Source: an optimization exercise on an open RTL-to-GDS flow (aim: small area and a short achievable clock period). Production flows keep margins and buffers that such runs may drop.
Where RTL was checked, it was by simulation tests only, not by an equivalence proof against the original.
The series may have gaps, and a smaller design here may also do less where the tests do not look.
Only the layout flow was run in run 6; the RTL was not checked for function there.

**Run 1: port wiring**

Scale bar: 100 um.
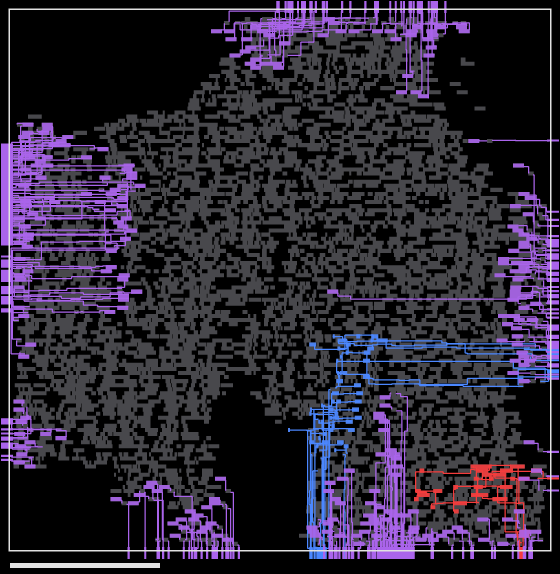
**Run 1: drive-strength map**

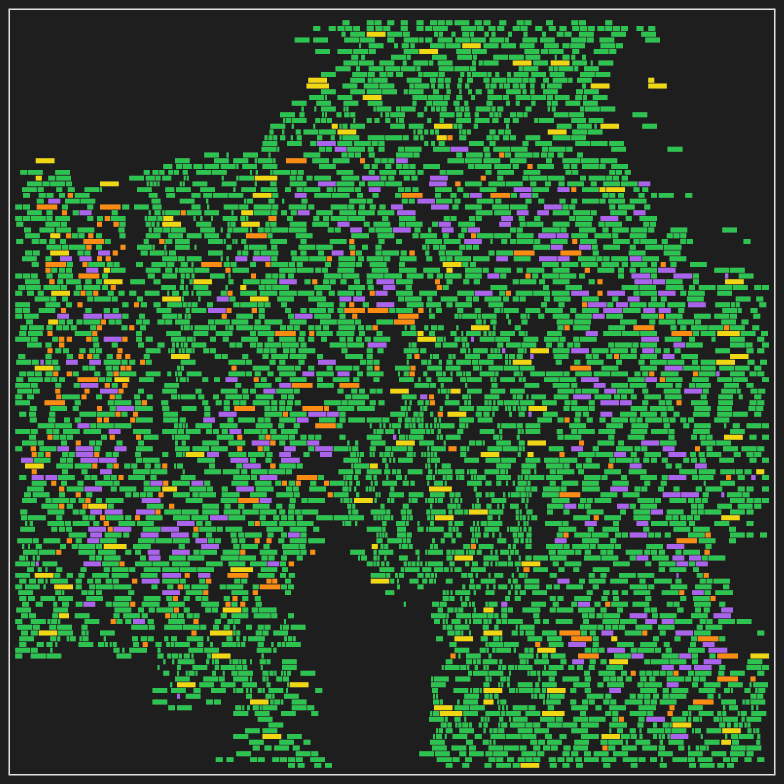
**Run 1: placed standard cells**

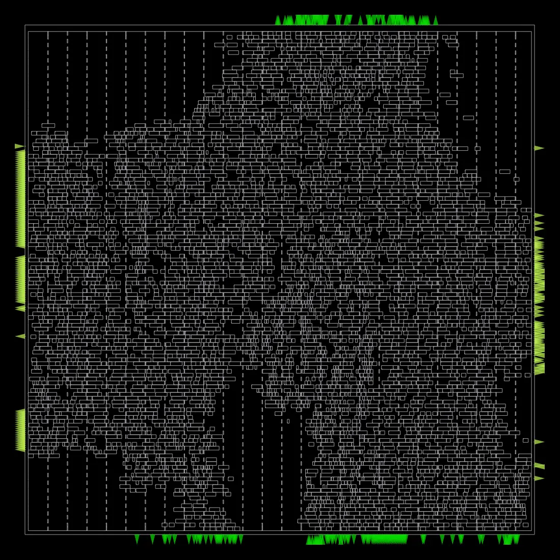
**Run 1: signal wires by layer**

Scale bar: 100 um.
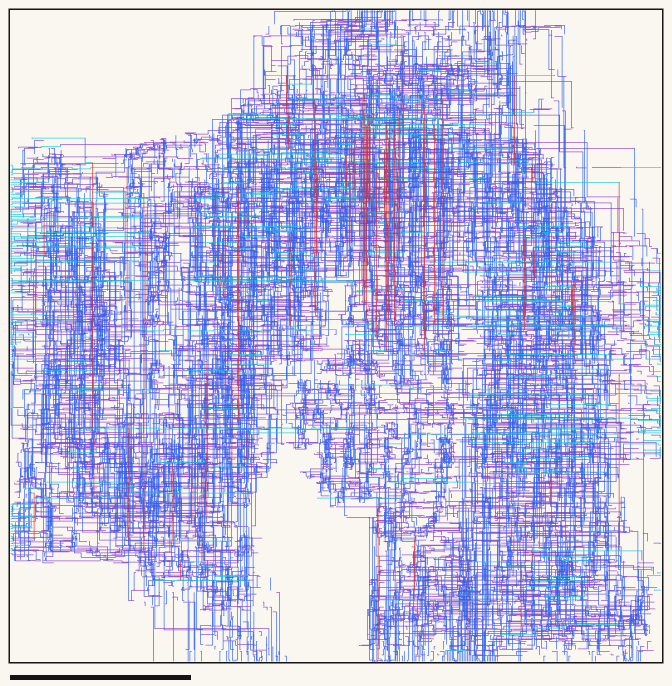
## design/flow/design.v

```verilog
`timescale 1ns / 1ps
module CRC32_8gen(
    input [7:0] data,
    input [31:0] crc32_init,
    output [31:0] crc32
    );
    wire [7:0]d;
    assign d=data;
    wire [31:0]c;
    assign c=crc32_init;
    reg [31:0] ct;
    always @(*)
    begin 
        ct[00]=c[30]^d[06]^c[24]^d[00];
        ct[01]=c[30]^d[06]^c[24]^d[00]^c[31]^d[07]^c[25]^d[01];
        ct[02]=c[30]^d[06]^c[24]^d[00]^c[31]^d[07]^c[25]^d[01]^c[26]^d[02];
        ct[03]=c[31]^d[07]^c[25]^d[01]^c[26]^d[02]^c[27]^d[03];
        ct[04]=c[30]^d[06]^c[24]^d[00]^c[26]^d[02]^c[27]^d[03]^c[28]^d[04];
        ct[05]=c[30]^d[06]^c[24]^d[00]^c[31]^d[07]^c[25]^d[01]^c[27]^d[03]^c[28]^d[04]^c[29]^d[05];
        ct[06]=c[31]^d[07]^c[25]^d[01]^c[26]^d[02]^c[28]^d[04]^c[29]^d[05]^c[30]^d[06];
        ct[07]=c[24]^d[00]^c[26]^d[02]^c[27]^d[03]^c[29]^d[05]^c[31]^d[07];
        ct[08]=c[24]^d[00]^c[25]^d[01]^c[27]^d[03]^c[28]^d[04]^c[00];
        ct[09]=c[25]^d[01]^c[26]^d[02]^c[28]^d[04]^c[29]^d[05]^c[01];
        ct[10]=c[30]^d[06]^c[24]^d[00]^c[26]^d[02]^c[27]^d[03]^c[29]^d[05]^c[30]^d[06]^c[02];
        ct[11]=c[30]^d[06]^c[24]^d[00]^c[31]^d[07]^c[25]^d[01]^c[27]^d[03]^c[28]^d[04]^c[30]^d[06]^c[31]^d[07]^c[03];
        ct[12]=c[30]^d[06]^c[24]^d[00]^c[31]^d[07]^c[25]^d[01]^c[26]^d[02]^c[28]^d[04]^c[29]^d[05]^c[31]^d[07]^c[04];
        ct[13]=c[31]^d[07]^c[25]^d[01]^c[26]^d[02]^c[27]^d[03]^c[29]^d[05]^c[30]^d[06]^c[05];
        ct[14]=c[26]^d[02]^c[27]^d[03]^c[28]^d[04]^c[30]^d[06]^c[31]^d[07]^c[06];	
        ct[15]=c[27]^d[03]^c[28]^d[04]^c[29]^d[05]^c[31]^d[07]^c[07];	
        ct[16]=c[30]^d[06]^c[24]^d[00]^c[28]^d[04]^c[29]^d[05]^c[30]^d[06]^c[08];
        ct[17]=c[31]^d[07]^c[25]^d[01]^c[29]^d[05]^c[30]^d[06]^c[31]^d[07]^c[09];	
        ct[18]=c[26]^d[02]^c[30]^d[06]^c[31]^d[07]^c[10];	
        ct[19]=c[27]^d[03]^c[31]^d[07]^c[11];	
        ct[20]=c[28]^d[04]^c[12];	
        ct[21]=c[29]^d[05]^c[13];	
        ct[22]=c[30]^d[06]^c[24]^d[00]^c[30]^d[06]^c[14];	
        ct[23]=c[30]^d[06]^c[24]^d[00]^c[31]^d[07]^c[25]^d[01]^c[31]^d[07]^c[15];	
        ct[24]=c[31]^d[07]^c[25]^d[01]^c[26]^d[02]^c[16];	
        ct[25]=c[26]^d[02]^c[27]^d[03]^c[17];	
        ct[26]=c[30]^d[06]^c[24]^d[00]^c[27]^d[03]^c[28]^d[04]^c[18];	
        ct[27]=c[31]^d[07]^c[25]^d[01]^c[28]^d[04]^c[29]^d[05]^c[19];	
        ct[28]=c[26]^d[02]^c[29]^d[05]^c[30]^d[06]^c[20];	
        ct[29]=c[27]^d[03]^c[30]^d[06]^c[31]^d[07]^c[21];	
        ct[30]=c[28]^d[04]^c[31]^d[07]^c[22];
        ct[31]=c[29]^d[05]^c[23];       
    end
    assign crc32=ct;
endmodule
`timescale 1ns / 1ps
module CRC32gen(
    input [223:0] data,
    output [31:0] crc32
  );
 wire [7:0]data8[27:0];
 wire [31:0] crc32_8[27:0];
 assign data8[0]=data[223:216];
 CRC32_8gen CRC32_8gen_inst(
 .data(data8[0]),
 .crc32_init(32'hffff_ffff),
 .crc32(crc32_8[0])
 );
 genvar i;
 generate
    for (i=1;i<28; i=i+1)
        begin
            assign data8[i]=data[224-8*i-1:216-8*i];
           CRC32_8gen CRC32_8gen_inst(
             .data(data8[i]), 
             .crc32_init(crc32_8[i-1]),
             .crc32(crc32_8[i])
            );   
        end
 endgenerate
 assign  crc32=crc32_8[27];
endmodule
`timescale 1ns / 1ps
module PRBS31_Seed_Checker(
    input clock,
    input reset,
    input pulse,
    input [3:0] channel,
    input [15:0] injectErrorCount,
    input [31:0] DataIn,
    output [17:0] shortErrorCount,
    output [127+128:0] dataOut
    );
reg [31:0] DataExpected;
 reg [31:0] DataOrigin;
 reg [47:0] TimeStamp;
 wire [63:0] Error_bit_Count;
reg [63:0] Data_reg;
always @(posedge clock)
begin
    if(reset)
        Data_reg<=64'b0;
    else
        Data_reg <= {DataIn[31:0], Data_reg[63:32]};
end
always @(posedge clock)
begin
    if(reset)
        TimeStamp <= 48'd0;
    else
        TimeStamp <= TimeStamp + 1;
end
reg [31:0] Bit_Error;
localparam idle=3'b001;
localparam check=3'b010;
localparam sync=3'b100;
localparam ifs1=3'b011;
localparam ifs2=3'b101;
reg [2:0] state;
reg [3:0] cnt;
reg [31:0] seeds;
reg [31:0] prbs7dataerr;
reg [15:0] INJECT_CNT_OLD;
reg RELINK;
always @(posedge clock)
begin
    if (reset) begin
        state<=idle;
        prbs7dataerr<=32'h0000;
        cnt<=4'b0;
        Bit_Error<=32'b0;
        seeds<=32'b0;
        INJECT_CNT_OLD<=16'h0000;
        RELINK<=1'b0;
    end
    else
    case(state)
    idle:begin
        prbs7dataerr<=32'h0000;
        cnt<=4'b0;
        Bit_Error<=32'b0;
        state<=check;
    end
    check:begin
        if(Data_reg[35:4]^Data_reg[32:1] == Data_reg[63:32])begin
            cnt<=cnt+1'b1;
            if (cnt==14)begin
                 state<=ifs2;
            end
            else state<=check;
        end
        else begin
            state<=check;
        end
    end
    ifs2:begin
       if (Data_reg[63:32]==32'h7009a0b2)begin   
           seeds[31:0]<=32'h1f044a52; 
           if (~RELINK) INJECT_CNT_OLD<=injectErrorCount+1; 
           else RELINK<=1'b0;
           state<=sync;
       end 
       else begin
            if(Data_reg[35:4]^Data_reg[32:1] == Data_reg[63:32])begin
                state<=ifs2;
            end
            else begin
                state<=check;
            end
       end
    end
    sync:begin
        state<=sync;
        seeds[31:0]<={ seeds[7]^seeds[1],
                      seeds[31:29]^seeds[6:4]^seeds[3:1],
                     seeds[31:4]^seeds[28:1]
                      };
       if (seeds[31]^Data_reg[63]) begin 
            prbs7dataerr<=prbs7dataerr+1'b1;
            Bit_Error[31]<=1'b1;
            end
            else Bit_Error[31]<=1'b0;
       if (seeds[30]^Data_reg[62]) begin
            prbs7dataerr<=prbs7dataerr+1'b1;
            Bit_Error[30]<=1'b1;
            end
            else Bit_Error[30]<=1'b0;
       if (seeds[29]^Data_reg[61]) begin
            prbs7dataerr<=prbs7dataerr+1'b1;
            Bit_Error[29]<=1'b1;
            end
            else Bit_Error[29]<=1'b0;
       if (seeds[28]^Data_reg[60]) begin
            prbs7dataerr<=prbs7dataerr+1'b1;
            Bit_Error[28]<=1'b1;
            end
            else Bit_Error[28]<=1'b0;
       if (seeds[27]^Data_reg[59]) begin 
            prbs7dataerr<=prbs7dataerr+1'b1;
            Bit_Error[27]<=1'b1;
            end
            else Bit_Error[27]<=1'b0;
       if (seeds[26]^Data_reg[58]) begin
            prbs7dataerr<=prbs7dataerr+1'b1;
            Bit_Error[26]<=1'b1;
            end
            else Bit_Error[26]<=1'b0;
       if (seeds[25]^Data_reg[57]) begin
            prbs7dataerr<=prbs7dataerr+1'b1;
            Bit_Error[25]<=1'b1;
            end
            else Bit_Error[25]<=1'b0;
       if (seeds[24]^Data_reg[56]) begin
            prbs7dataerr<=prbs7dataerr+1'b1;
            Bit_Error[24]<=1'b1;
            end
            else Bit_Error[24]<=1'b0;   
       if (seeds[23]^Data_reg[55]) begin 
            prbs7dataerr<=prbs7dataerr+1'b1;
            Bit_Error[23]<=1'b1;
            end
            else Bit_Error[23]<=1'b0;
       if (seeds[22]^Data_reg[54]) begin
            prbs7dataerr<=prbs7dataerr+1'b1;
            Bit_Error[22]<=1'b1;
            end
            else Bit_Error[22]<=1'b0;
       if (seeds[21]^Data_reg[53]) begin
            prbs7dataerr<=prbs7dataerr+1'b1;
            Bit_Error[21]<=1'b1;
            end
            else Bit_Error[21]<=1'b0;
       if (seeds[20]^Data_reg[52]) begin
            prbs7dataerr<=prbs7dataerr+1'b1;
            Bit_Error[20]<=1'b1;
            end
            else Bit_Error[20]<=1'b0;
       if (seeds[19]^Data_reg[51]) begin 
            prbs7dataerr<=prbs7dataerr+1'b1;
            Bit_Error[19]<=1'b1;
            end
            else Bit_Error[19]<=1'b0;
       if (seeds[18]^Data_reg[50]) begin
            prbs7dataerr<=prbs7dataerr+1'b1;
            Bit_Error[18]<=1'b1;
            end
            else Bit_Error[18]<=1'b0;
       if (seeds[17]^Data_reg[49]) begin
            prbs7dataerr<=prbs7dataerr+1'b1;
            Bit_Error[17]<=1'b1;
            end
            else Bit_Error[17]<=1'b0;
       if (seeds[16]^Data_reg[48]) begin
            prbs7dataerr<=prbs7dataerr+1'b1;
            Bit_Error[16]<=1'b1;
            end
            else Bit_Error[16]<=1'b0;       
      if (seeds[31-16]^Data_reg[63-16]) begin 
            prbs7dataerr<=prbs7dataerr+1'b1;
            Bit_Error[31-16]<=1'b1;
            end
            else Bit_Error[31-16]<=1'b0;
       if (seeds[30-16]^Data_reg[62-16]) begin
            prbs7dataerr<=prbs7dataerr+1'b1;
            Bit_Error[30-16]<=1'b1;
            end
            else Bit_Error[30-16]<=1'b0;
       if (seeds[29-16]^Data_reg[61-16]) begin
            prbs7dataerr<=prbs7dataerr+1'b1;
            Bit_Error[29-16]<=1'b1;
            end
            else Bit_Error[29-16]<=1'b0;
       if (seeds[28-16]^Data_reg[60-16]) begin
            prbs7dataerr<=prbs7dataerr+1'b1;
            Bit_Error[28-16]<=1'b1;
            end
            else Bit_Error[28-16]<=1'b0;
       if (seeds[27-16]^Data_reg[59-16]) begin 
            prbs7dataerr<=prbs7dataerr+1'b1;
            Bit_Error[27-16]<=1'b1;
            end
            else Bit_Error[27-16]<=1'b0;
       if (seeds[26-16]^Data_reg[58-16]) begin
            prbs7dataerr<=prbs7dataerr+1'b1;
            Bit_Error[26-16]<=1'b1;
            end
            else Bit_Error[26-16]<=1'b0;
       if (seeds[25-16]^Data_reg[57-16]) begin
            prbs7dataerr<=prbs7dataerr+1'b1;
            Bit_Error[25-16]<=1'b1;
            end
            else Bit_Error[25-16]<=1'b0;
       if (seeds[24-16]^Data_reg[56-16]) begin
            prbs7dataerr<=prbs7dataerr+1'b1;
            Bit_Error[24-16]<=1'b1;
            end
            else Bit_Error[24-16]<=1'b0;   
       if (seeds[23-16]^Data_reg[55-16]) begin 
            prbs7dataerr<=prbs7dataerr+1'b1;
            Bit_Error[23-16]<=1'b1;
            end
            else Bit_Error[23-16]<=1'b0;
       if (seeds[22-16]^Data_reg[54-16]) begin
            prbs7dataerr<=prbs7dataerr+1'b1;
            Bit_Error[22-16]<=1'b1;
            end
            else Bit_Error[22-16]<=1'b0;
       if (seeds[21-16]^Data_reg[53-16]) begin
            prbs7dataerr<=prbs7dataerr+1'b1;
            Bit_Error[21-16]<=1'b1;
            end
            else Bit_Error[21-16]<=1'b0;
       if (seeds[20-16]^Data_reg[52-16]) begin
            prbs7dataerr<=prbs7dataerr+1'b1;
            Bit_Error[20-16]<=1'b1;
            end
            else Bit_Error[20-16]<=1'b0;
       if (seeds[19-16]^Data_reg[51-16]) begin 
            prbs7dataerr<=prbs7dataerr+1'b1;
            Bit_Error[19-16]<=1'b1;
            end
            else Bit_Error[19-16]<=1'b0;
       if (seeds[18-16]^Data_reg[50-16]) begin
            prbs7dataerr<=prbs7dataerr+1'b1;
            Bit_Error[18-16]<=1'b1;
            end
            else Bit_Error[18-16]<=1'b0;
       if (seeds[17-16]^Data_reg[49-16]) begin
            prbs7dataerr<=prbs7dataerr+1'b1;
            Bit_Error[17-16]<=1'b1;
            end
            else Bit_Error[17-16]<=1'b0;
       if (seeds[16-16]^Data_reg[48-16]) begin
            prbs7dataerr<=prbs7dataerr+1'b1;
            Bit_Error[16-16]<=1'b1;
            end
            else Bit_Error[16-16]<=1'b0;         
       if ( reset )begin state<=idle; prbs7dataerr<=0;end
       if (prbs7dataerr-injectErrorCount==16'h3000) begin
            state<=idle;
            RELINK<=1'b1;
       end
    end
    default: state<=idle;
    endcase
end
wire [5:0] count;
assign count = Bit_Error[0] + Bit_Error[1] + Bit_Error[2] + Bit_Error[3] + 
               Bit_Error[4] + Bit_Error[5] + Bit_Error[6] + Bit_Error[7] +
               Bit_Error[8] + Bit_Error[9] + Bit_Error[10] + Bit_Error[11] +
               Bit_Error[12] + Bit_Error[13] + Bit_Error[14] + Bit_Error[15] +
               Bit_Error[16] + Bit_Error[17] + Bit_Error[18] + Bit_Error[19] +
               Bit_Error[20] + Bit_Error[21] + Bit_Error[22] + Bit_Error[23] +
               Bit_Error[24] + Bit_Error[25] + Bit_Error[26] + Bit_Error[27] +
               Bit_Error[28] + Bit_Error[29] + Bit_Error[30] + Bit_Error[31];
reg [63:0] Error_bit_Count_reg;
assign Error_bit_Count = Error_bit_Count_reg;
always @(posedge clock)
begin
    if(pulse)
        Error_bit_Count_reg <= 64'b0;
    else if(reset)
        Error_bit_Count_reg <= 64'b0;
    else
        Error_bit_Count_reg <= Error_bit_Count_reg + count;
end
assign shortErrorCount = Error_bit_Count[17:0];
wire errorFlag = |Bit_Error; 
always @(posedge clock)
begin
     DataOrigin<=Data_reg[63:32];
     DataExpected<=seeds;
end
wire [15:0] match_injectErrorCount;
assign match_injectErrorCount=injectErrorCount-INJECT_CNT_OLD;
wire [223:0]checked_data={errorFlag,channel,TimeStamp,match_injectErrorCount,DataExpected,DataOrigin,Bit_Error,Error_bit_Count[58:0]};
wire [31:0] CRC32;
CRC32gen CRC32gen_inst(
.data(checked_data),
.crc32(CRC32)
);
reg [127+128:0] dataOutReg;
always @(posedge clock)
begin
   dataOutReg <= {errorFlag,channel,TimeStamp,match_injectErrorCount,DataExpected,DataOrigin,Bit_Error,Error_bit_Count[58:0],CRC32}; 
end
assign dataOut = dataOutReg;
endmodule
```

## design/flow/run.sh

```bash
#!/bin/bash
# synth_recipe.tcl (not shown) runs the flow's synth.tcl, then flattens the netlist and writes it again
# the make line also repeats each setting of config.mk as NAME=value (left out here)
make -C /OpenROAD-flow-scripts/flow DESIGN_CONFIG=/design/flow/config.mk WORK_HOME=/design/flow/orfs CLKGATE_MAP_FILE= SYNTH_SCRIPT=/design/flow/synth_recipe.tcl finish
```

## design/flow/config.mk

```make
export PLATFORM = sky130hd
export DESIGN_NAME = PRBS31_Seed_Checker
export DESIGN_NICKNAME = PRBS31_Seed_Checker
export VERILOG_FILES = /design/flow/design.v
export SDC_FILE = /design/flow/constraint.sdc
export NUM_CORES = 4
export LEC_CHECK = 0
export CAP_MARGIN = 20
export CORE_MARGIN = 2
export CORE_UTILIZATION = 40
export PLACE_DENSITY = 0.6
export SETUP_SLACK_MARGIN = 1.0
export SLEW_MARGIN = 20
```

## design/flow/constraint.sdc

```tcl
create_clock -name core_clock -period 25.0 [get_ports {clock}]
set_input_delay 5.0000 -clock core_clock [delete_from_list [all_inputs] [get_ports {clock}]]
set_output_delay 5.0000 -clock core_clock [all_outputs]
set_load 0.01 [all_outputs]
```

==> summary.md, run 1 <==
Run status
• result of the run: complete, no violations

Worst setup path
• number of cell instances on the worst register-to-register path: 43
• reg2reg start: Bit_Error[0]$_SDFFE_PP0P_
• crit path capture: dataOutReg[28]$_DFF_P_
• Worst EP required: 25.57 ns
• type of the worst setup path: primary input to register
• endpoint kind of the worst setup timing path: register
• slowest CP cell: clkdlybuf4s50_1
• startpoint of the worst setup timing path: channel[0]
• type of origin of the critical path: primary input
• maximum fanout encountered on the critical timing path: 9
• slack of the worst reg-to-reg path: 5.60 ns
• dominant cell type by count on the critical path: xnor3_1
• endpoint of the most critical register-to-register path: dataOutReg[28]$_DFF_P_
• CP arrival: 24.06 ns

Yosys
• register area share after synthesis: 23.96%
• area fraction of the dominant cell type after synthesis: 26.16%
• cell area after synthesis: 50,960 um2
• Post-Syn Nets: 4,106
• number of cells produced by synthesis: 3,971
• area share of fa/ha/maj cells after synthesis: 2.362%
• combinational family with the most area after synthesis: XOR/XNOR gates
• xor/xnor cell area share of the yosys netlist: 63.16%
• Synth async-reset ratio: 0%
• mean cell area of the mapped netlist: 12.83 um2
• post-synth top area cell: xnor3_1
• synthesized-area fraction occupied by and/or/nand/nor cells: 6.192%
• number of synthesized flops with an enable pin: 0
• leading post-synthesis cells by cell area: xnor3_1, dfxtp_1, xnor2_1
• primary flip-flop cell chosen by synthesis mapping: dfxtp_1
• Compound-Gate Fraction of Synth Area: 2.482%
• total of flip-flops plus latches after synthesis: 610
• YS warnings: 3

Placed design
• I/O Buffers: 328
• gp weighted congestion: 0.9647
• sum of net half-perimeters after detailed placement: 126.4 mm
• total placed instance area: 57,270 um2

CTS
• Bufs on Longest Clock Path: 3
• number of hold-repair buffers added at the cts stage: 0
• Num Clock Sinks: 610
• CTS resizes: 0
• total CTS buffers: 73
• buffers inserted during post-CTS setup optimization: 0
• master cell of the clock root buffer: clkbuf_16
• clock edge transition at the registers on the reported setup and hold paths: 0.06 ns
• clock tree from TritonCTS: yes
• clock insertion delay at the later pin of the skew report: 0.70 ns
• H-tree depth: 3

Hold path
• beginning of the worst hold path: DataOrigin[17]$_DFF_P_
• classification of the worst-slack hold path: register to register
• hold depth: 0
• destination of the worst hold path: dataOutReg[140]$_DFF_P_

Finish
• Layout Utilization: 47.46%
• most common cell after layout, fill and taps aside: xnor2_1
• commonest cells after routing, fill and taps aside: xnor2_1, dfxtp_1, xnor3_1
• number of nets in the layout: 4,599
• share of layout cells above drive strength 1: 13.09%
• number of flip-flops in the largest register: 256

STA
• relative slew slack: 33.89%
• unrepaired setup endpoints after global routing: false
• Max Transition Viols Final: 0
• Fmax achieved: 42.59 MHz
• count of final hold-check violations: 0
• slew at the pin with the worst max-slew slack: 0.9827 ns
• worst path setup slack after routing: 1.518 ns
• final setup violating endpoints: 0
• Fin Setup TNS: 0 ns
• Worst Hold Margin: 0.3574 ns
• final cycle utilization of the critical path: 93.93%
• Worst Skew: 0.03116 ns
• final critical path time including I/O delays and setup: 23.48 ns

Floorplanning
• IO Pins: 329
• full die area: 130,300 um2
• starting density of the core: 40.43%
• die boundary height: 360.9 um
• Die Wd: 360.9 um
• number of rows in the core area: 130

Route
• via count: 30,948
• vias per std cell: 5.010
• number of DRC violations after detailed routing: 0
• routed wirelength normalized by instance count: 25.08 um
• DRT Wirelength: 154.9 mm
• count of nets left with antenna violations after detail routing: 0
• count of routing violations after the opening detailed-route iteration: 2,531
• Pre-antenna DRT Iters: 5

Global route
• first-pass GRT wire length: 223.1 mm
• overall overflow remaining after global route: 0
• total routing resource utilization after global routing: 23.53%
• vias in the first global route: 31,529

Flow run
• number of maximum-capacitance constraint violations: 0

Back to the opening pictures, 'port wiring':
Key: purple = dataOut [bits 256, direction output, edge 83 west, 83 south, 49 east, 41 north, end cells 256, buffers 256, wire 10,000 um]; blue = injectErrorCount [bits 16, direction input, edge 10 south, 6 east, end cells 54, buffers 16, wire 2,280 um]; red = channel [bits 4, direction input, edge 3 south, 1 east, end cells 28, buffers 6, wire 584 um]

Back to the opening pictures, 'drive-strength map':
Key: yellow = drive 6 and up [cells 107]; purple = drive 2 [cells 236]; green = drive 1 or less [cells 3,931]; orange = drive 3 to 4 [cells 249]
design area: 59,830 um2
synthesis-to-layout area growth: 17.40%

Back to the opening pictures, 'placed standard cells':
tap cell instance count: 1,650
filler-free cell count of the finished design: 6,177
core region area: 126,100 um2
Filler Cell Count: 11,242

Back to the opening pictures, 'signal wires by layer':
Key: purple = met1 [wire length 66.8 mm]; red = met4 [wire length 4,660 um]; blue = met2 [wire length 72.7 mm]; cyan = met3 [wire length 10,800 um]

==> run 1: area by class of cell <==
| cell class | count | area [um2] |
|---|---|---|
| flip-flops and latches | 610 | 12210 |
| fillers | 11242 | 66230 |
| well taps | 1650 | 2064 |
| clock buffers | 94 | 1996 |
| multi-input cells | 3163 | 37900 |
| repair buffers | 530 | 4832 |
| diodes | 4 | 10.01 |
| inverters | 86 | 322.8 |
| clock inverters | 40 | 499.2 |
==> run 1: worst max-delay path: cells and delay by family <==
family	cells	cell delay, ns
buf+inv	2	1.07
xor+xnor	39	17.89
==> run 1: per-layer routing <==
metal	part of all wire (%)	vias up	GRT usage [%]
met2	47	986	38.53
met3	7.0	195	4.811
met4	3.0	0	6.932
met1	43	15458	31.40
li1	-	14309	-
met5	0	-	0
==> run 1: synthesized netlist by cell type (53+ instances only) <==
master / count
xnor3_2: 74
clkbuf_1: 58
xnor2_2: 85
ha_1: 53
xor2_1: 453
nor2b_1: 74
xnor3_1: 592
xor3_1: 97
dfxtp_1: 610
inv_1: 85
nand2_1: 106
a21oi_1: 59
nand3_1: 68
xnor2_1: 843
nor2_1: 221
**Run 1: sequential cells grouped by signal name**

Scale bar: 100 um. Other sequential cells in the stronger grey, the rest of the logic in the fainter grey.
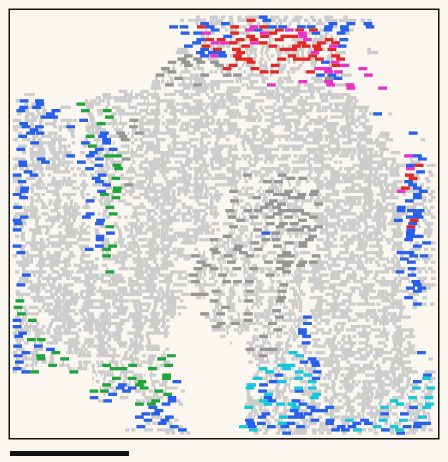

==> run 2: a larger rewrite; changed files in full <==
==> design/flow/design.v <==
`timescale 1ns / 1ps
module CRC32_8gen(
    input [7:0] data,
    input [31:0] crc32_init,
    output [31:0] crc32
    );
    wire [7:0]d;
    assign d=data;
    wire [31:0]c;
    assign c=crc32_init;
    reg [31:0] ct;
    always @(*)
    begin 
        ct[00]=c[30]^d[06]^c[24]^d[00];
        ct[01]=c[30]^d[06]^c[24]^d[00]^c[31]^d[07]^c[25]^d[01];
        ct[02]=c[30]^d[06]^c[24]^d[00]^c[31]^d[07]^c[25]^d[01]^c[26]^d[02];
        ct[03]=c[31]^d[07]^c[25]^d[01]^c[26]^d[02]^c[27]^d[03];
        ct[04]=c[30]^d[06]^c[24]^d[00]^c[26]^d[02]^c[27]^d[03]^c[28]^d[04];
        ct[05]=c[30]^d[06]^c[24]^d[00]^c[31]^d[07]^c[25]^d[01]^c[27]^d[03]^c[28]^d[04]^c[29]^d[05];
        ct[06]=c[31]^d[07]^c[25]^d[01]^c[26]^d[02]^c[28]^d[04]^c[29]^d[05]^c[30]^d[06];
        ct[07]=c[24]^d[00]^c[26]^d[02]^c[27]^d[03]^c[29]^d[05]^c[31]^d[07];
        ct[08]=c[24]^d[00]^c[25]^d[01]^c[27]^d[03]^c[28]^d[04]^c[00];
        ct[09]=c[25]^d[01]^c[26]^d[02]^c[28]^d[04]^c[29]^d[05]^c[01];
        ct[10]=c[30]^d[06]^c[24]^d[00]^c[26]^d[02]^c[27]^d[03]^c[29]^d[05]^c[30]^d[06]^c[02];
        ct[11]=c[30]^d[06]^c[24]^d[00]^c[31]^d[07]^c[25]^d[01]^c[27]^d[03]^c[28]^d[04]^c[30]^d[06]^c[31]^d[07]^c[03];
        ct[12]=c[30]^d[06]^c[24]^d[00]^c[31]^d[07]^c[25]^d[01]^c[26]^d[02]^c[28]^d[04]^c[29]^d[05]^c[31]^d[07]^c[04];
        ct[13]=c[31]^d[07]^c[25]^d[01]^c[26]^d[02]^c[27]^d[03]^c[29]^d[05]^c[30]^d[06]^c[05];
        ct[14]=c[26]^d[02]^c[27]^d[03]^c[28]^d[04]^c[30]^d[06]^c[31]^d[07]^c[06];	
        ct[15]=c[27]^d[03]^c[28]^d[04]^c[29]^d[05]^c[31]^d[07]^c[07];	
        ct[16]=c[30]^d[06]^c[24]^d[00]^c[28]^d[04]^c[29]^d[05]^c[30]^d[06]^c[08];
        ct[17]=c[31]^d[07]^c[25]^d[01]^c[29]^d[05]^c[30]^d[06]^c[31]^d[07]^c[09];	
        ct[18]=c[26]^d[02]^c[30]^d[06]^c[31]^d[07]^c[10];	
        ct[19]=c[27]^d[03]^c[31]^d[07]^c[11];	
        ct[20]=c[28]^d[04]^c[12];	
        ct[21]=c[29]^d[05]^c[13];	
        ct[22]=c[30]^d[06]^c[24]^d[00]^c[30]^d[06]^c[14];	
        ct[23]=c[30]^d[06]^c[24]^d[00]^c[31]^d[07]^c[25]^d[01]^c[31]^d[07]^c[15];	
        ct[24]=c[31]^d[07]^c[25]^d[01]^c[26]^d[02]^c[16];	
        ct[25]=c[26]^d[02]^c[27]^d[03]^c[17];	
        ct[26]=c[30]^d[06]^c[24]^d[00]^c[27]^d[03]^c[28]^d[04]^c[18];	
        ct[27]=c[31]^d[07]^c[25]^d[01]^c[28]^d[04]^c[29]^d[05]^c[19];	
        ct[28]=c[26]^d[02]^c[29]^d[05]^c[30]^d[06]^c[20];	
        ct[29]=c[27]^d[03]^c[30]^d[06]^c[31]^d[07]^c[21];	
        ct[30]=c[28]^d[04]^c[31]^d[07]^c[22];
        ct[31]=c[29]^d[05]^c[23];       
    end
    assign crc32=ct;
endmodule
module crc_rest(input [223:0] d, output [31:0] y);
  wire t0 = d[113] ^ d[187];
  wire t1 = d[121] ^ d[186];
  wire t2 = d[193] ^ d[197];
  wire t3 = d[98] ^ d[122];
  wire t4 = d[24] ^ d[94];
  wire t5 = d[119] ^ d[182];
  wire t6 = d[50] ^ d[120];
  wire t7 = d[52] ^ d[95];
  wire t8 = d[104] ^ d[183];
  wire t9 = d[105] ^ d[184];
  wire t10 = d[51] ^ d[83];
  wire t11 = d[60] ^ d[80];
  wire t12 = d[79] ^ t0;
  wire t13 = d[82] ^ d[207];
  wire t14 = d[123] ^ d[188];
  wire t15 = d[124] ^ d[189];
  wire t16 = d[143] ^ t1;
  wire t17 = d[29] ^ d[115];
  wire t18 = d[31] ^ d[117];
  wire t19 = d[47] ^ d[103];
  wire t20 = d[54] ^ d[97];
  wire t21 = d[111] ^ d[129];
  wire t22 = d[112] ^ d[130];
  wire t23 = d[116] ^ d[190];
  wire t24 = d[128] ^ t2;
  wire t25 = d[185] ^ d[202];
  wire t26 = d[55] ^ d[218];
  wire t27 = d[57] ^ t5;
  wire t28 = d[58] ^ d[171];
  wire t29 = d[59] ^ d[192];
  wire t30 = d[73] ^ d[216];
  wire t31 = d[74] ^ d[217];
  wire t32 = d[78] ^ d[223];
  wire t33 = d[81] ^ d[131];
  wire t34 = d[85] ^ d[210];
  wire t35 = d[86] ^ d[211];
  wire t36 = d[93] ^ t3;
  wire t37 = d[114] ^ t14;
  wire t38 = d[9] ^ d[27];
  wire t39 = d[25] ^ d[208];
  wire t40 = d[26] ^ d[132];
  wire t41 = d[28] ^ d[106];
  wire t42 = d[44] ^ d[100];
  wire t43 = d[53] ^ d[99];
  wire t44 = d[56] ^ d[71];
  wire t45 = d[84] ^ d[136];
  wire t46 = d[87] ^ d[88];
  wire t47 = d[89] ^ d[90];
  wire t48 = d[91] ^ d[92];
  wire t49 = d[101] ^ t6;
  wire t50 = d[110] ^ d[194];
  wire t51 = d[196] ^ t4;
  wire t52 = d[203] ^ t12;
  wire t53 = d[205] ^ t10;
  wire t54 = d[2] ^ d[75];
  wire t55 = d[3] ^ d[76];
  wire t56 = d[4] ^ d[77];
  wire t57 = d[7] ^ d[32];
  wire t58 = d[8] ^ d[33];
  wire t59 = d[19] ^ t21;
  wire t60 = d[20] ^ t22;
  wire t61 = d[21] ^ d[204];
  wire t62 = d[22] ^ t7;
  wire t63 = d[23] ^ d[206];
  wire t64 = d[48] ^ t8;
  wire t65 = d[49] ^ d[201];
  wire t66 = d[62] ^ d[195];
  wire t67 = d[68] ^ d[153];
  wire t68 = d[69] ^ d[154];
  wire t69 = d[70] ^ d[107];
  wire t70 = d[102] ^ d[133];
  wire t71 = d[108] ^ d[140];
  wire t72 = d[109] ^ d[135];
  wire t73 = d[125] ^ d[134];
  wire t74 = d[0] ^ d[149];
  wire t75 = d[1] ^ d[150];
  wire t76 = d[6] ^ d[137];
  wire t77 = d[18] ^ t24;
  wire t78 = d[30] ^ t23;
  wire t79 = d[34] ^ d[213];
  wire t80 = d[37] ^ d[214];
  wire t81 = d[38] ^ d[215];
  wire t82 = d[39] ^ d[138];
  wire t83 = d[40] ^ d[139];
  wire t84 = d[42] ^ d[126];
  wire t85 = d[43] ^ d[142];
  wire t86 = d[45] ^ d[65];
  wire t87 = d[96] ^ d[198];
  wire t88 = d[118] ^ d[127];
  wire t89 = d[141] ^ t9;
  wire t90 = d[148] ^ t11;
  wire t91 = d[191] ^ t18;
  wire t92 = t15 ^ t17;
  wire t93 = d[5] ^ d[13];
  wire t94 = d[14] ^ t26;
  wire t95 = d[16] ^ t19;
  wire t96 = d[17] ^ t46;
  wire t97 = d[35] ^ d[212];
  wire t98 = d[41] ^ d[61];
  wire t99 = d[46] ^ d[145];
  wire t100 = d[63] ^ d[151];
  wire t101 = d[64] ^ d[152];
  wire t102 = d[66] ^ d[209];
  wire t103 = d[176] ^ t16;
  wire t104 = d[181] ^ t13;
  wire t105 = d[199] ^ t20;
  wire t106 = d[10] ^ t43;
  wire t107 = d[11] ^ d[67];
  wire t108 = d[12] ^ t31;
  wire t109 = d[15] ^ t29;
  wire t110 = d[36] ^ d[174];
  wire t111 = d[144] ^ t39;
  wire t112 = d[146] ^ t25;
  wire t113 = d[147] ^ t33;
  wire t114 = d[172] ^ t28;
  wire t115 = d[173] ^ t47;
  wire t116 = d[175] ^ t44;
  wire t117 = d[178] ^ t37;
  wire t118 = d[180] ^ t38;
  wire t119 = d[200] ^ t32;
  wire t120 = t27 ^ t53;
  wire t121 = t30 ^ t86;
  wire t122 = t36 ^ t52;
  wire t123 = t42 ^ t66;
  wire t124 = t48 ^ t61;
  wire t125 = t50 ^ t54;
  wire t126 = d[177] ^ t56;
  wire t127 = d[179] ^ t71;
  wire t128 = t34 ^ t51;
  wire t129 = t35 ^ t41;
  wire t130 = t45 ^ t76;
  wire t131 = t49 ^ t69;
  wire t132 = t55 ^ t62;
  wire t133 = t59 ^ t82;
  wire t134 = t60 ^ t83;
  wire t135 = t65 ^ t70;
  wire t136 = t72 ^ t85;
  wire t137 = d[17] ^ t67;
  wire t138 = d[111] ^ t78;
  wire t139 = d[137] ^ t58;
  wire t140 = d[209] ^ t40;
  wire t141 = t57 ^ t75;
  wire t142 = t63 ^ t79;
  wire t143 = t68 ^ t89;
  wire t144 = t73 ^ t80;
  wire t145 = t81 ^ t103;
  wire t146 = t87 ^ t91;
  wire t147 = t92 ^ t97;
  wire t148 = t94 ^ t125;
  wire t149 = t111 ^ t121;
  wire t150 = d[5] ^ t2;
  wire t151 = d[6] ^ d[65];
  wire t152 = d[7] ^ d[72];
  wire t153 = d[28] ^ t73;
  wire t154 = d[32] ^ t102;
  wire t155 = d[36] ^ d[150];
  wire t156 = d[37] ^ t120;
  wire t157 = d[38] ^ d[120];
  wire t158 = d[47] ^ t98;
  wire t159 = d[50] ^ t105;
  wire t160 = d[52] ^ t114;
  wire t161 = d[56] ^ t88;
  wire t162 = d[57] ^ t119;
  wire t163 = d[59] ^ t101;
  wire t164 = d[66] ^ t25;
  wire t165 = d[75] ^ t84;
  wire t166 = d[80] ^ t106;
  wire t167 = d[82] ^ t96;
  wire t168 = d[89] ^ t16;
  wire t169 = d[99] ^ t64;
  wire t170 = d[100] ^ t113;
  wire t171 = d[107] ^ t123;
  wire t172 = d[108] ^ t128;
  wire t173 = d[114] ^ t107;
  wire t174 = d[119] ^ t7;
  wire t175 = d[127] ^ t93;
  wire t176 = d[135] ^ d[212];
  wire t177 = d[136] ^ t30;
  wire t178 = d[140] ^ t99;
  wire t179 = d[143] ^ t95;
  wire t180 = d[146] ^ d[185];
  wire t181 = d[147] ^ t57;
  wire t182 = d[151] ^ t116;
  wire t183 = d[152] ^ t27;
  wire t184 = d[198] ^ t77;
  wire t185 = d[200] ^ t11;
  wire t186 = d[201] ^ t40;
  wire t187 = d[204] ^ t74;
  wire t188 = d[211] ^ t13;
  wire t189 = t0 ^ t90;
  wire t190 = t36 ^ t132;
  wire t191 = t108 ^ t118;
  wire t192 = t109 ^ t135;
  wire t193 = t112 ^ t134;
  wire t194 = t127 ^ t142;
  wire t195 = d[0] ^ t75;
  wire t196 = d[1] ^ d[76];
  wire t197 = d[2] ^ d[195];
  wire t198 = d[3] ^ d[210];
  wire t199 = d[8] ^ d[79];
  wire t200 = d[9] ^ d[16];
  wire t201 = d[10] ^ t90;
  wire t202 = d[11] ^ d[138];
  wire t203 = d[12] ^ d[186];
  wire t204 = d[13] ^ d[69];
  wire t205 = d[14] ^ d[58];
  wire t206 = d[15] ^ d[40];
  wire t207 = d[18] ^ d[125];
  wire t208 = d[19] ^ t115;
  wire t209 = d[20] ^ t110;
  wire t210 = d[23] ^ t67;
  wire t211 = d[24] ^ d[88];
  wire t212 = d[25] ^ d[51];
  wire t213 = d[26] ^ d[179];
  wire t214 = d[27] ^ d[49];
  wire t215 = d[29] ^ d[41];
  wire t216 = d[31] ^ d[84];
  wire t217 = d[33] ^ d[197];
  wire t218 = d[35] ^ d[39];
  wire t219 = d[42] ^ t104;
  wire t220 = d[43] ^ t100;
  wire t221 = d[44] ^ d[67];
  wire t222 = d[45] ^ d[131];
  wire t223 = d[46] ^ t35;
  wire t224 = d[48] ^ d[70];
  wire t225 = d[53] ^ d[110];
  wire t226 = d[55] ^ t87;
  wire t227 = d[60] ^ d[72];
  wire t228 = d[61] ^ d[81];
  wire t229 = d[63] ^ d[97];
  wire t230 = d[64] ^ d[182];
  wire t231 = d[68] ^ d[95];
  wire t232 = d[73] ^ t26;
  wire t233 = d[77] ^ t129;
  wire t234 = d[79] ^ t100;
  wire t235 = d[83] ^ t19;
  wire t236 = d[87] ^ d[134];
  wire t237 = d[90] ^ d[91];
  wire t238 = d[92] ^ d[141];
  wire t239 = d[93] ^ d[122];
  wire t240 = d[94] ^ d[196];
  wire t241 = d[96] ^ t172;
  wire t242 = d[98] ^ t34;
  wire t243 = d[101] ^ t186;
  wire t244 = d[102] ^ d[216];
  wire t245 = d[106] ^ d[205];
  wire t246 = d[109] ^ d[183];
  wire t247 = d[112] ^ t93;
  wire t248 = d[113] ^ d[203];
  wire t249 = d[115] ^ t15;
  wire t250 = d[116] ^ d[132];
  wire t251 = d[118] ^ t112;
  wire t252 = d[121] ^ t177;
  wire t253 = d[123] ^ d[130];
  wire t254 = d[124] ^ t55;
  wire t255 = d[126] ^ t146;
  wire t256 = d[128] ^ t119;
  wire t257 = d[129] ^ d[149];
  wire t258 = d[133] ^ t182;
  wire t259 = d[139] ^ d[217];
  wire t260 = d[142] ^ d[175];
  wire t261 = d[144] ^ d[194];
  wire t262 = d[145] ^ t48;
  wire t263 = d[153] ^ d[208];
  wire t264 = d[154] ^ t104;
  wire t265 = d[174] ^ t51;
  wire t266 = d[176] ^ t136;
  wire t267 = d[177] ^ d[223];
  wire t268 = d[178] ^ t8;
  wire t269 = d[180] ^ t29;
  wire t270 = d[190] ^ t3;
  wire t271 = d[192] ^ t41;
  wire t272 = d[195] ^ t44;
  wire t273 = d[202] ^ t74;
  wire t274 = d[206] ^ t31;
  wire t275 = d[207] ^ t9;
  wire t276 = d[214] ^ t18;
  wire t277 = d[215] ^ t230;
  wire t278 = d[218] ^ t137;
  wire t279 = t1 ^ t117;
  wire t280 = t4 ^ t163;
  wire t281 = t17 ^ t175;
  wire t282 = t20 ^ t39;
  wire t283 = t32 ^ t214;
  wire t284 = t33 ^ t92;
  wire t285 = t42 ^ t45;
  wire t286 = t49 ^ t124;
  wire t287 = t52 ^ t68;
  wire t288 = t53 ^ t62;
  wire t289 = t56 ^ t138;
  wire t290 = t58 ^ t78;
  wire t291 = t63 ^ t65;
  wire t292 = t64 ^ t130;
  wire t293 = t71 ^ t174;
  wire t294 = t79 ^ t275;
  wire t295 = t84 ^ t288;
  wire t296 = t85 ^ t164;
  wire t297 = t114 ^ t273;
  wire t298 = t115 ^ t139;
  wire t299 = t122 ^ t126;
  wire t300 = t124 ^ t178;
  wire t301 = t133 ^ t197;
  wire t302 = t141 ^ t148;
  wire t303 = t144 ^ t179;
  wire t304 = t150 ^ t222;
  wire t305 = t153 ^ t264;
  wire t306 = t160 ^ t168;
  wire t307 = t165 ^ t232;
  wire t308 = d[0] ^ t147;
  wire t309 = d[1] ^ t192;
  wire t310 = d[4] ^ d[54];
  wire t311 = d[4] ^ d[103];
  wire t312 = d[5] ^ d[30];
  wire t313 = d[8] ^ d[21];
  wire t314 = d[9] ^ t242;
  wire t315 = d[12] ^ d[22];
  wire t316 = d[15] ^ d[191];
  wire t317 = d[16] ^ t102;
  wire t318 = d[26] ^ t103;
  wire t319 = d[27] ^ t228;
  wire t320 = d[28] ^ t132;
  wire t321 = d[30] ^ t77;
  wire t322 = d[31] ^ t180;
  wire t323 = d[33] ^ t268;
  wire t324 = d[34] ^ t4;
  wire t325 = d[41] ^ t131;
  wire t326 = d[44] ^ t296;
  wire t327 = d[46] ^ d[197];
  wire t328 = d[48] ^ d[108];
  wire t329 = d[51] ^ d[81];
  wire t330 = d[55] ^ t24;
  wire t331 = d[56] ^ t171;
  wire t332 = d[58] ^ t12;
  wire t333 = d[59] ^ d[103];
  wire t334 = d[60] ^ t158;
  wire t335 = d[61] ^ t43;
  wire t336 = d[62] ^ d[74];
  wire t337 = d[62] ^ t155;
  wire t338 = d[64] ^ d[149];
  wire t339 = d[67] ^ t91;
  wire t340 = d[68] ^ t94;
  wire t341 = d[69] ^ d[187];
  wire t342 = d[70] ^ t110;
  wire t343 = d[71] ^ d[78];
  wire t344 = d[71] ^ t88;
  wire t345 = d[72] ^ d[213];
  wire t346 = d[76] ^ d[105];
  wire t347 = d[77] ^ t159;
  wire t348 = d[80] ^ t70;
  wire t349 = d[83] ^ t154;
  wire t350 = d[84] ^ t59;
  wire t351 = d[85] ^ d[181];
  wire t352 = d[86] ^ t143;
  wire t353 = d[87] ^ t271;
  wire t354 = d[88] ^ t43;
  wire t355 = d[91] ^ d[193];
  wire t356 = d[92] ^ t95;
  wire t357 = d[94] ^ t72;
  wire t358 = d[97] ^ d[199];
  wire t359 = d[104] ^ d[150];
  wire t360 = d[105] ^ t136;
  wire t361 = d[106] ^ t157;
  wire t362 = d[107] ^ t147;
  wire t363 = d[109] ^ d[206];
  wire t364 = d[110] ^ t89;
  wire t365 = d[112] ^ t38;
  wire t366 = d[117] ^ t101;
  wire t367 = d[119] ^ t126;
  wire t368 = d[120] ^ t156;
  wire t369 = d[122] ^ t105;
  wire t370 = d[123] ^ t10;
  wire t371 = d[124] ^ t122;
  wire t372 = d[132] ^ t217;
  wire t373 = d[133] ^ d[205];
  wire t374 = d[134] ^ t28;
  wire t375 = d[135] ^ t98;
  wire t376 = d[136] ^ t188;
  wire t377 = d[138] ^ t244;
  wire t378 = d[139] ^ d[171];
  wire t379 = d[142] ^ t140;
  wire t380 = d[144] ^ t289;
  wire t381 = d[148] ^ t117;
  wire t382 = d[152] ^ t83;
  wire t383 = d[172] ^ d[187];
  wire t384 = d[172] ^ t294;
  wire t385 = d[173] ^ d[184];
  wire t386 = d[173] ^ t81;
  wire t387 = d[177] ^ t193;
  wire t388 = d[185] ^ d[215];
  wire t389 = d[186] ^ t185;
  wire t390 = d[188] ^ t76;
  wire t391 = d[189] ^ t6;
  wire t392 = d[190] ^ t58;
  wire t393 = d[191] ^ d[199];
  wire t394 = d[194] ^ t184;
  wire t395 = d[196] ^ t187;
  wire t396 = d[201] ^ t173;
  wire t397 = d[204] ^ t38;
  wire t398 = d[207] ^ t15;
  wire t399 = d[209] ^ t181;
  wire t400 = d[210] ^ t40;
  wire t401 = d[214] ^ t37;
  wire t402 = d[216] ^ t129;
  wire t403 = d[217] ^ t116;
  wire t404 = d[218] ^ t22;
  wire t405 = d[223] ^ t80;
  wire t406 = t5 ^ t109;
  wire t407 = t6 ^ t151;
  wire t408 = t8 ^ t61;
  wire t409 = t9 ^ t47;
  wire t410 = t13 ^ t50;
  wire t411 = t14 ^ t152;
  wire t412 = t16 ^ t265;
  wire t413 = t20 ^ t170;
  wire t414 = t21 ^ t23;
  wire t415 = t23 ^ t96;
  wire t416 = t24 ^ t312;
  wire t417 = t25 ^ t285;
  wire t418 = t28 ^ t32;
  wire t419 = t29 ^ t69;
  wire t420 = t31 ^ t190;
  wire t421 = t33 ^ t133;
  wire t422 = t34 ^ t143;
  wire t423 = t35 ^ t149;
  wire t424 = t37 ^ t255;
  wire t425 = t41 ^ t300;
  wire t426 = t46 ^ t247;
  wire t427 = t47 ^ t161;
  wire t428 = t50 ^ t118;
  wire t429 = t51 ^ t107;
  wire t430 = t54 ^ t145;
  wire t431 = t60 ^ t96;
  wire t432 = t63 ^ t305;
  wire t433 = t64 ^ t237;
  wire t434 = t66 ^ t89;
  wire t435 = t67 ^ t82;
  wire t436 = t68 ^ t106;
  wire t437 = t69 ^ t176;
  wire t438 = t70 ^ t338;
  wire t439 = t72 ^ t161;
  wire t440 = t74 ^ t241;
  wire t441 = t77 ^ t99;
  wire t442 = t80 ^ t194;
  wire t443 = t81 ^ t218;
  wire t444 = t86 ^ t393;
  wire t445 = t88 ^ t130;
  wire t446 = t90 ^ t204;
  wire t447 = t95 ^ t209;
  wire t448 = t97 ^ t201;
  wire t449 = t98 ^ t113;
  wire t450 = t100 ^ t187;
  wire t451 = t101 ^ t140;
  wire t452 = t104 ^ t169;
  wire t453 = t108 ^ t225;
  wire t454 = t110 ^ t200;
  wire t455 = t120 ^ t280;
  wire t456 = t123 ^ t128;
  wire t457 = t125 ^ t363;
  wire t458 = t131 ^ t167;
  wire t459 = t131 ^ t233;
  wire t460 = t134 ^ t231;
  wire t461 = t135 ^ t415;
  wire t462 = t141 ^ t246;
  wire t463 = t145 ^ t173;
  wire t464 = t146 ^ t403;
  wire t465 = t148 ^ t213;
  wire t466 = t149 ^ t248;
  wire t467 = t151 ^ t202;
  wire t468 = t152 ^ t369;
  wire t469 = t154 ^ t256;
  wire t470 = t155 ^ t169;
  wire t471 = t158 ^ t367;
  wire t472 = t162 ^ t189;
  wire t473 = t166 ^ t205;
  wire t474 = t167 ^ t274;
  wire t475 = t171 ^ t409;
  wire t476 = t176 ^ t292;
  wire t477 = t180 ^ t428;
  wire t478 = t181 ^ t199;
  wire t479 = t183 ^ t215;
  wire t480 = t183 ^ t262;
  wire t481 = t184 ^ t374;
  wire t482 = t185 ^ t196;
  wire t483 = t190 ^ t284;
  wire t484 = t191 ^ t254;
  wire t485 = t193 ^ t336;
  wire t486 = t194 ^ t226;
  wire t487 = t195 ^ t234;
  wire t488 = t198 ^ t263;
  wire t489 = t203 ^ t227;
  wire t490 = t206 ^ t270;
  wire t491 = t208 ^ t253;
  wire t492 = t210 ^ t251;
  wire t493 = t211 ^ t318;
  wire t494 = t212 ^ t267;
  wire t495 = t216 ^ t333;
  wire t496 = t219 ^ t279;
  wire t497 = t220 ^ t283;
  wire t498 = t221 ^ t419;
  wire t499 = t224 ^ t229;
  wire t500 = t235 ^ t290;
  wire t501 = t236 ^ t278;
  wire t502 = t238 ^ t243;
  wire t503 = t240 ^ t431;
  wire t504 = t249 ^ t331;
  wire t505 = t252 ^ t286;
  wire t506 = t257 ^ t342;
  wire t507 = t259 ^ t291;
  wire t508 = t266 ^ t420;
  wire t509 = t276 ^ t441;
  wire t510 = t277 ^ t282;
  wire t511 = t281 ^ t323;
  wire t512 = t287 ^ t460;
  wire t513 = t293 ^ t298;
  wire t514 = t297 ^ t353;
  wire t515 = t299 ^ t328;
  wire t516 = t301 ^ t423;
  wire t517 = t302 ^ t321;
  wire t518 = t304 ^ t316;
  wire t519 = t307 ^ t395;
  wire t520 = t317 ^ t456;
  wire t521 = t324 ^ t410;
  wire t522 = t330 ^ t489;
  wire t523 = t339 ^ t480;
  wire t524 = t346 ^ t427;
  wire t525 = t350 ^ t474;
  wire t526 = t355 ^ t439;
  wire t527 = t366 ^ t482;
  wire t528 = t383 ^ t397;
  wire t529 = t404 ^ t492;
  wire t530 = t408 ^ t518;
  assign y[0] = (((t521 ^ (((t5 ^ t88) ^ t106) ^ t138)) ^ t424) ^ ((((t159 ^ t243) ^ (t234 ^ ((d[29] ^ t221) ^ (t228 ^ t231)))) ^ ((t314 ^ t349) ^ t303)) ^ ((t466 ^ t476) ^ (t514 ^ t522))));
  assign y[1] = ~((((t450 ^ t453) ^ (t49 ^ (((d[129] ^ d[182]) ^ t204) ^ (t329 ^ t75)))) ^ (t303 ^ t461)) ^ (t504 ^ (((((t97 ^ t99) ^ t365) ^ (t372 ^ t386)) ^ ((t411 ^ t467) ^ t280)) ^ ((t294 ^ t332) ^ (t389 ^ t402)))));
  assign y[2] = ~(((t306 ^ (((t358 ^ ((d[13] ^ d[187]) ^ (d[203] ^ d[98]))) ^ (t398 ^ t443)) ^ (t445 ^ t451))) ^ t440) ^ (t517 ^ (((t454 ^ ((t199 ^ t253) ^ (t259 ^ t345))) ^ t156) ^ (t498 ^ ((t137 ^ t322) ^ (t348 ^ t354))))));
  assign y[3] = ~((t394 ^ t516) ^ (((((t34 ^ (d[36] ^ (d[188] ^ d[206]))) ^ t278) ^ (t389 ^ t436)) ^ ((t462 ^ t490) ^ t258)) ^ ((t413 ^ t513) ^ (t528 ^ (((t157 ^ t205) ^ t144) ^ (t254 ^ t495))))));
  assign y[4] = ~((((t479 ^ t500) ^ t463) ^ (t509 ^ t512)) ^ (t516 ^ ((((t108 ^ t109) ^ (t391 ^ t499)) ^ (t265 ^ t297)) ^ (t445 ^ ((((d[141] ^ d[148]) ^ t198) ^ (t237 ^ t245)) ^ ((t246 ^ t385) ^ (t42 ^ t56)))))));
  assign y[5] = ~(((t425 ^ t468) ^ t387) ^ (((((t144 ^ t274) ^ (t277 ^ t370)) ^ ((t375 ^ t407) ^ (t65 ^ (t250 ^ t260)))) ^ ((t166 ^ t281) ^ (t307 ^ t376))) ^ (((t487 ^ t498) ^ (t488 ^ ((t311 ^ t341) ^ (t343 ^ t385)))) ^ (t412 ^ t421))));
  assign y[6] = ~(((((t437 ^ ((d[50] ^ (d[11] ^ d[127])) ^ (t102 ^ t215))) ^ t258) ^ (t295 ^ t527)) ^ (t371 ^ t430)) ^ (t485 ^ (((((t238 ^ t250) ^ (t310 ^ t313)) ^ (t130 ^ t188)) ^ ((t268 ^ t411) ^ (t71 ^ ((d[154] ^ d[174]) ^ (d[43] ^ d[47]))))) ^ ((t149 ^ t170) ^ (t340 ^ t416)))));
  assign y[7] = ~(((((t364 ^ t478) ^ (t494 ^ ((t54 ^ t84) ^ t398))) ^ (t258 ^ t347)) ^ ((t442 ^ t479) ^ t530)) ^ ((t514 ^ (((t414 ^ t435) ^ (t99 ^ (d[24] ^ t341))) ^ (t179 ^ t201))) ^ t508));
  assign y[8] = ~((((t448 ^ t458) ^ (t487 ^ ((t121 ^ t126) ^ (t139 ^ t165)))) ^ (t469 ^ (((t327 ^ ((d[113] ^ d[116]) ^ (d[171] ^ d[178]))) ^ (t382 ^ t386)) ^ (t266 ^ t396)))) ^ (t529 ^ (((t495 ^ (((d[180] ^ d[34]) ^ t203) ^ t105)) ^ t156) ^ (t320 ^ t422))));
  assign y[9] = ((t527 ^ (((((d[151] ^ d[181]) ^ (d[18] ^ d[2])) ^ ((d[32] ^ d[35]) ^ t10)) ^ ((t211 ^ t244) ^ (t343 ^ t45))) ^ ((t113 ^ t223) ^ (t361 ^ t435)))) ^ ((((t314 ^ t396) ^ (t453 ^ t506)) ^ (t287 ^ t306)) ^ ((t326 ^ t471) ^ (t486 ^ t511))));
  assign y[10] = ((t511 ^ (((t382 ^ t418) ^ (t84 ^ (t2 ^ t200))) ^ (t143 ^ t189))) ^ ((((t252 ^ t349) ^ (t488 ^ ((t218 ^ t73) ^ t174))) ^ (t450 ^ ((t269 ^ t270) ^ (t337 ^ t357)))) ^ ((t459 ^ t464) ^ (t465 ^ t491))));
  assign y[11] = ((t484 ^ (((t137 ^ t186) ^ (t195 ^ t272)) ^ ((t276 ^ t418) ^ (t9 ^ ((d[102] ^ d[131]) ^ (d[211] ^ d[85])))))) ^ ((((t103 ^ t433) ^ (t447 ^ t490)) ^ ((t94 ^ ((t217 ^ t310) ^ t127)) ^ t305)) ^ ((t325 ^ t326) ^ (t455 ^ t466))));
  assign y[12] = ~(((((t219 ^ t457) ^ (t390 ^ (((d[52] ^ d[53]) ^ (d[57] ^ d[63])) ^ (t0 ^ t3)))) ^ (t309 ^ t352)) ^ ((t471 ^ t501) ^ t509)) ^ ((t505 ^ ((((t329 ^ t388) ^ t105) ^ (t116 ^ t175)) ^ (t138 ^ t191))) ^ t440));
  assign y[13] = ~(((((t436 ^ t510) ^ t302) ^ t481) ^ t508) ^ (t496 ^ (((((t224 ^ t227) ^ (t66 ^ t76)) ^ (t129 ^ t377)) ^ ((t391 ^ t53) ^ (t59 ^ t91))) ^ ((t162 ^ t251) ^ (t356 ^ t426)))));
  assign y[14] = ~((((t406 ^ t507) ^ t306) ^ (t465 ^ t503)) ^ (t299 ^ ((((((d[199] ^ d[208]) ^ t30) ^ (d[54] ^ (d[103] ^ d[118]))) ^ ((t55 ^ t87) ^ t220)) ^ ((t272 ^ t285) ^ (t335 ^ t370))) ^ (((t392 ^ t437) ^ (t467 ^ t59)) ^ ((t64 ^ t92) ^ t399)))));
  assign y[15] = ~((((t468 ^ t472) ^ (t484 ^ t513)) ^ (t380 ^ t520)) ^ (t530 ^ (((t60 ^ (((d[202] ^ d[49]) ^ t207) ^ (t26 ^ t378))) ^ t384) ^ (t117 ^ (((t44 ^ t45) ^ t163) ^ (t354 ^ t49))))));
  assign y[16] = ~((((t417 ^ (((t313 ^ t315) ^ (t35 ^ t358)) ^ (t178 ^ t247))) ^ (t452 ^ t469)) ^ ((t501 ^ t526) ^ t368)) ^ (t380 ^ (((t208 ^ t364) ^ (t377 ^ ((d[75] ^ (d[131] ^ d[151])) ^ (t19 ^ t213)))) ^ (t308 ^ t412))));
  assign y[17] = ((((t507 ^ t52) ^ t422) ^ (t476 ^ t477)) ^ (t523 ^ ((((((d[100] ^ d[101]) ^ (d[14] ^ d[213])) ^ ((d[45] ^ d[90]) ^ t1)) ^ ((t196 ^ t207) ^ (t21 ^ t260))) ^ (((t28 ^ t3) ^ t111) ^ (t209 ^ t235))) ^ (((t361 ^ t372) ^ (t62 ^ t78)) ^ (t256 ^ t426)))));
  assign y[18] = (((t424 ^ t493) ^ (t473 ^ ((((d[89] ^ t239) ^ (t260 ^ t351)) ^ (t12 ^ t405)) ^ (t192 ^ t292)))) ^ (t529 ^ (((t300 ^ t399) ^ t301) ^ (t384 ^ t459))));
  assign y[19] = (((t406 ^ (((t236 ^ t239) ^ (t245 ^ t57)) ^ (t111 ^ t283))) ^ t387) ^ ((((t159 ^ t170) ^ (t189 ^ t298)) ^ ((t344 ^ (((d[102] ^ d[193]) ^ (d[203] ^ d[22])) ^ ((d[3] ^ d[51]) ^ t202))) ^ (t356 ^ t401))) ^ ((t145 ^ t172) ^ (t352 ^ t362))));
  assign y[20] = ~(((t122 ^ t381) ^ (t449 ^ (((t378 ^ t388) ^ (t61 ^ t82)) ^ (t142 ^ t249)))) ^ ((t458 ^ t522) ^ ((((t357 ^ t454) ^ t290) ^ (t293 ^ t379)) ^ ((t402 ^ t433) ^ (t494 ^ (((d[125] ^ d[145]) ^ (d[149] ^ d[200])) ^ (t261 ^ t311)))))));
  assign y[21] = ((((t521 ^ t528) ^ t295) ^ (t362 ^ t381)) ^ ((t461 ^ t464) ^ ((((t127 ^ t177) ^ (t262 ^ t400)) ^ ((t93 ^ ((d[109] ^ d[120]) ^ (d[146] ^ d[61]))) ^ t166)) ^ ((t168 ^ t434) ^ (t405 ^ ((t207 ^ t257) ^ (t359 ^ t83)))))));
  assign y[22] = ((t520 ^ (((t340 ^ t360) ^ t122) ^ (t308 ^ t442))) ^ ((t502 ^ ((t191 ^ t334) ^ (t322 ^ (t121 ^ t27)))) ^ (((t376 ^ ((t46 ^ (d[147] ^ t373)) ^ t160)) ^ (t470 ^ t491)) ^ (t394 ^ t463))));
  assign y[23] = ((((t447 ^ (((t17 ^ t267) ^ (t351 ^ t5)) ^ (t115 ^ t118))) ^ t371) ^ (t526 ^ (((t223 ^ t407) ^ (t443 ^ t91)) ^ ((t79 ^ ((d[104] ^ d[128]) ^ (d[72] ^ d[96]))) ^ t379)))) ^ (t525 ^ (((t434 ^ t446) ^ t309) ^ (t413 ^ t519))));
  assign y[24] = (((t506 ^ ((((d[74] ^ d[86]) ^ t229) ^ t242) ^ (t250 ^ ((d[133] ^ d[175]) ^ (d[39] ^ d[40]))))) ^ t517) ^ (((((t271 ^ t319) ^ t117) ^ (t120 ^ t296)) ^ (t303 ^ t448)) ^ ((t452 ^ t503) ^ (t505 ^ t524))));
  assign y[25] = (((((t182 ^ t233) ^ t470) ^ t368) ^ (t430 ^ t481)) ^ ((t475 ^ (((((d[179] ^ d[208]) ^ (d[213] ^ d[21])) ^ (d[49] ^ (d[126] ^ d[130]))) ^ ((t107 ^ t18) ^ (t206 ^ t248))) ^ (((t261 ^ t48) ^ t139) ^ (t375 ^ t438)))) ^ (t483 ^ t525)));
  assign y[26] = (((((t334 ^ t77) ^ t320) ^ (t421 ^ t475)) ^ (t493 ^ t523)) ^ ((t519 ^ (((((d[10] ^ d[110]) ^ (d[210] ^ d[78])) ^ (t157 ^ t359)) ^ (t164 ^ t269)) ^ ((t282 ^ t291) ^ (t390 ^ t60)))) ^ t515));
  assign y[27] = ~(((((t462 ^ t497) ^ t524) ^ t485) ^ t515) ^ (t496 ^ (((((t245 ^ t261) ^ t140) ^ (t210 ^ t226)) ^ (t133 ^ t286)) ^ ((t304 ^ t429) ^ (t335 ^ (((d[189] ^ d[192]) ^ (d[211] ^ d[25])) ^ ((d[29] ^ d[58]) ^ t11)))))));
  assign y[28] = ((t504 ^ t512) ^ (((((t348 ^ t392) ^ (t39 ^ ((d[198] ^ d[212]) ^ (d[6] ^ d[90])))) ^ (t400 ^ ((d[99] ^ (d[179] ^ d[184])) ^ (t239 ^ t315)))) ^ ((t416 ^ t449) ^ (t457 ^ t497))) ^ ((t279 ^ t347) ^ (t425 ^ t455))));
  assign y[29] = ~((((t446 ^ t451) ^ t325) ^ (t477 ^ t486)) ^ (t483 ^ (((((d[7] ^ (d[141] ^ d[153])) ^ (t19 ^ t212)) ^ ((t216 ^ t240) ^ t123)) ^ ((t124 ^ t153) ^ (t188 ^ t37))) ^ (((t373 ^ ((d[183] ^ d[42]) ^ (d[63] ^ d[6]))) ^ (t414 ^ t444)) ^ (t162 ^ t332)))));
  assign y[30] = ~((((t478 ^ ((t136 ^ t269) ^ (t272 ^ t319))) ^ t241) ^ (t502 ^ (((t327 ^ ((d[104] ^ d[117]) ^ (d[184] ^ d[200]))) ^ (t438 ^ t444)) ^ (t147 ^ t401)))) ^ (t432 ^ (((t499 ^ (((d[66] ^ d[93]) ^ t1) ^ (t22 ^ t263))) ^ t289) ^ (t295 ^ t473))));
  assign y[31] = ((t500 ^ (((t344 ^ t36) ^ t192) ^ (t284 ^ t360))) ^ ((((t365 ^ ((d[65] ^ (d[143] ^ d[171])) ^ (t102 ^ t225))) ^ (t417 ^ t429)) ^ (t255 ^ t472)) ^ ((t510 ^ (((t345 ^ t7) ^ t150) ^ (t223 ^ t337))) ^ t432)));
endmodule
module crc_ch(input [3:0] ch, output [31:0] y);
  wire t0 = ch[0] ^ ch[2];
  wire t1 = ch[1] ^ ch[3];
  wire t2 = ch[3] ^ t0;
  wire t3 = t0 ^ t1;
  wire t4 = ch[0] ^ ch[1];
  wire t5 = ch[0] ^ t1;
  wire t6 = ch[1] ^ ch[2];
  wire t7 = ch[1] ^ t0;
  wire t8 = ch[2] ^ t1;
  assign y[0] = 1'b0;
  assign y[1] = 1'b0;
  assign y[2] = 1'b0;
  assign y[3] = ch[0];
  assign y[4] = t4;
  assign y[5] = t6;
  assign y[6] = t2;
  assign y[7] = t5;
  assign y[8] = t6;
  assign y[9] = t2;
  assign y[10] = t1;
  assign y[11] = t0;
  assign y[12] = t5;
  assign y[13] = t7;
  assign y[14] = t3;
  assign y[15] = t3;
  assign y[16] = t3;
  assign y[17] = t3;
  assign y[18] = t8;
  assign y[19] = t2;
  assign y[20] = t1;
  assign y[21] = ch[2];
  assign y[22] = ch[3];
  assign y[23] = ch[0];
  assign y[24] = t4;
  assign y[25] = t7;
  assign y[26] = t8;
  assign y[27] = t2;
  assign y[28] = t1;
  assign y[29] = ch[2];
  assign y[30] = ch[3];
  assign y[31] = 1'b0;
endmodule
module crc_match(input [15:0] m, output [31:0] y);
  wire t0 = m[1] ^ m[12];
  wire t1 = m[2] ^ m[13];
  wire t2 = m[3] ^ m[14];
  wire t3 = m[4] ^ m[9];
  wire t4 = m[5] ^ m[6];
  wire t5 = m[0] ^ m[11];
  wire t6 = m[15] ^ t0;
  wire t7 = m[7] ^ m[10];
  wire t8 = m[8] ^ t1;
  wire t9 = t2 ^ t6;
  wire t10 = t4 ^ t5;
  wire t11 = m[0] ^ m[2];
  wire t12 = m[7] ^ t3;
  wire t13 = t2 ^ t5;
  wire t14 = t7 ^ t8;
  wire t15 = m[1] ^ m[3];
  wire t16 = m[4] ^ m[15];
  wire t17 = m[5] ^ t6;
  wire t18 = m[6] ^ m[11];
  wire t19 = m[8] ^ m[13];
  wire t20 = t4 ^ t7;
  wire t21 = m[1] ^ m[10];
  wire t22 = m[3] ^ t14;
  wire t23 = m[4] ^ t11;
  wire t24 = m[6] ^ t13;
  wire t25 = m[9] ^ t10;
  wire t26 = m[10] ^ m[14];
  wire t27 = m[14] ^ t12;
  wire t28 = t0 ^ t12;
  wire t29 = t1 ^ t10;
  wire t30 = t3 ^ t4;
  assign y[0] = (((m[6] ^ m[7]) ^ t5) ^ t9);
  assign y[1] = ((m[4] ^ t8) ^ t24);
  assign y[2] = (t3 ^ t10);
  assign y[3] = (t0 ^ t20);
  assign y[4] = (t8 ^ t9);
  assign y[5] = ((t1 ^ t18) ^ t28);
  assign y[6] = (((m[12] ^ m[5]) ^ t2) ^ t14);
  assign y[7] = (t19 ^ t28);
  assign y[8] = ((t6 ^ t25) ^ t22);
  assign y[9] = (t24 ^ ((t0 ^ t3) ^ t14));
  assign y[10] = (t8 ^ (m[10] ^ t30));
  assign y[11] = ((m[10] ^ m[9]) ^ t17);
  assign y[12] = ((t1 ^ t7) ^ t9);
  assign y[13] = (t8 ^ (t16 ^ t13));
  assign y[14] = (((m[0] ^ m[5]) ^ t3) ^ t9);
  assign y[15] = ((t1 ^ t16) ^ (t21 ^ t4));
  assign y[16] = (t11 ^ t17);
  assign y[17] = (t15 ^ (m[6] ^ t1));
  assign y[18] = ((m[7] ^ t2) ^ t23);
  assign y[19] = (t16 ^ ((m[5] ^ m[8]) ^ t15));
  assign y[20] = (t11 ^ t30);
  assign y[21] = (t15 ^ t20);
  assign y[22] = ((m[8] ^ t23) ^ t9);
  assign y[23] = (t29 ^ (m[12] ^ t27));
  assign y[24] = ((t19 ^ t20) ^ t9);
  assign y[25] = (((m[15] ^ t18) ^ t8) ^ t27);
  assign y[26] = ((m[8] ^ t21) ^ t25);
  assign y[27] = (((m[2] ^ m[9]) ^ t0) ^ (t18 ^ t7));
  assign y[28] = ((m[11] ^ m[12]) ^ t22);
  assign y[29] = (t13 ^ (t3 ^ (m[12] ^ t19)));
  assign y[30] = ((t3 ^ (m[13] ^ t26)) ^ t17);
  assign y[31] = ((m[15] ^ t26) ^ t29);
endmodule
`timescale 1ns / 1ps
module PRBS31_Seed_Checker(
    input clock,
    input reset,
    input pulse,
    input [3:0] channel,
    input [15:0] injectErrorCount,
    input [31:0] DataIn,
    output [17:0] shortErrorCount,
    output [127+128:0] dataOut
    );
localparam [31:0] MAGIC = 32'h7009a0b2;
localparam [31:0] SEED  = 32'h1f044a52;
localparam [31:0] QINIT = 32'hffffd000;    
localparam [1:0] IDLE = 2'd0, CHECK = 2'd1, IFS2 = 2'd2, SYNC = 2'd3;
reg [31:0] Dh;           
reg [31:0] DO;           
reg [31:0] DE;           
reg        rd;           
reg        ld;           
reg        sv;           
reg [1:0]  state;
reg [3:0]  cnt;
reg [31:0] Q;            
reg [15:0] NOLD;         
reg        RELINK;
reg [17:0] ECL;          
reg        cy;           
reg        clr_d;        
reg [31:0] R;            
reg        oEF;
reg [3:0]  och;
reg [47:0] oTS;
reg [15:0] omatch;
reg [31:0] oDE, oDO, oBE;
reg [58:0] oEC;
wire [31:0] nxt = {DE[7]^DE[1], DE[31:29]^DE[6:4]^DE[3:1], DE[31:4]^DE[28:1]};
wire [31:0] seeds = rd ? 32'd0 : ld ? SEED : sv ? nxt : DE;
wire [31:0] BE = sv ? (DE ^ DO) : 32'd0;
wire        EF = |BE;
wire [47:0] TS = rd ? 48'd0 : oTS + 48'd1;
wire [40:0] ECH = clr_d ? 41'd0 : oEC[58:18] + {40'd0, cy};
wire [58:0] EC = {ECH, ECL};
wire [63:0] Data_reg = {Dh, DO};
wire        T = |(Data_reg[35:4]^Data_reg[32:1] == Data_reg[63:32]);
wire        magic = (Dh == MAGIC);
wire        anyerr = |(seeds ^ Dh);
wire        relink = (Q == {16'd0, injectErrorCount});
wire [5:0]  count = BE[0] + BE[1] + BE[2] + BE[3] + BE[4] + BE[5] + BE[6] + BE[7] + BE[8] + BE[9] + BE[10] + BE[11] + BE[12] + BE[13] + BE[14] + BE[15] + BE[16] + BE[17] + BE[18] + BE[19] + BE[20] + BE[21] + BE[22] + BE[23] + BE[24] + BE[25] + BE[26] + BE[27] + BE[28] + BE[29] + BE[30] + BE[31];
wire [18:0] ecsum = {1'b0, ECL} + {13'd0, count};
wire        clr = pulse | reset;
always @(posedge clock) begin
    Dh <= reset ? 32'd0 : DataIn;
    DO <= Dh;
    DE <= seeds;
    rd <= reset;
    ECL <= clr ? 18'd0 : ecsum[17:0];
    cy <= ~clr & ecsum[18];
    clr_d <= clr;
end
always @(posedge clock) begin
    ld <= 1'b0;
    sv <= 1'b0;
    if (reset) begin
        state <= IDLE;
        cnt <= 4'd0;
        Q <= QINIT;
        NOLD <= 16'd0;
        RELINK <= 1'b0;
    end else
    case (state)
    IDLE: begin
        cnt <= 4'd0;
        Q <= QINIT;
        state <= CHECK;
    end
    CHECK: begin
        if (T) begin
            cnt <= cnt + 4'd1;
            if (cnt == 4'd14) state <= IFS2;
        end
    end
    IFS2: begin
        if (magic) begin
            ld <= 1'b1;
            if (~RELINK) NOLD <= ~injectErrorCount;
            else RELINK <= 1'b0;
            state <= SYNC;
        end else if (!T)
            state <= CHECK;
    end
    SYNC: begin
        sv <= 1'b1;
        if (anyerr) Q <= Q + 32'd1;
        if (relink) begin
            state <= IDLE;
            RELINK <= 1'b1;
        end
    end
    endcase
end
wire [223:0] rec = {EF, channel, TS, 16'd0, DE, DO, BE, EC};
wire [31:0] crc_r;
crc_rest crc_rest_inst(.d(rec), .y(crc_r));
wire [31:0] crc_c;
crc_ch crc_ch_inst(.ch(channel), .y(crc_c));
always @(posedge clock) begin
    R <= crc_r ^ crc_c;
    oEF <= EF;
    och <= channel;
    oTS <= TS;
    omatch <= injectErrorCount + NOLD;
    oDE <= DE;
    oDO <= DO;
    oBE <= BE;
    oEC <= EC;
end
wire [31:0] crc_m;
crc_match crc_match_inst(.m(omatch), .y(crc_m));
assign dataOut = {oEF, och, oTS, omatch, oDE, oDO, oBE, oEC, R ^ crc_m};
assign shortErrorCount = ECL;
endmodule
**Run 2: sequential cells grouped by signal name**

Scale bar: 100 um. Other sequential cells in the stronger grey, the rest of the logic in the fainter grey.
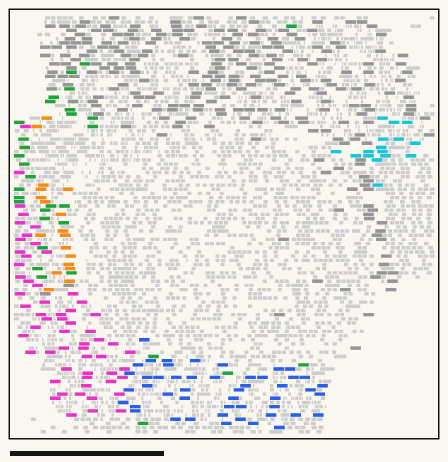
Key: green = oBE [flops 32]; cyan = omatch [flops 16]; magenta = oEC [flops 59]; blue = oTS [flops 48, where south]; orange = ECL [flops 18, where west]
Layout Utilization: 48.46%
fraction of standard cell area that is sequential: 23.83%

**Run 2: signal wires by layer**

Scale bar: 100 um.
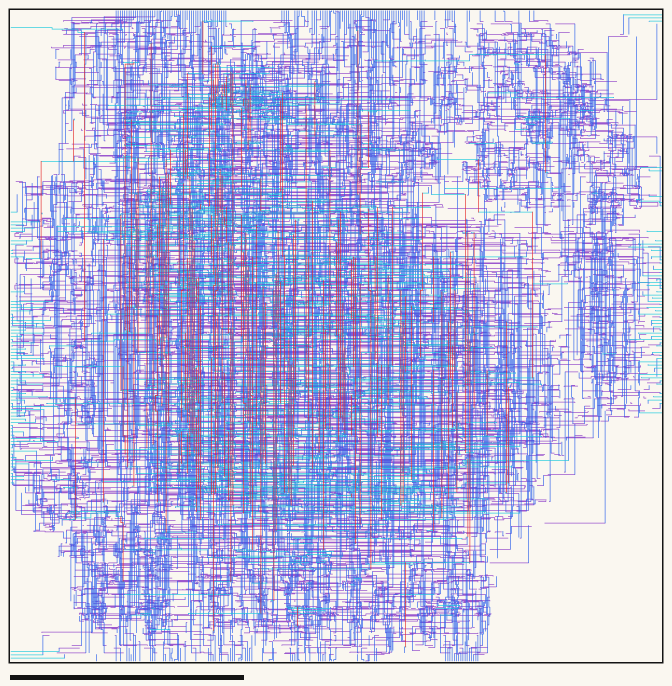
Key: blue = met2 [wire length 58.1 mm]; purple = met1 [wire length 54.7 mm]; red = met4 [wire length 9,120 um]; cyan = met3 [wire length 14,100 um]

==> run 2 against run 1 <==
  * Critical endpoint is now dataOut[14]
  * Clock skew is 0.0099 ns lower
  * First-iteration DRC count is 17% higher
  * Register-to-register slack better by 12 ns
  * Global-route usage rose by 11 points
  * Wire length fell by 12%
  * Clock-buffer cell count down 27
  * Still clean on timing, DRC and antenna
==> summary.md, run 2 <==
Yosys
• area fraction of the dominant cell type after synthesis: 32.90%, +6.7 points
• mean cell area of the mapped netlist: 9.288 um2, -28%
• YS warnings: 1, -2
• total of flip-flops plus latches after synthesis: 430, -30%
• most frequently used cell type in the post-synthesis netlist: xnor2_1
• synthesized-area fraction occupied by and/or/nand/nor cells: 11.51%, +5.3 points
• primary flip-flop cell chosen by synthesis mapping: dfxtp_1
• register area share after synthesis: 28.57%, +4.6 points
• area share of fa/ha/maj cells after synthesis: 3.372%, +1.0 points
• Synth async-reset ratio: 0%, unchanged
• number of cells produced by synthesis: 3,244, -18%
• xor/xnor cell area share of the yosys netlist: 47.98%, -15 points
• number of synthesized flops with an enable pin: 0, unchanged
• Post-Syn Nets: 3,364, -18%
• cell area after synthesis: 30,130 um2, -41%
• combinational family with the most area after synthesis: XOR/XNOR gates
• leading post-synthesis cells by cell area: xnor2_1, dfxtp_1, xor2_1
• post-synth top area cell: xnor2_1
• Compound-Gate Fraction of Synth Area: 4.510%, +2.0 points

STA
• Fin Setup TNS: 0 ns, unchanged
• Fmax achieved: 117.8 MHz, +180%
• worst path setup slack after routing: 16.51 ns, +14.99 ns
• Max Transition Viols Final: 0, unchanged
• count of final hold-check violations: 0, unchanged
• final critical path time including I/O delays and setup: 8.490 ns, -14.99 ns
• final setup violating endpoints: 0, unchanged
• final cycle utilization of the critical path: 33.96%, -60 points
• Worst Hold Margin: 0.3999 ns, +0.04255 ns
• unrepaired setup endpoints after global routing: false

Route
• via count: 24,503, -21%
• count of routing violations after the opening detailed-route iteration: 2,960, +17%
• Pre-antenna DRT Iters: 6, +1
• DRT Wirelength: 136.0 mm, -12%
• vias per std cell: 5.397, +7.7%
• wire length on met1: 54.74 mm, -18%
• count of nets left with antenna violations after detail routing: 0, unchanged
• routed length on met2: 58.08 mm, -20%
• routed length on met3: 14.08 mm, +30%
• routed wirelength normalized by instance count: 29.96 um, +19%
• top routing layer in use: met4

Hold path
• destination of the worst hold path: oEC[10]$_DFF_P_
• beginning of the worst hold path: ECL[10]$_SDFF_PN0_
• hold depth: 0, unchanged

Worst setup path
• reg2reg start: sv$_SDFF_PP0_
• number of cell instances on the worst register-to-register path: 22, -49%
• type of origin of the critical path: register
• top cell family by delay on the critical path: XOR/XNOR gates
• Worst EP required: 20.00 ns, -5.57 ns
• endpoint of the most critical register-to-register path: ECL[16]$_SDFF_PN0_
• slowest CP cell: xnor2_1
• endpoint kind of the worst setup timing path: output port
• total buffers and inverters traversed by the critical path: 1, -1
• slack of the worst reg-to-reg path: 17.13 ns, +11.53 ns
• maximum fanout encountered on the critical timing path: 5, -4
• dominant cell type by count on the critical path: xnor2_1
• CP arrival: 3.49 ns, -20.57 ns
• type of the worst setup path: register to output port

Finish
• share of layout cells above drive strength 1: 6.106%, -7.0 points
• synthesis-to-layout area growth: 19.94%
• filler-free cell count of the finished design: 4,540, -27%
• design area: 36,140 um2, -40%
• number of flip-flops in the largest register: 59, -77%
• most common cell after layout, fill and taps aside: xnor2_1
• number of nets in the layout: 3,654, -21%

Global route
• first-pass GRT wire length: 184.3 mm, -17%
• overall overflow remaining after global route: 0, unchanged
• vias in the first global route: 23,060, -27%
• total routing resource utilization after global routing: 34.05%, +11 points
• GR met1 Demand/Resource: 44.41%, +13 points
• most crowded layer after global routing: met2
• routing usage on met2: 51.47%, +13 points

CTS
• clock tree from TritonCTS: yes
• Num Clock Sinks: 430, -30%
• number of hold-repair buffers added at the cts stage: 0, unchanged
• CTS resizes: 0, unchanged
• master cell of the clock root buffer: clkbuf_16
• H-tree depth: 2, -1
• clock edge transition at the registers on the reported setup and hold paths: 0.06 ns, about the same
• clock insertion delay at the later pin of the skew report: 0.61 ns, -0.09 ns
• buffers inserted during post-CTS setup optimization: 0, unchanged
• total CTS buffers: 49, -33%

Floorplanning
• full die area: 77,540 um2, -40%
• core region area: 74,570 um2, -41%
• IO Pins: 329, unchanged
• number of rows in the core area: 100, -23%
• die boundary height: 278.5 um, -23%
• Die Wd: 278.5 um, -23%
• starting density of the core: 40.41%, about the same

Placed design
• sum of net half-perimeters after detailed placement: 111.3 mm, -12%
• gp weighted congestion: 1.093, +13%
• total placed instance area: 34,480 um2, -40%
• I/O Buffers: 328, unchanged
• cell count after placement: 4,452

Run status
• result of the run: complete, no violations

Flow run
• number of maximum-capacitance constraint violations: 0, unchanged

run 2: worst max-delay path by stage:
stage,start,to,slack [ns],cells after the start
5_1_grt,omatch[1]$_DFF_P_,dataOut[14],16.30,6
6_report,omatch[1]$_DFF_P_,dataOut[14],16.51,6
4_1_cts,omatch[1]$_DFF_P_,dataOut[14],16.42,6
2_1_floorplan,channel[2],R[9]$_DFF_P_,17.44,12
3_5_place_dp,channel[2],R[9]$_DFF_P_,16.30,13
3_3_place_gp,channel[2],R[9]$_DFF_P_,16.37,13
run 2: area by class of cell:
class / count / area (um2)
clock buffer: 67 / 1405
multi-input combinational: 2544 / 20420
clock inverter: 20 / 251.5
inverter: 106 / 397.9
antenna: 1 / 2.502
tap: 969 / 1212
fill: 7119 / 38430
timing repair buffer: 403 / 3841
sequential: 430 / 8613
run 2: cells by family (layout without fill, tap and decap cells):
family | Yosys count | after routing
xor gates and xnor gates | 1590 | 1590
and+or+nand+nor | 666 | 666
DFF | 430 | 430
buffers and inverters | 270 | 596
AOI/OAI and AO/OA | 212 | 212
adders and majority gates | 65 | 65
muxes | 11 | 11
other | 0 | 1
**Run 2: port wiring**

Scale bar: 100 um.
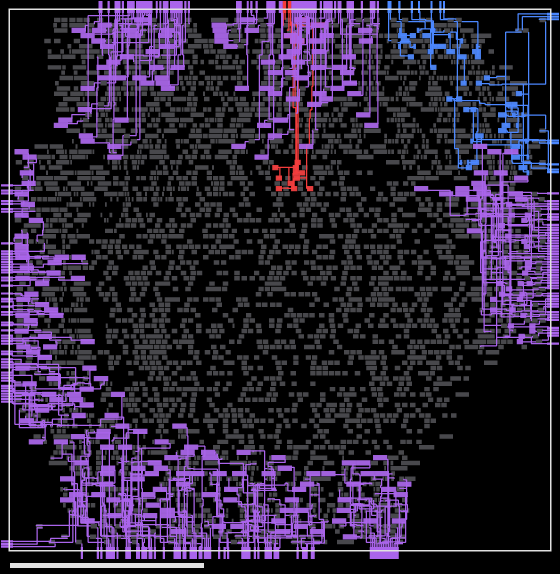

==> run 3: too many edits to list; what changed since run 2 <==
design/flow/design.v: 843 -> 1748 lines; modules unchanged: 1
  x2: new, 3 lines
  xn2: new, 3 lines
  crc_rest: edited, 565 -> 1362 lines
  crc_late: new, 208 lines
  PRBS31_Seed_Checker: edited, 121 -> 123 lines
  removed: crc_ch, crc_match
==> module crc_late as of run 3 <==
module crc_late(input [31:0] r, input [3:0] ch, input [15:0] m, output [31:0] y);
  wire t0, t1, t2, t3, t4, t5, t6, t7, t8, t9, t10, t11, t12, t13, t14, t15;
  wire t16, t17, t18, t19, t20, t21, t22, t23, t24, t25, t26, t27, t28, t29, t30, t31;
  wire t32, t33, t34, t35, t36, t37, t38, t39, t40, t41, t42, t43, t44, t45, t46, t47;
  wire t48, t49, t50, t51, t52, t53, t54, t55, t56, t57, t58, t59, t60, t61, t62, t63;
  wire t64, t65, t66, t67, t68, t69, t70, t71, t72, t73, t74, t75, t76, t77, t78, t79;
  wire t80, t81, t82, t83, t84, t85, t86, t87, t88, t89, t90, t91, t92, t93, t94, t95;
  wire t96, t97, t98, t99, t100, t101, t102, t103, t104, t105, t106, t107, t108, t109, t110, t111;
  wire t112, t113, t114, t115, t116, t117, t118, t119, t120, t121, t122, t123, t124, t125, t126, t127;
  wire t128, t129, t130, t131, t132, t133, t134, t135, t136, t137, t138, t139, t140, t141, t142, t143;
  wire t144, t145, t146, t147, t148, t149, t150, t151, t152, t153, t154, t155, t156, t157, t158, t159;
  wire t160, t161, t162;
  x2 u1(.a(m[1]), .b(m[12]), .y(t0));
  x2 u2(.a(m[2]), .b(m[13]), .y(t1));
  x2 u3(.a(m[3]), .b(m[14]), .y(t2));
  x2 u4(.a(ch[0]), .b(ch[2]), .y(t3));
  x2 u5(.a(ch[1]), .b(ch[3]), .y(t4));
  x2 u6(.a(m[4]), .b(m[9]), .y(t5));
  x2 u7(.a(m[5]), .b(m[6]), .y(t6));
  x2 u8(.a(m[0]), .b(m[11]), .y(t7));
  x2 u9(.a(m[15]), .b(t0), .y(t8));
  x2 u10(.a(m[7]), .b(m[10]), .y(t9));
  x2 u11(.a(m[8]), .b(t1), .y(t10));
  x2 u12(.a(t2), .b(t8), .y(t11));
  x2 u13(.a(m[5]), .b(t3), .y(t12));
  x2 u14(.a(t6), .b(t7), .y(t13));
  x2 u15(.a(ch[1]), .b(t10), .y(t14));
  x2 u16(.a(m[0]), .b(m[2]), .y(t15));
  x2 u17(.a(m[6]), .b(t3), .y(t16));
  x2 u18(.a(m[7]), .b(t5), .y(t17));
  x2 u19(.a(t2), .b(t7), .y(t18));
  x2 u20(.a(ch[0]), .b(t9), .y(t19));
  x2 u21(.a(ch[3]), .b(t9), .y(t20));
  x2 u22(.a(m[1]), .b(m[3]), .y(t21));
  x2 u23(.a(m[4]), .b(m[15]), .y(t22));
  x2 u24(.a(m[8]), .b(m[13]), .y(t23));
  x2 u25(.a(m[10]), .b(t4), .y(t24));
  x2 u26(.a(t4), .b(t15), .y(t25));
  x2 u27(.a(ch[0]), .b(t17), .y(t26));
  x2 u28(.a(ch[2]), .b(m[9]), .y(t27));
  x2 u29(.a(ch[3]), .b(m[8]), .y(t28));
  x2 u30(.a(m[1]), .b(t24), .y(t29));
  x2 u31(.a(m[3]), .b(t9), .y(t30));
  x2 u32(.a(m[10]), .b(m[14]), .y(t31));
  x2 u33(.a(m[11]), .b(t0), .y(t32));
  x2 u34(.a(m[12]), .b(t10), .y(t33));
  x2 u35(.a(t1), .b(t4), .y(t34));
  x2 u36(.a(t1), .b(t13), .y(t35));
  x2 u37(.a(t3), .b(t22), .y(t36));
  x2 u38(.a(t5), .b(t6), .y(t37));
  x2 u39(.a(t5), .b(t18), .y(t38));
  x2 u40(.a(t6), .b(t19), .y(t39));
  x2 u41(.a(t8), .b(t12), .y(t40));
  x2 u42(.a(t13), .b(t27), .y(t41));
  x2 u43(.a(t16), .b(t20), .y(t42));
  x2 u44(.a(r[0]), .b(m[6]), .y(t43));
  x2 u45(.a(m[7]), .b(t43), .y(t44));
  x2 u46(.a(t7), .b(t44), .y(t45));
  x2 u47(.a(t11), .b(t45), .y(t46));
  x2 u48(.a(r[1]), .b(m[4]), .y(t47));
  x2 u49(.a(m[6]), .b(t47), .y(t48));
  x2 u50(.a(t10), .b(t18), .y(t49));
  x2 u51(.a(t48), .b(t49), .y(t50));
  x2 u52(.a(r[2]), .b(t5), .y(t51));
  x2 u53(.a(t13), .b(t51), .y(t52));
  x2 u54(.a(r[3]), .b(t0), .y(t53));
  x2 u55(.a(t53), .b(t39), .y(t54));
  x2 u56(.a(r[4]), .b(ch[0]), .y(t55));
  x2 u57(.a(t55), .b(t11), .y(t56));
  x2 u58(.a(t14), .b(t56), .y(t57));
  x2 u59(.a(r[5]), .b(ch[1]), .y(t58));
  x2 u60(.a(ch[2]), .b(t58), .y(t59));
  x2 u61(.a(t59), .b(m[6]), .y(t60));
  x2 u62(.a(t1), .b(t60), .y(t61));
  x2 u63(.a(t17), .b(t32), .y(t62));
  x2 u64(.a(t61), .b(t62), .y(t63));
  x2 u65(.a(r[6]), .b(t12), .y(t64));
  x2 u66(.a(t2), .b(t20), .y(t65));
  x2 u67(.a(t64), .b(t33), .y(t66));
  x2 u68(.a(t65), .b(t66), .y(t67));
  x2 u69(.a(r[7]), .b(t4), .y(t68));
  x2 u70(.a(t68), .b(t0), .y(t69));
  x2 u71(.a(t23), .b(t69), .y(t70));
  x2 u72(.a(t26), .b(t70), .y(t71));
  x2 u73(.a(r[8]), .b(t30), .y(t72));
  x2 u74(.a(t8), .b(t14), .y(t73));
  x2 u75(.a(t41), .b(t72), .y(t74));
  x2 u76(.a(t73), .b(t74), .y(t75));
  x2 u77(.a(r[9]), .b(t0), .y(t76));
  x2 u78(.a(t10), .b(t76), .y(t77));
  x2 u79(.a(t38), .b(t42), .y(t78));
  x2 u80(.a(t77), .b(t78), .y(t79));
  x2 u81(.a(r[10]), .b(t24), .y(t80));
  x2 u82(.a(t10), .b(t37), .y(t81));
  x2 u83(.a(t80), .b(t81), .y(t82));
  x2 u84(.a(r[11]), .b(m[10]), .y(t83));
  x2 u85(.a(m[9]), .b(t83), .y(t84));
  x2 u86(.a(t84), .b(t40), .y(t85));
  x2 u87(.a(r[12]), .b(t19), .y(t86));
  x2 u88(.a(t34), .b(t11), .y(t87));
  x2 u89(.a(t86), .b(t87), .y(t88));
  x2 u90(.a(r[13]), .b(t18), .y(t89));
  x2 u91(.a(t36), .b(t14), .y(t90));
  x2 u92(.a(t89), .b(t90), .y(t91));
  x2 u93(.a(r[14]), .b(t4), .y(t92));
  x2 u94(.a(t92), .b(m[0]), .y(t93));
  x2 u95(.a(t12), .b(t5), .y(t94));
  x2 u96(.a(t93), .b(t94), .y(t95));
  x2 u97(.a(t11), .b(t95), .y(t96));
  x2 u98(.a(r[15]), .b(t1), .y(t97));
  x2 u99(.a(t6), .b(t29), .y(t98));
  x2 u100(.a(t36), .b(t97), .y(t99));
  x2 u101(.a(t98), .b(t99), .y(t100));
  x2 u102(.a(r[16]), .b(t25), .y(t101));
  x2 u103(.a(t101), .b(t40), .y(t102));
  x2 u104(.a(r[17]), .b(t16), .y(t103));
  x2 u105(.a(t21), .b(t103), .y(t104));
  x2 u106(.a(t34), .b(t104), .y(t105));
  x2 u107(.a(r[18]), .b(ch[2]), .y(t106));
  x2 u108(.a(t106), .b(m[4]), .y(t107));
  x2 u109(.a(m[7]), .b(t107), .y(t108));
  x2 u110(.a(t2), .b(t108), .y(t109));
  x2 u111(.a(t25), .b(t109), .y(t110));
  x2 u112(.a(r[19]), .b(t12), .y(t111));
  x2 u113(.a(t21), .b(t22), .y(t112));
  x2 u114(.a(t28), .b(t111), .y(t113));
  x2 u115(.a(t112), .b(t113), .y(t114));
  x2 u116(.a(r[20]), .b(t25), .y(t115));
  x2 u117(.a(t37), .b(t115), .y(t116));
  x2 u118(.a(r[21]), .b(ch[2]), .y(t117));
  x2 u119(.a(t117), .b(t21), .y(t118));
  x2 u120(.a(t6), .b(t9), .y(t119));
  x2 u121(.a(t118), .b(t119), .y(t120));
  x2 u122(.a(r[22]), .b(m[4]), .y(t121));
  x2 u123(.a(t121), .b(t15), .y(t122));
  x2 u124(.a(t28), .b(t122), .y(t123));
  x2 u125(.a(t11), .b(t123), .y(t124));
  x2 u126(.a(r[23]), .b(m[12]), .y(t125));
  x2 u127(.a(m[14]), .b(t125), .y(t126));
  x2 u128(.a(t126), .b(t26), .y(t127));
  x2 u129(.a(t35), .b(t127), .y(t128));
  x2 u130(.a(r[24]), .b(ch[1]), .y(t129));
  x2 u131(.a(t129), .b(t23), .y(t130));
  x2 u132(.a(t130), .b(t11), .y(t131));
  x2 u133(.a(t39), .b(t131), .y(t132));
  x2 u134(.a(r[25]), .b(m[11]), .y(t133));
  x2 u135(.a(m[14]), .b(m[15]), .y(t134));
  x2 u136(.a(t133), .b(t134), .y(t135));
  x2 u137(.a(t16), .b(t135), .y(t136));
  x2 u138(.a(t17), .b(t136), .y(t137));
  x2 u139(.a(t14), .b(t137), .y(t138));
  x2 u140(.a(r[26]), .b(m[8]), .y(t139));
  x2 u141(.a(t139), .b(t29), .y(t140));
  x2 u142(.a(t140), .b(t41), .y(t141));
  x2 u143(.a(r[27]), .b(m[2]), .y(t142));
  x2 u144(.a(m[9]), .b(t142), .y(t143));
  x2 u145(.a(t143), .b(t32), .y(t144));
  x2 u146(.a(t144), .b(t42), .y(t145));
  x2 u147(.a(r[28]), .b(t4), .y(t146));
  x2 u148(.a(t146), .b(m[11]), .y(t147));
  x2 u149(.a(t147), .b(t30), .y(t148));
  x2 u150(.a(t148), .b(t33), .y(t149));
  x2 u151(.a(r[29]), .b(ch[2]), .y(t150));
  x2 u152(.a(t150), .b(m[12]), .y(t151));
  x2 u153(.a(t151), .b(t23), .y(t152));
  x2 u154(.a(t152), .b(t38), .y(t153));
  x2 u155(.a(r[30]), .b(ch[3]), .y(t154));
  x2 u156(.a(t154), .b(m[13]), .y(t155));
  x2 u157(.a(m[5]), .b(t155), .y(t156));
  x2 u158(.a(t31), .b(t5), .y(t157));
  x2 u159(.a(t156), .b(t157), .y(t158));
  x2 u160(.a(t8), .b(t158), .y(t159));
  x2 u161(.a(r[31]), .b(m[15]), .y(t160));
  x2 u162(.a(t160), .b(t31), .y(t161));
  x2 u163(.a(t161), .b(t35), .y(t162));
  assign y[0] = t46;
  assign y[1] = t50;
  assign y[2] = t52;
  assign y[3] = t54;
  assign y[4] = t57;
  assign y[5] = t63;
  assign y[6] = t67;
  assign y[7] = t71;
  assign y[8] = t75;
  assign y[9] = t79;
  assign y[10] = t82;
  assign y[11] = t85;
  assign y[12] = t88;
  assign y[13] = t91;
  assign y[14] = t96;
  assign y[15] = t100;
  assign y[16] = t102;
  assign y[17] = t105;
  assign y[18] = t110;
  assign y[19] = t114;
  assign y[20] = t116;
  assign y[21] = t120;
  assign y[22] = t124;
  assign y[23] = t128;
  assign y[24] = t132;
  assign y[25] = t138;
  assign y[26] = t141;
  assign y[27] = t145;
  assign y[28] = t149;
  assign y[29] = t153;
  assign y[30] = t159;
  assign y[31] = t162;
endmodule
==> module x2 as of run 3 <==
module x2(input a, input b, output y);
  assign y = a ^ b;
endmodule
==> module xn2 as of run 3 <==
module xn2(input a, input b, output y);
  assign y = ~(a ^ b);
endmodule
==> design/flow/flow/run.sh (new file) <==
#!/bin/bash
# Layout flow: the standard synthesis unchanged, then the standard layout
# with timing repair aimed at a tighter setup margin (the SDC is unchanged).
set -euo pipefail
bash standard.sh synth > synth.log 2>&1
bash standard.sh SETUP_SLACK_MARGIN=19 finish > layout.log 2>&1
==> design/flow/standard.sh (new file) <==
#!/bin/bash
# synth_recipe.tcl (not shown) runs the flow's synth.tcl, then flattens the netlist and writes it again
# the make line also repeats each setting of config.mk as NAME=value (left out here)
make -C /OpenROAD-flow-scripts/flow DESIGN_CONFIG=/design/flow/config.mk WORK_HOME=/design/flow/orfs CLKGATE_MAP_FILE= SYNTH_SCRIPT=/design/flow/synth_recipe.tcl "${@:-finish}"
--- a/design/flow/config.mk
+++ b/design/flow/config.mk
@@ -12,2 +12,4 @@
 export SETUP_SLACK_MARGIN = 1.0
 export SLEW_MARGIN = 20
+export SYNTH_HIERARCHICAL = 1
+export SYNTH_MINIMUM_KEEP_SIZE = 0
removed: design/flow/run.sh
**Run 3: port wiring**

Scale bar: 100 um.
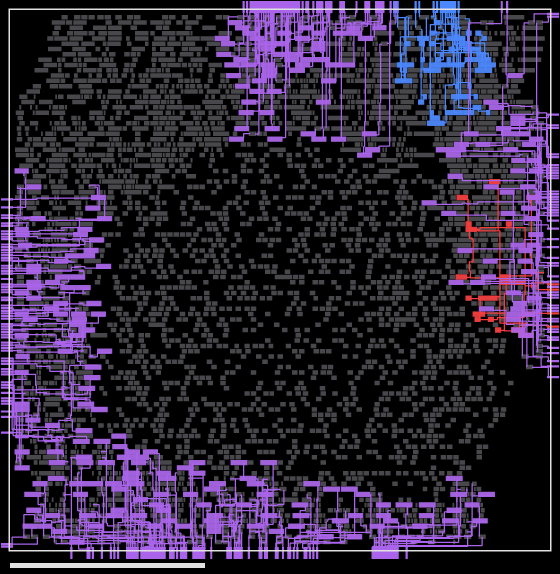
Key: red = channel [bits 4, direction input, edge east, end cells 20, buffers 4, wire 506 um]; blue = injectErrorCount [bits 16, direction input, edge north, end cells 48, buffers 17, wire 908 um]; purple = dataOut [bits 256, direction output, edge 86 south, 62 west, 58 north, 50 east, end cells 256, buffers 267, wire 10,900 um]
IO Pins: 329
I/O Buffers: 328

==> run 3 against run 2 <==
  * Cell count increased by 3.0%
  * Maximum frequency increased by 14%
  * Hold slack got worse by 0.014 ns
  * Clock skew increased by 0.013 ns
  * Wire length increased by 10%
  * Critical path type is now primary input to register
  * Synthesized cell count decreased by 4.0%
  * Critical path depth increased by 11
  * Worst setup slack improved by 1.0 ns
  * Sequential share of layout area increased by 0.40 points
  * First-iteration DRC count decreased by 17%
==> summary.md, run 3 <==
Run status
• result of the run: complete, no violations

Route
• vias per std cell: 5.316, -1.5%
• count of nets left with antenna violations after detail routing: 0, unchanged
• routed length on met2: 65.36 mm, +13%
• routed wirelength normalized by instance count: 32.14 um, +7.3%
• routed length on met3: 13.40 mm, -4.9%
• wire length on met1: 61.70 mm, +13%
• top routing layer in use: met5
• DRT Wirelength: 150.2 mm, +10%
• Pre-antenna DRT Iters: 7, +1
• count of routing violations after the opening detailed-route iteration: 2,471, -17%
• via count: 24,845, +1.4%

Hold path
• beginning of the worst hold path: DO[15]$_SDFF_PP0_
• hold depth: 0, unchanged
• destination of the worst hold path: oDO[15]$_DFF_P_

CTS
• buffers inserted during post-CTS setup optimization: 137, +137
• H-tree depth: 2, unchanged
• clock tree from TritonCTS: yes
• Bufs on Longest Clock Path: 3
• CTS resizes: 1,745, +1,745
• total CTS buffers: 48, -2.0%
• clock insertion delay at the later pin of the skew report: 0.63 ns, +0.02 ns
• number of hold-repair buffers added at the cts stage: 0, unchanged
• clock edge transition at the registers on the reported setup and hold paths: 0.07 ns, about the same
• Num Clock Sinks: 437, +1.6%
• master cell of the clock root buffer: clkbuf_16

Global route
• GR met1 Demand/Resource: 49.45%, +5.0 points
• vias in the first global route: 23,899, +3.6%
• met3 global-route usage: 8.175%
• total routing resource utilization after global routing: 37.76%, +3.7 points
• pin count of the biggest net entering global routing: 53
• first-pass GRT wire length: 199.4 mm, +8.2%
• overall overflow remaining after global route: 0, unchanged
• most crowded layer after global routing: met2
• routing usage on met2: 58.05%, +6.6 points
• number of antenna violations at the first check in global routing: 2

STA
• Fin Setup TNS: 0 ns, unchanged
• final setup violating endpoints: 0, unchanged
• unrepaired setup endpoints after global routing: true
• slew at the pin with the worst max-slew slack: 1.347 ns
• Fmax achieved: 134.3 MHz, +14%
• Worst Skew: 0.03468 ns
• relative slew slack: 9.862%
• final critical path time including I/O delays and setup: 7.447 ns, -1.044 ns
• count of final hold-check violations: 0, unchanged
• Max Transition Viols Final: 0, unchanged
• final cycle utilization of the critical path: 29.79%, -4.2 points
• Worst Hold Margin: 0.3862 ns, -0.01375 ns
• worst path setup slack after routing: 17.55 ns, +1.044 ns

Flow run
• number of maximum-capacitance constraint violations: 0, unchanged

Worst setup path
• maximum fanout encountered on the critical timing path: 5, unchanged
• number of cell instances on the worst register-to-register path: 22, unchanged
• type of the worst setup path: primary input to register
• slowest CP cell: fa_2
• type of origin of the critical path: primary input
• startpoint of the worst setup timing path: injectErrorCount[0]
• CP arrival: 7.97 ns, +4.48 ns
• slack of the worst reg-to-reg path: 17.88 ns, +0.75 ns
• endpoint of the most critical register-to-register path: R[25]$_DFF_P_
• Worst EP required: 25.53 ns, +5.53 ns
• endpoint kind of the worst setup timing path: register
• dominant cell type by count on the critical path: xor2_1
• crit path capture: R[25]$_DFF_P_
• CP Cell Sequence: buf_8 -> ha_4 -> inv_4 -> fa_2 -> nor2b_2 -> o21ai_2 -> a21boi_2 -> o21ai_2 -> a31oi_4 -> nor4_1 -> or3_4 -> buf_6 -> xor2_2 -> xor2_1 -> xor2_1 -> xor2_1 -> xor2_1
• delay of the slowest cell on the worst path: 0.39 ns
• reg2reg start: cy$_DFF_P_

Yosys
• cell area after synthesis: 29,830 um2, -1.0%
• mean cell area of the mapped netlist: 9.582 um2, +3.2%
• YS warnings: 7, +6
• Post-Syn Nets: 3,229, -4.0%
• number of cells produced by synthesis: 3,113, -4.0%

Finish
• number of nets in the layout: 3,780, +3.4%
• area taken by multi-input logic gates: 21,030 um2, +3.0%
• commonest cells after routing, fill and taps aside: xor2_1, buf_6, buf_4
• synthesis-to-layout area growth: 33.12%
• Layout Utilization: 53.61%, +5.1 points
• Filler Cell Count: 6,737, -5.4%
• number of flip-flops in the largest register: 59, unchanged
• register area: 9622 um2, +12%
• most common cell after layout, fill and taps aside: xor2_1
• share of layout cells above drive strength 1: 28.75%, +23 points
• design area: 39,710 um2, +9.9%

Floorplanning
• Die Wd: 277.1 um, -0.50%
• full die area: 76,770 um2, -0.99%
• starting density of the core: 40.27%, -0.14 points
• die boundary height: 277.1 um, -0.50%

Placed design
• Place WS: 16.05 ns
• cell count after placement: 4,390, -1.4%
• total placed instance area: 34,740 um2, +0.75%
• gp weighted congestion: 1.114, +2.0%
• sum of net half-perimeters after detailed placement: 119.4 mm, +7.2%

**Run 3: placed standard cells**

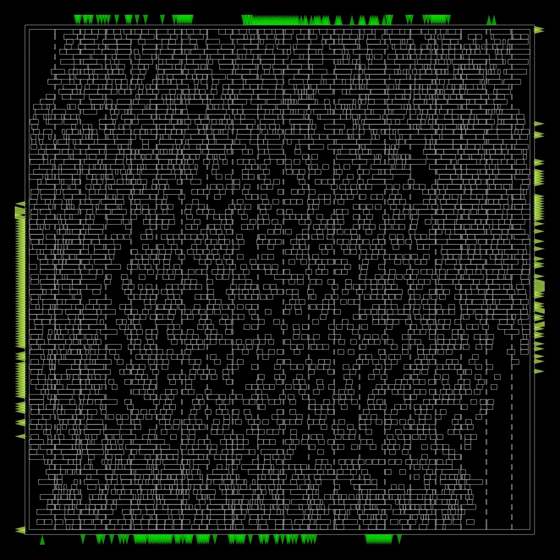
number of rows in the core area: 100
count of sequential standard cells: 437
core region area: 74,070 um2
filler-free cell count of the finished design: 4,674

run 3: cell types whose count changed in the layout (fill, tap and decap cells not counted), sizes merged, moves of 29 or more:
cell and change:
and2 +37, clkdlybuf4s50 -289, dfxtp -29, buf +499, edfxtp +36, xnor2 -1042, xor2 +1149, inv -41
run 3: cell type report:
type | instances | area share [%]
antenna | 1 | 0.006302
clock buffer | 73 | 3.724
clock inverter | 17 | 0.5955
inverter | 60 | 0.5798
multi-input combinational | 2492 | 52.95
sequential | 437 | 24.23
tap | 969 | 3.053
timing repair buffer | 625 | 14.86
run 3: critical path: cells and delay by family:
kind	cells	cell delay, ns
buf+inv	3	0.26
fa+ha+maj	2	0.52
simple gates	3	0.62
compound gates	4	0.60
xor+xnor	5	0.96
**Run 3: sequential cells grouped by signal name**

Scale bar: 100 um. Other sequential cells in the stronger grey, the rest of the logic in the fainter grey.
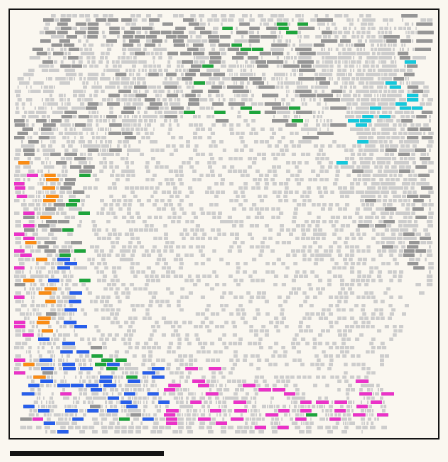

==> run 3 -> run 4 <==
--- a/design/flow/flow/run.sh
+++ b/design/flow/flow/run.sh
@@ -4,3 +4,3 @@
 set -euo pipefail
 bash standard.sh synth > synth.log 2>&1
-bash standard.sh SETUP_SLACK_MARGIN=19 finish > layout.log 2>&1
+bash standard.sh SETUP_SLACK_MARGIN=17 finish > layout.log 2>&1
**Run 4: sequential cells grouped by signal name**

Scale bar: 100 um. Other sequential cells in the stronger grey, the rest of the logic in the fainter grey.
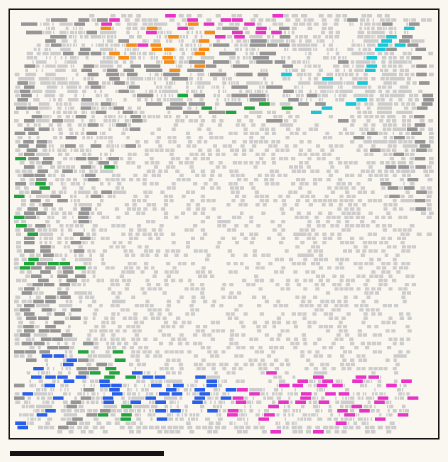
Key: blue = oTS [flops 48]; orange = ECL [flops 18]; green = oBE [flops 32]; magenta = oEC [flops 59]; cyan = omatch [flops 16, where north-east]
Another 264 sequential cells are not coloured.

==> run 4 against run 3 <==
  * Synthesized cell count is the same
  * Die area unchanged
  * Register-to-register slack got worse by 0.30 ns
  * Wire length decreased by 1.1%
  * Area after synthesis unchanged
==> summary.md, run 4 <==
Worst setup path
• cell depth of the worst setup path: 14, -3
• maximum fanout encountered on the critical timing path: 4, -1
• startpoint of the worst setup timing path: injectErrorCount[4]
• number of cell instances on the worst register-to-register path: 23, +4.5%
• CP arrival: 8.40 ns, +0.43 ns
• dominant cell type by count on the critical path: xor2_4
• slack of the worst reg-to-reg path: 17.58 ns, -0.30 ns
• CP Cell Sequence: clkdlybuf4s50_1 -> ha_1 -> nor3_1 -> o211ai_1 -> a31oi_2 -> o21ai_0 -> and2_2 -> o21ai_1 -> xnor2_2 -> xor2_4 -> xor2_4 -> xor2_4 -> xor2_1 -> xor2_1
• reg2reg start: cy$_DFF_P_
• Worst EP required: 25.53 ns, about the same

CTS
• total CTS buffers: 48, unchanged
• Num Clock Sinks: 437, unchanged
• Bufs on Longest Clock Path: 3, unchanged
• clock edge transition at the registers on the reported setup and hold paths: 0.06 ns, about the same

Route
• vias per std cell: 5.305, -0.20%
• routed wirelength normalized by instance count: 32.99 um, +2.6%
• routed length on met3: 11.60 mm, -13%
• count of nets left with antenna violations after detail routing: 0, unchanged
• top routing layer in use: met5
• count of routing violations after the opening detailed-route iteration: 2,720, +10%

Finish
• most common cell after layout, fill and taps aside: xor2_1
• design area: 36,750 um2, -7.5%
• area taken by multi-input logic gates: 20,190 um2, -4.0%
• diodes inserted: 0, -1
• register area: 9114 um2, -5.3%

Run status
• result of the run: complete, no violations

Floorplanning
• IO Pins: 329, unchanged
• Die Wd: 277.1 um, unchanged
• number of rows in the core area: 100, unchanged
• die boundary height: 277.1 um, unchanged
• full die area: 76,770 um2, unchanged

STA
• relative slew slack: 13.08%, +3.2 points
• final cycle utilization of the critical path: 31.46%, +1.7 points
• final setup violating endpoints: 0, unchanged
• unrepaired setup endpoints after global routing: false
• slew at the pin with the worst max-slew slack: 1.299 ns, -0.04805 ns
• Fmax achieved: 127.1 MHz, -5.3%
• worst path setup slack after routing: 17.13 ns, -0.4188 ns
• count of final hold-check violations: 0, unchanged
• Fin Setup TNS: 0 ns, unchanged
• Worst Hold Margin: 0.3683 ns, -0.01789 ns

Global route
• met3 global-route usage: 8.614%, +0.44 points
• number of antenna violations at the first check in global routing: 4, +2
• overall overflow remaining after global route: 0, unchanged

Placed design
• Place WS: 15.95 ns, -0.1001 ns
• total placed instance area: 34,560 um2, -0.50%
• cell count after placement: 4,394, +0.091%

Yosys
• number of cells produced by synthesis: 3,113, unchanged
• Post-Syn Nets: 3,229, unchanged
• cell area after synthesis: 29,830 um2, unchanged

Flow run
• number of maximum-capacitance constraint violations: 0, unchanged

**Run 4: placed standard cells**

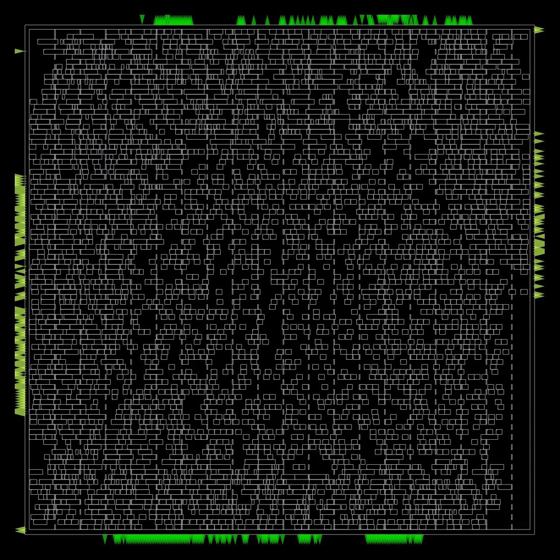
tap cell instance count: 969
Layout Utilization: 49.61%
filler-free cell count of the finished design: 4,506
fraction of standard cell area that is sequential: 24.80%

## run 4: worst min path at each step
stage / startpoint / endpoint / depth (start not counted)
2_1_floorplan: DE[5]$_DFF_P_ / oDE[5]$_DFF_P_ / 0
6_report: DO[18]$_SDFF_PP0_ / oDO[18]$_DFF_P_ / 0
4_1_cts: DO[18]$_SDFF_PP0_ / oDO[18]$_DFF_P_ / 0
3_5_place_dp: DO[18]$_SDFF_PP0_ / oDO[18]$_DFF_P_ / 0
3_3_place_gp: DO[18]$_SDFF_PP0_ / oDO[18]$_DFF_P_ / 0
5_1_grt: DO[18]$_SDFF_PP0_ / oDO[18]$_DFF_P_ / 0
## run 4: layout make-up
class / instances / share of cell area, %
clock buffers: 63 / 3.561
clock inverters: 23 / 0.9431
inverters: 60 / 0.6128
multi-input cells: 2487 / 54.95
flip-flops and latches: 437 / 24.80
well taps: 969 / 3.299
repair buffers: 467 / 11.83
**Run 4: drive-strength map**

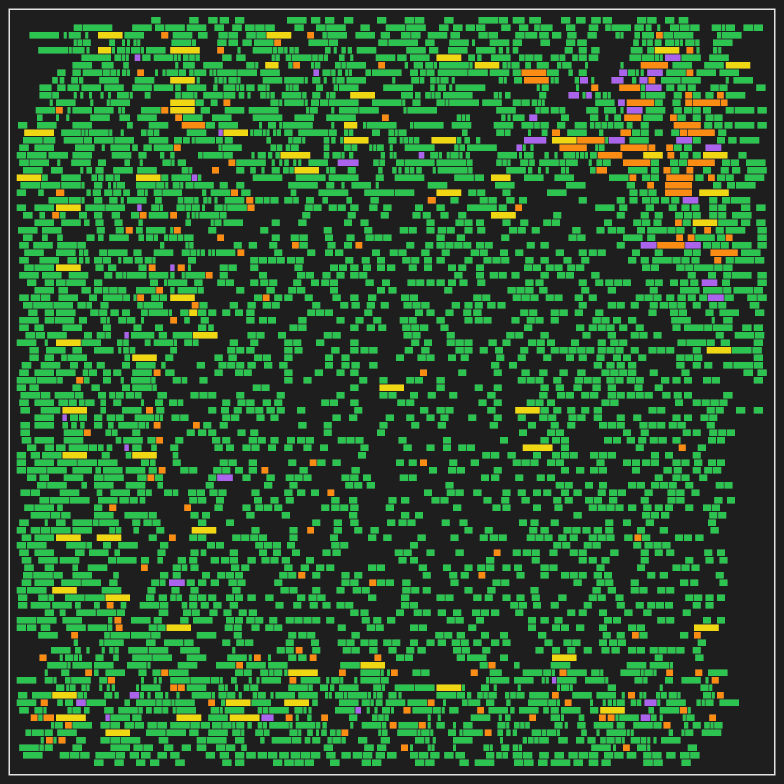

==> run 4 -> run 5 <==
==> design/flow/run.sh (new file) <==
#!/bin/bash
# synth_recipe.tcl (not shown) runs the flow's synth.tcl, then flattens the netlist and writes it again
# the make line also repeats each setting of config.mk as NAME=value (left out here)
make -C /OpenROAD-flow-scripts/flow DESIGN_CONFIG=/design/flow/config.mk WORK_HOME=/design/flow/orfs CLKGATE_MAP_FILE= SYNTH_SCRIPT=/design/flow/synth_recipe.tcl finish
removed: design/flow/flow/run.sh
removed: design/flow/standard.sh
**Run 5: drive-strength map**

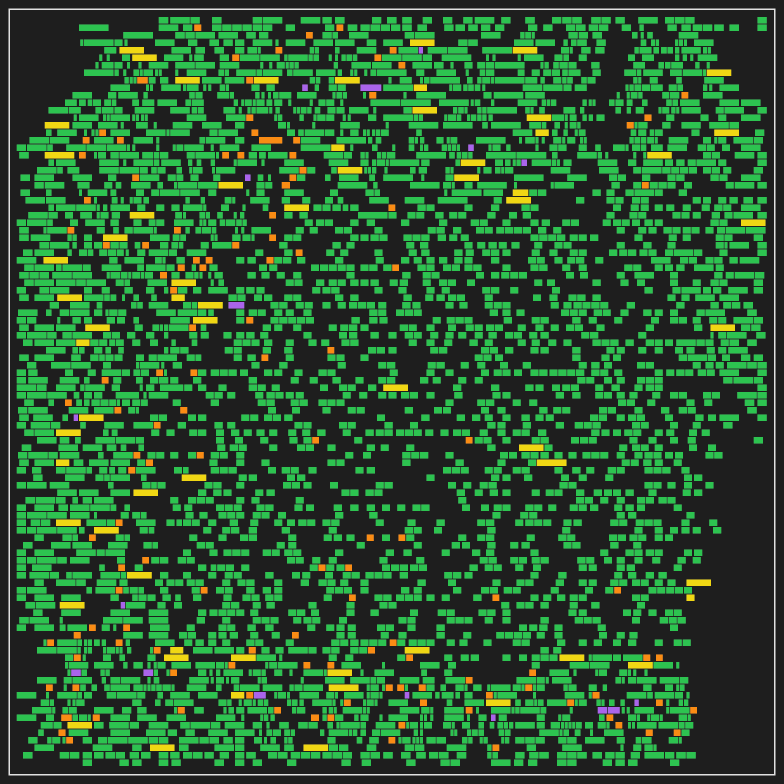
Key: purple = drive 2 [cells 17]; green = drive 1 or less [cells 3,310]; orange = drive 3 to 4 [cells 128]; yellow = drive 6 and up [cells 63]

**Run 5: placed standard cells**

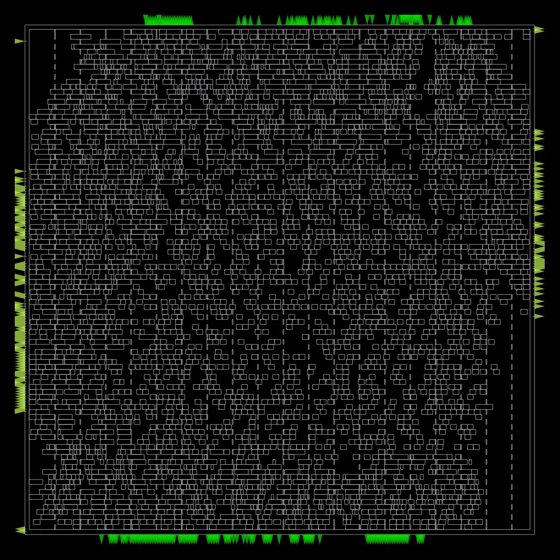
Filler Cell Count: 7,058
fraction of standard cell area that is sequential: 25.29%

==> run 5 against run 4 <==
  * Register-to-register slack improved by 0.05 ns
  * Non-clock buffer count fell by 20
  * Flip-flop and latch count did not move
  * Hold slack got worse by 0.0098 ns
  * Sequential share of layout area rose by 0.49 points
  * Area after synthesis did not move
  * Cell count fell by 0.38%
  * Cell area fell by 1.9%
  * First-iteration DRC count rose by 4.2%
  * Global-route usage fell by 1.2 points
  * Utilization fell by 0.95 points
  * Largest cell class unchanged
==> summary.md, run 5 <==
Floorplanning
• number of rows in the core area: 100, unchanged
• IO Pins: 329, unchanged
• die boundary height: 277.1 um, unchanged
• Die Wd: 277.1 um, unchanged
• tap cell instance count: 969, unchanged
• starting density of the core: 40.27%
• full die area: 76,770 um2, unchanged

Yosys
• Post-Syn Nets: 3,229, unchanged
• mean cell area of the mapped netlist: 9.582 um2
• YS warnings: 7
• number of cells produced by synthesis: 3,113, unchanged
• cell area after synthesis: 29,830 um2, unchanged

STA
• relative slew slack: 18.39%, +5.3 points
• Fin Setup TNS: 0 ns, unchanged
• count of final hold-check violations: 0, unchanged
• worst path setup slack after routing: 15.53 ns, -1.602 ns
• Worst Skew: 0.02387 ns
• slew at the pin with the worst max-slew slack: 1.220 ns, -0.07975 ns
• final setup violating endpoints: 0, unchanged
• Fmax achieved: 105.6 MHz, -17%
• unrepaired setup endpoints after global routing: false
• final cycle utilization of the critical path: 37.87%, +6.4 points

Finish
• most common cell after layout, fill and taps aside: xor2_1
• filler-free cell count of the finished design: 4,489, -0.38%
• number of flip-flops in the largest register: 59
• clock buf count: 69, +9.5%
• area taken by multi-input logic gates: 19,710 um2, -2.4%
• portion of the layout cell area used by non-clock buffers: 11.59%, -0.25 points
• Plain + repair buffers: 447, -4.3%
• Multi-Input Combinational: 2,487, unchanged
• register area: 9114 um2, unchanged
• design area: 36,040 um2, -1.9%
• share of the final layout cell area in multi-input gates: 54.69%, -0.26 points
• diodes inserted: 2, +2
• share of layout cells above drive strength 1: 5.912%
• Max-area cell class: multi-input combinational cells
• count of sequential standard cells: 437, unchanged
• Logic inverters: 60, unchanged
• clock network share of area: 4.437%, -0.068 points
• synthesis-to-layout area growth: 20.83%

CTS
• clock edge transition at the registers on the reported setup and hold paths: 0.06 ns, about the same
• H-tree depth: 2
• Num Clock Sinks: 437, unchanged
• CTS resizes: 0
• buffers inserted during post-CTS setup optimization: 0
• clock insertion delay at the later pin of the skew report: 0.61 ns
• total CTS buffers: 47, -2.1%
• Bufs on Longest Clock Path: 3, unchanged

Worst setup path
• CP Cell Sequence: clkdlybuf4s50_1 -> ha_1 -> inv_1 -> fa_1 -> nor2b_1 -> o21ai_0 -> a21boi_0 -> o21ai_0 -> a31oi_1 -> or4_1 -> nand3_1 -> xor2_1 -> xor2_1 -> xor2_1 -> xor2_1 -> xor2_1
• dominant cell type by count on the critical path: xor2_1
• slowest CP cell: xor2_1
• CP arrival: 9.94 ns, +1.54 ns
• Worst EP required: 25.47 ns, -0.06 ns
• maximum fanout encountered on the critical timing path: 6, +2
• total buffers and inverters traversed by the critical path: 2

Placed design
• total placed instance area: 34,430 um2, -0.38%
• Place WS: 14.86 ns, -1.089 ns
• cell count after placement: 4,400, +0.14%

Global route
• first-pass GRT wire length: 192.7 mm
• number of antenna violations at the first check in global routing: 5, +1
• pin count of the biggest net entering global routing: 89
• overall overflow remaining after global route: 0, unchanged

Route
• routed wirelength normalized by instance count: 32.14 um, -2.6%
• routed length on met3: 12.65 mm, +9.0%
• number of DRC violations after detailed routing: 0
• routed length on met2: 61.85 mm
• top routing layer in use: met5
• vias per std cell: 5.281, -0.46%
• count of routing violations after the opening detailed-route iteration: 2,834, +4.2%
• count of nets left with antenna violations after detail routing: 0, unchanged

Flow run
• number of maximum-capacitance constraint violations: 0, unchanged

Run status
• result of the run: complete, no violations

## run 5: changes by cell type in the layout (fill, tap and decap cells not counted), sizes merged, moves of 3 or more
cell,delta
buf,-20
clkbuf,+6
bufinv,-5
clkdlybuf4s50,+4
dlymetal6s2s,-4
clkinvlp,+3
## run 5: worst paths after layout
kind	startpoint	to	slack [ns]	cells past startpoint
max	injectErrorCount[0]	R[4]$_DFF_P_	15.53	16
min	DO[22]$_SDFF_PP0_	oDO[22]$_DFF_P_	0.36	0
max reg2reg	cy$_DFF_P_	R[25]$_DFF_P_	17.63	22
min reg2reg	DO[22]$_SDFF_PP0_	oDO[22]$_DFF_P_	0.36	0
## run 5: through the flow
stage / hold slack (ns) / utilization [%]
2_1_floorplan: 0.4055 / -
3_3_place_gp: 0.3570 / 46.48
3_5_place_dp: 0.3514 / 46.49
4_1_cts: 0.3647 / 48.65
5_1_grt: 0.3700 / 48.65
6_report: 0.3585 / 48.66
## run 5: per-layer routing
layer | GRT usage (%) | up-vias
met5 | 0 | -
met2 | 55.54 | 1251
met4 | 18.91 | 2
met1 | 48.95 | 11505
li1 | - | 10627
met3 | 7.703 | 320
**Run 5: signal wires by layer**

Scale bar: 100 um.
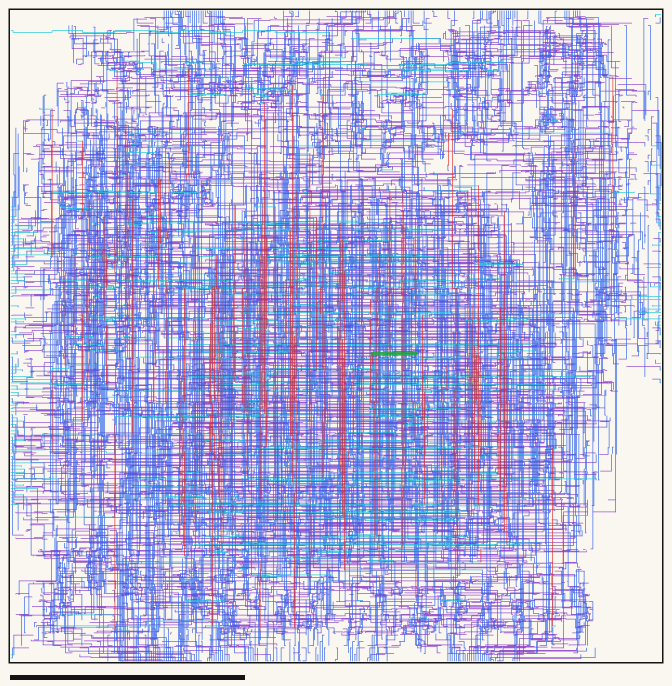

## Run 6: large edit since run 5, in outline
design/flow/design.v: 1748 -> 1958 lines; modules unchanged: 4
  an2: new, 3 lines
  ao21: new, 3 lines
  add16: new, 203 lines
  crc_late: edited, 208 -> 208 lines
  PRBS31_Seed_Checker: edited, 123 -> 124 lines
==> module an2 as of run 6 <==
module an2(input a, input b, output y);
  assign y = a & b;
endmodule
==> module ao21 as of run 6 <==
module ao21(input a, input b, input c, output y);
  assign y = (a & b) | c;
endmodule
==> design/flow/flow/run.sh (new file) <==
#!/bin/bash
# Layout flow: the standard synthesis unchanged, then the standard layout
# with timing repair aimed at a tighter setup margin (the SDC is unchanged).
set -euo pipefail
bash standard.sh synth > synth.log 2>&1
bash standard.sh SETUP_SLACK_MARGIN=17 finish > layout.log 2>&1
==> design/flow/standard.sh (new file) <==
#!/bin/bash
# synth_recipe.tcl (not shown) runs the flow's synth.tcl, then flattens the netlist and writes it again
# the make line also repeats each setting of config.mk as NAME=value (left out here)
make -C /OpenROAD-flow-scripts/flow DESIGN_CONFIG=/design/flow/config.mk WORK_HOME=/design/flow/orfs CLKGATE_MAP_FILE= SYNTH_SCRIPT=/design/flow/synth_recipe.tcl "${@:-finish}"
removed: design/flow/run.sh
**Run 6: signal wires by layer**

Scale bar: 100 um.
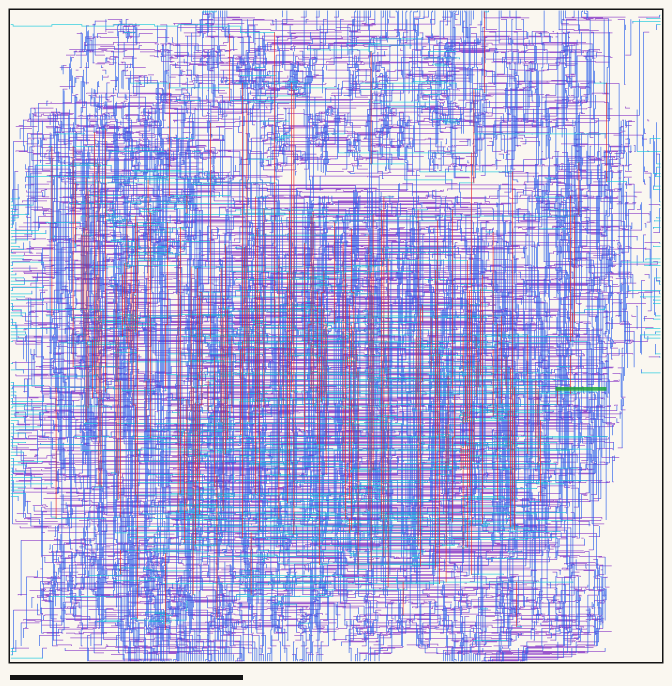
Key: red = met4 [wire length 9,540 um]; green = met5 [wire length 20.2 um]; purple = met1 [wire length 64.4 mm]; cyan = met3 [wire length 12,400 um]; blue = met2 [wire length 61.8 mm]
total routing resource utilization after global routing: 37.13%
routed wirelength normalized by instance count: 32.42 um
DRT Wirelength: 148.2 mm

==> run 6 against run 5 <==
  * Utilization about the same
  * Critical path depth is 4 lower
  * Maximum frequency grew 21%
  * First-iteration DRC count is 7.9% lower
  * Hold slack better by 0.047 ns
  * Highest routed layer unchanged
==> summary.md, run 6 <==
Run status
• result of the run: complete, no violations

Placed design
• total placed instance area: 34,990 um2, +1.6%
• Place WS: 15.76 ns, +0.8980 ns
• cell count after placement: 4,482, +1.9%

Finish
• filler-free cell count of the finished design: 4,570, +1.8%
• most common cell after layout, fill and taps aside: xor2_1
• area taken by multi-input logic gates: 20,610 um2, +4.6%
• share of layout cells above drive strength 1: 6.656%, +0.74 points
• Filler Cell Count: 7,194, +1.9%
• number of flip-flops in the largest register: 59, unchanged

Worst setup path
• dominant cell type by count on the critical path: xor2_1
• CP arrival: 8.36 ns, -1.58 ns
• CP Cell Sequence: clkdlybuf4s50_1 -> xor2_2 -> and2_1 -> and2_1 -> and2_1 -> a21o_1 -> xor2_2 -> xor2_2 -> xor2_1 -> xor2_1 -> xor2_1 -> xor2_1
• slack of the worst reg-to-reg path: 17.93 ns, +0.30 ns
• maximum fanout encountered on the critical timing path: 5, -1
• endpoint of the most critical register-to-register path: R[30]$_DFF_P_
• crit path capture: R[9]$_DFF_P_
• Worst EP required: 25.51 ns, +0.04 ns
• startpoint of the worst setup timing path: injectErrorCount[9]

Floorplanning
• Die Wd: 280.0 um, +1.0%
• number of rows in the core area: 101, +1.0%
• full die area: 78,380 um2, +2.1%
• die boundary height: 280.0 um, +1.0%
• starting density of the core: 40.24%, about the same

Global route
• number of antenna violations at the first check in global routing: 4, -1

CTS
• Num Clock Sinks: 437, unchanged
• total CTS buffers: 48, +2.1%
• Bufs on Longest Clock Path: 3, unchanged
• clock edge transition at the registers on the reported setup and hold paths: 0.06 ns, about the same
• H-tree depth: 2, unchanged
• clock insertion delay at the later pin of the skew report: 0.62 ns, about the same

Route
• vias per std cell: 5.301, +0.39%
• count of nets left with antenna violations after detail routing: 0, unchanged
• number of DRC violations after detailed routing: 0, unchanged
• count of routing violations after the opening detailed-route iteration: 2,610, -7.9%

STA
• count of final hold-check violations: 0, unchanged
• unrepaired setup endpoints after global routing: true
• Fin Setup TNS: 0 ns, unchanged
• Worst Skew: 0.03418 ns, +0.01031 ns
• slew at the pin with the worst max-slew slack: 1.198 ns, -0.02132 ns
• final setup violating endpoints: 0, unchanged
• relative slew slack: 19.84%, +1.5 points
• Fmax achieved: 127.4 MHz, +21%

Flow run
• number of maximum-capacitance constraint violations: 0, unchanged

Hold path
• destination of the worst hold path: oDO[29]$_DFF_P_
• hold depth: 0, unchanged

Yosys
• cell area after synthesis: 30,460 um2, +2.1%
• number of cells produced by synthesis: 3,202, +2.9%

**Run 6: sequential cells grouped by signal name**

Scale bar: 100 um. Other sequential cells in the stronger grey, the rest of the logic in the fainter grey.
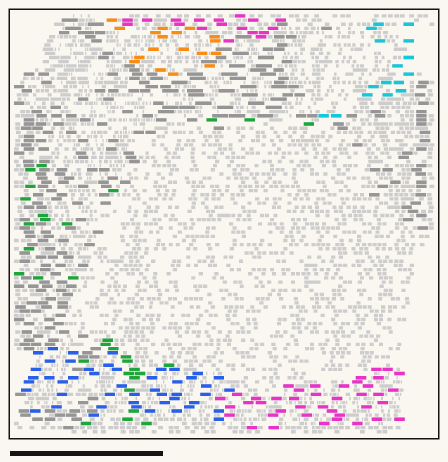
Key: blue = oTS [flops 48]; orange = ECL [flops 18]; magenta = oEC [flops 59]; green = oBE [flops 32]; cyan = omatch [flops 16, where north-east]
fraction of standard cell area that is sequential: 24.73%
Layout Utilization: 48.70%
register area: 9116 um2

[run 6: per-layer routing]
layer	routed length, um	share of wire, %	track usage, %	vias up
met4	9541	6.4	19.64	2
met5	20	0.013	0	-
met3	12390	8.4	8.349	346
met1	64440	43	50.35	11687
met2	61770	42	54.79	1276
li1	-	-	-	10915
[run 6: timing repair]
item | in CTS | in global routing
endpoints found under the setup margin | 19 | 12
resized for setup | 16 | 19
pin swaps | 1 | 2
gates cloned | 0 | 0
setup buffers | 1 | 0
[run 6: cell type report]
type / instances / share of cell area, %
tap: 978 / 3.319
clock buffer: 62 / 3.601
multi-input combinational: 2569 / 55.90
antenna: 1 / 0.006788
timing repair buffer: 444 / 11.27
sequential: 437 / 24.73
inverter: 55 / 0.5600
clock inverter: 24 / 0.6143

[re-timing with driven ports]
The flow's constraints put no driver on any port. The routed layouts listed below were extracted and timed again, unchanged, in two steps. Step 1 (the two cells are an assumption about what drives the block):
set clk [get_ports {clock}]
set_driving_cell -lib_cell sky130_fd_sc_hd__clkbuf_16 $clk
set_driving_cell -lib_cell sky130_fd_sc_hd__buf_2 [delete_from_list [all_inputs] $clk]
Step 2 times the ports against the registers' clock, not the clock port: input delays grow and output delays shrink by t, the midpoint of the rising clock arrivals with the driver on. Three values: no drivers, after step 1, after step 2; two values: the first two.
run | shift t [ns] | setup WS [ns] | hold WS [ns]
run 1 | 0.756 | 1.518 / 1.563 / 0.807 | 0.357 / 0.357 / 0.357
run 2 | 0.669 | 16.510 / 16.437 / 16.265 | 0.400 / 0.400 / 0.400
run 3 | 0.685 | 17.553 / 17.575 / 16.890 | 0.386 / 0.386 / 0.386
run 4 | 0.679 | 17.135 / 17.177 / 16.498 | 0.368 / 0.368 / 0.368
run 5 | 0.663 | 15.532 / 15.573 / 14.910 | 0.359 / 0.359 / 0.359
run 6 | 0.667 | 17.149 / 17.190 / 16.523 | 0.405 / 0.405 / 0.405
After both steps every run listed still meets setup and hold. The setup slack of run 1, which loses most, moves by +0.045 ns with the drivers and by -0.711 ns with both steps.
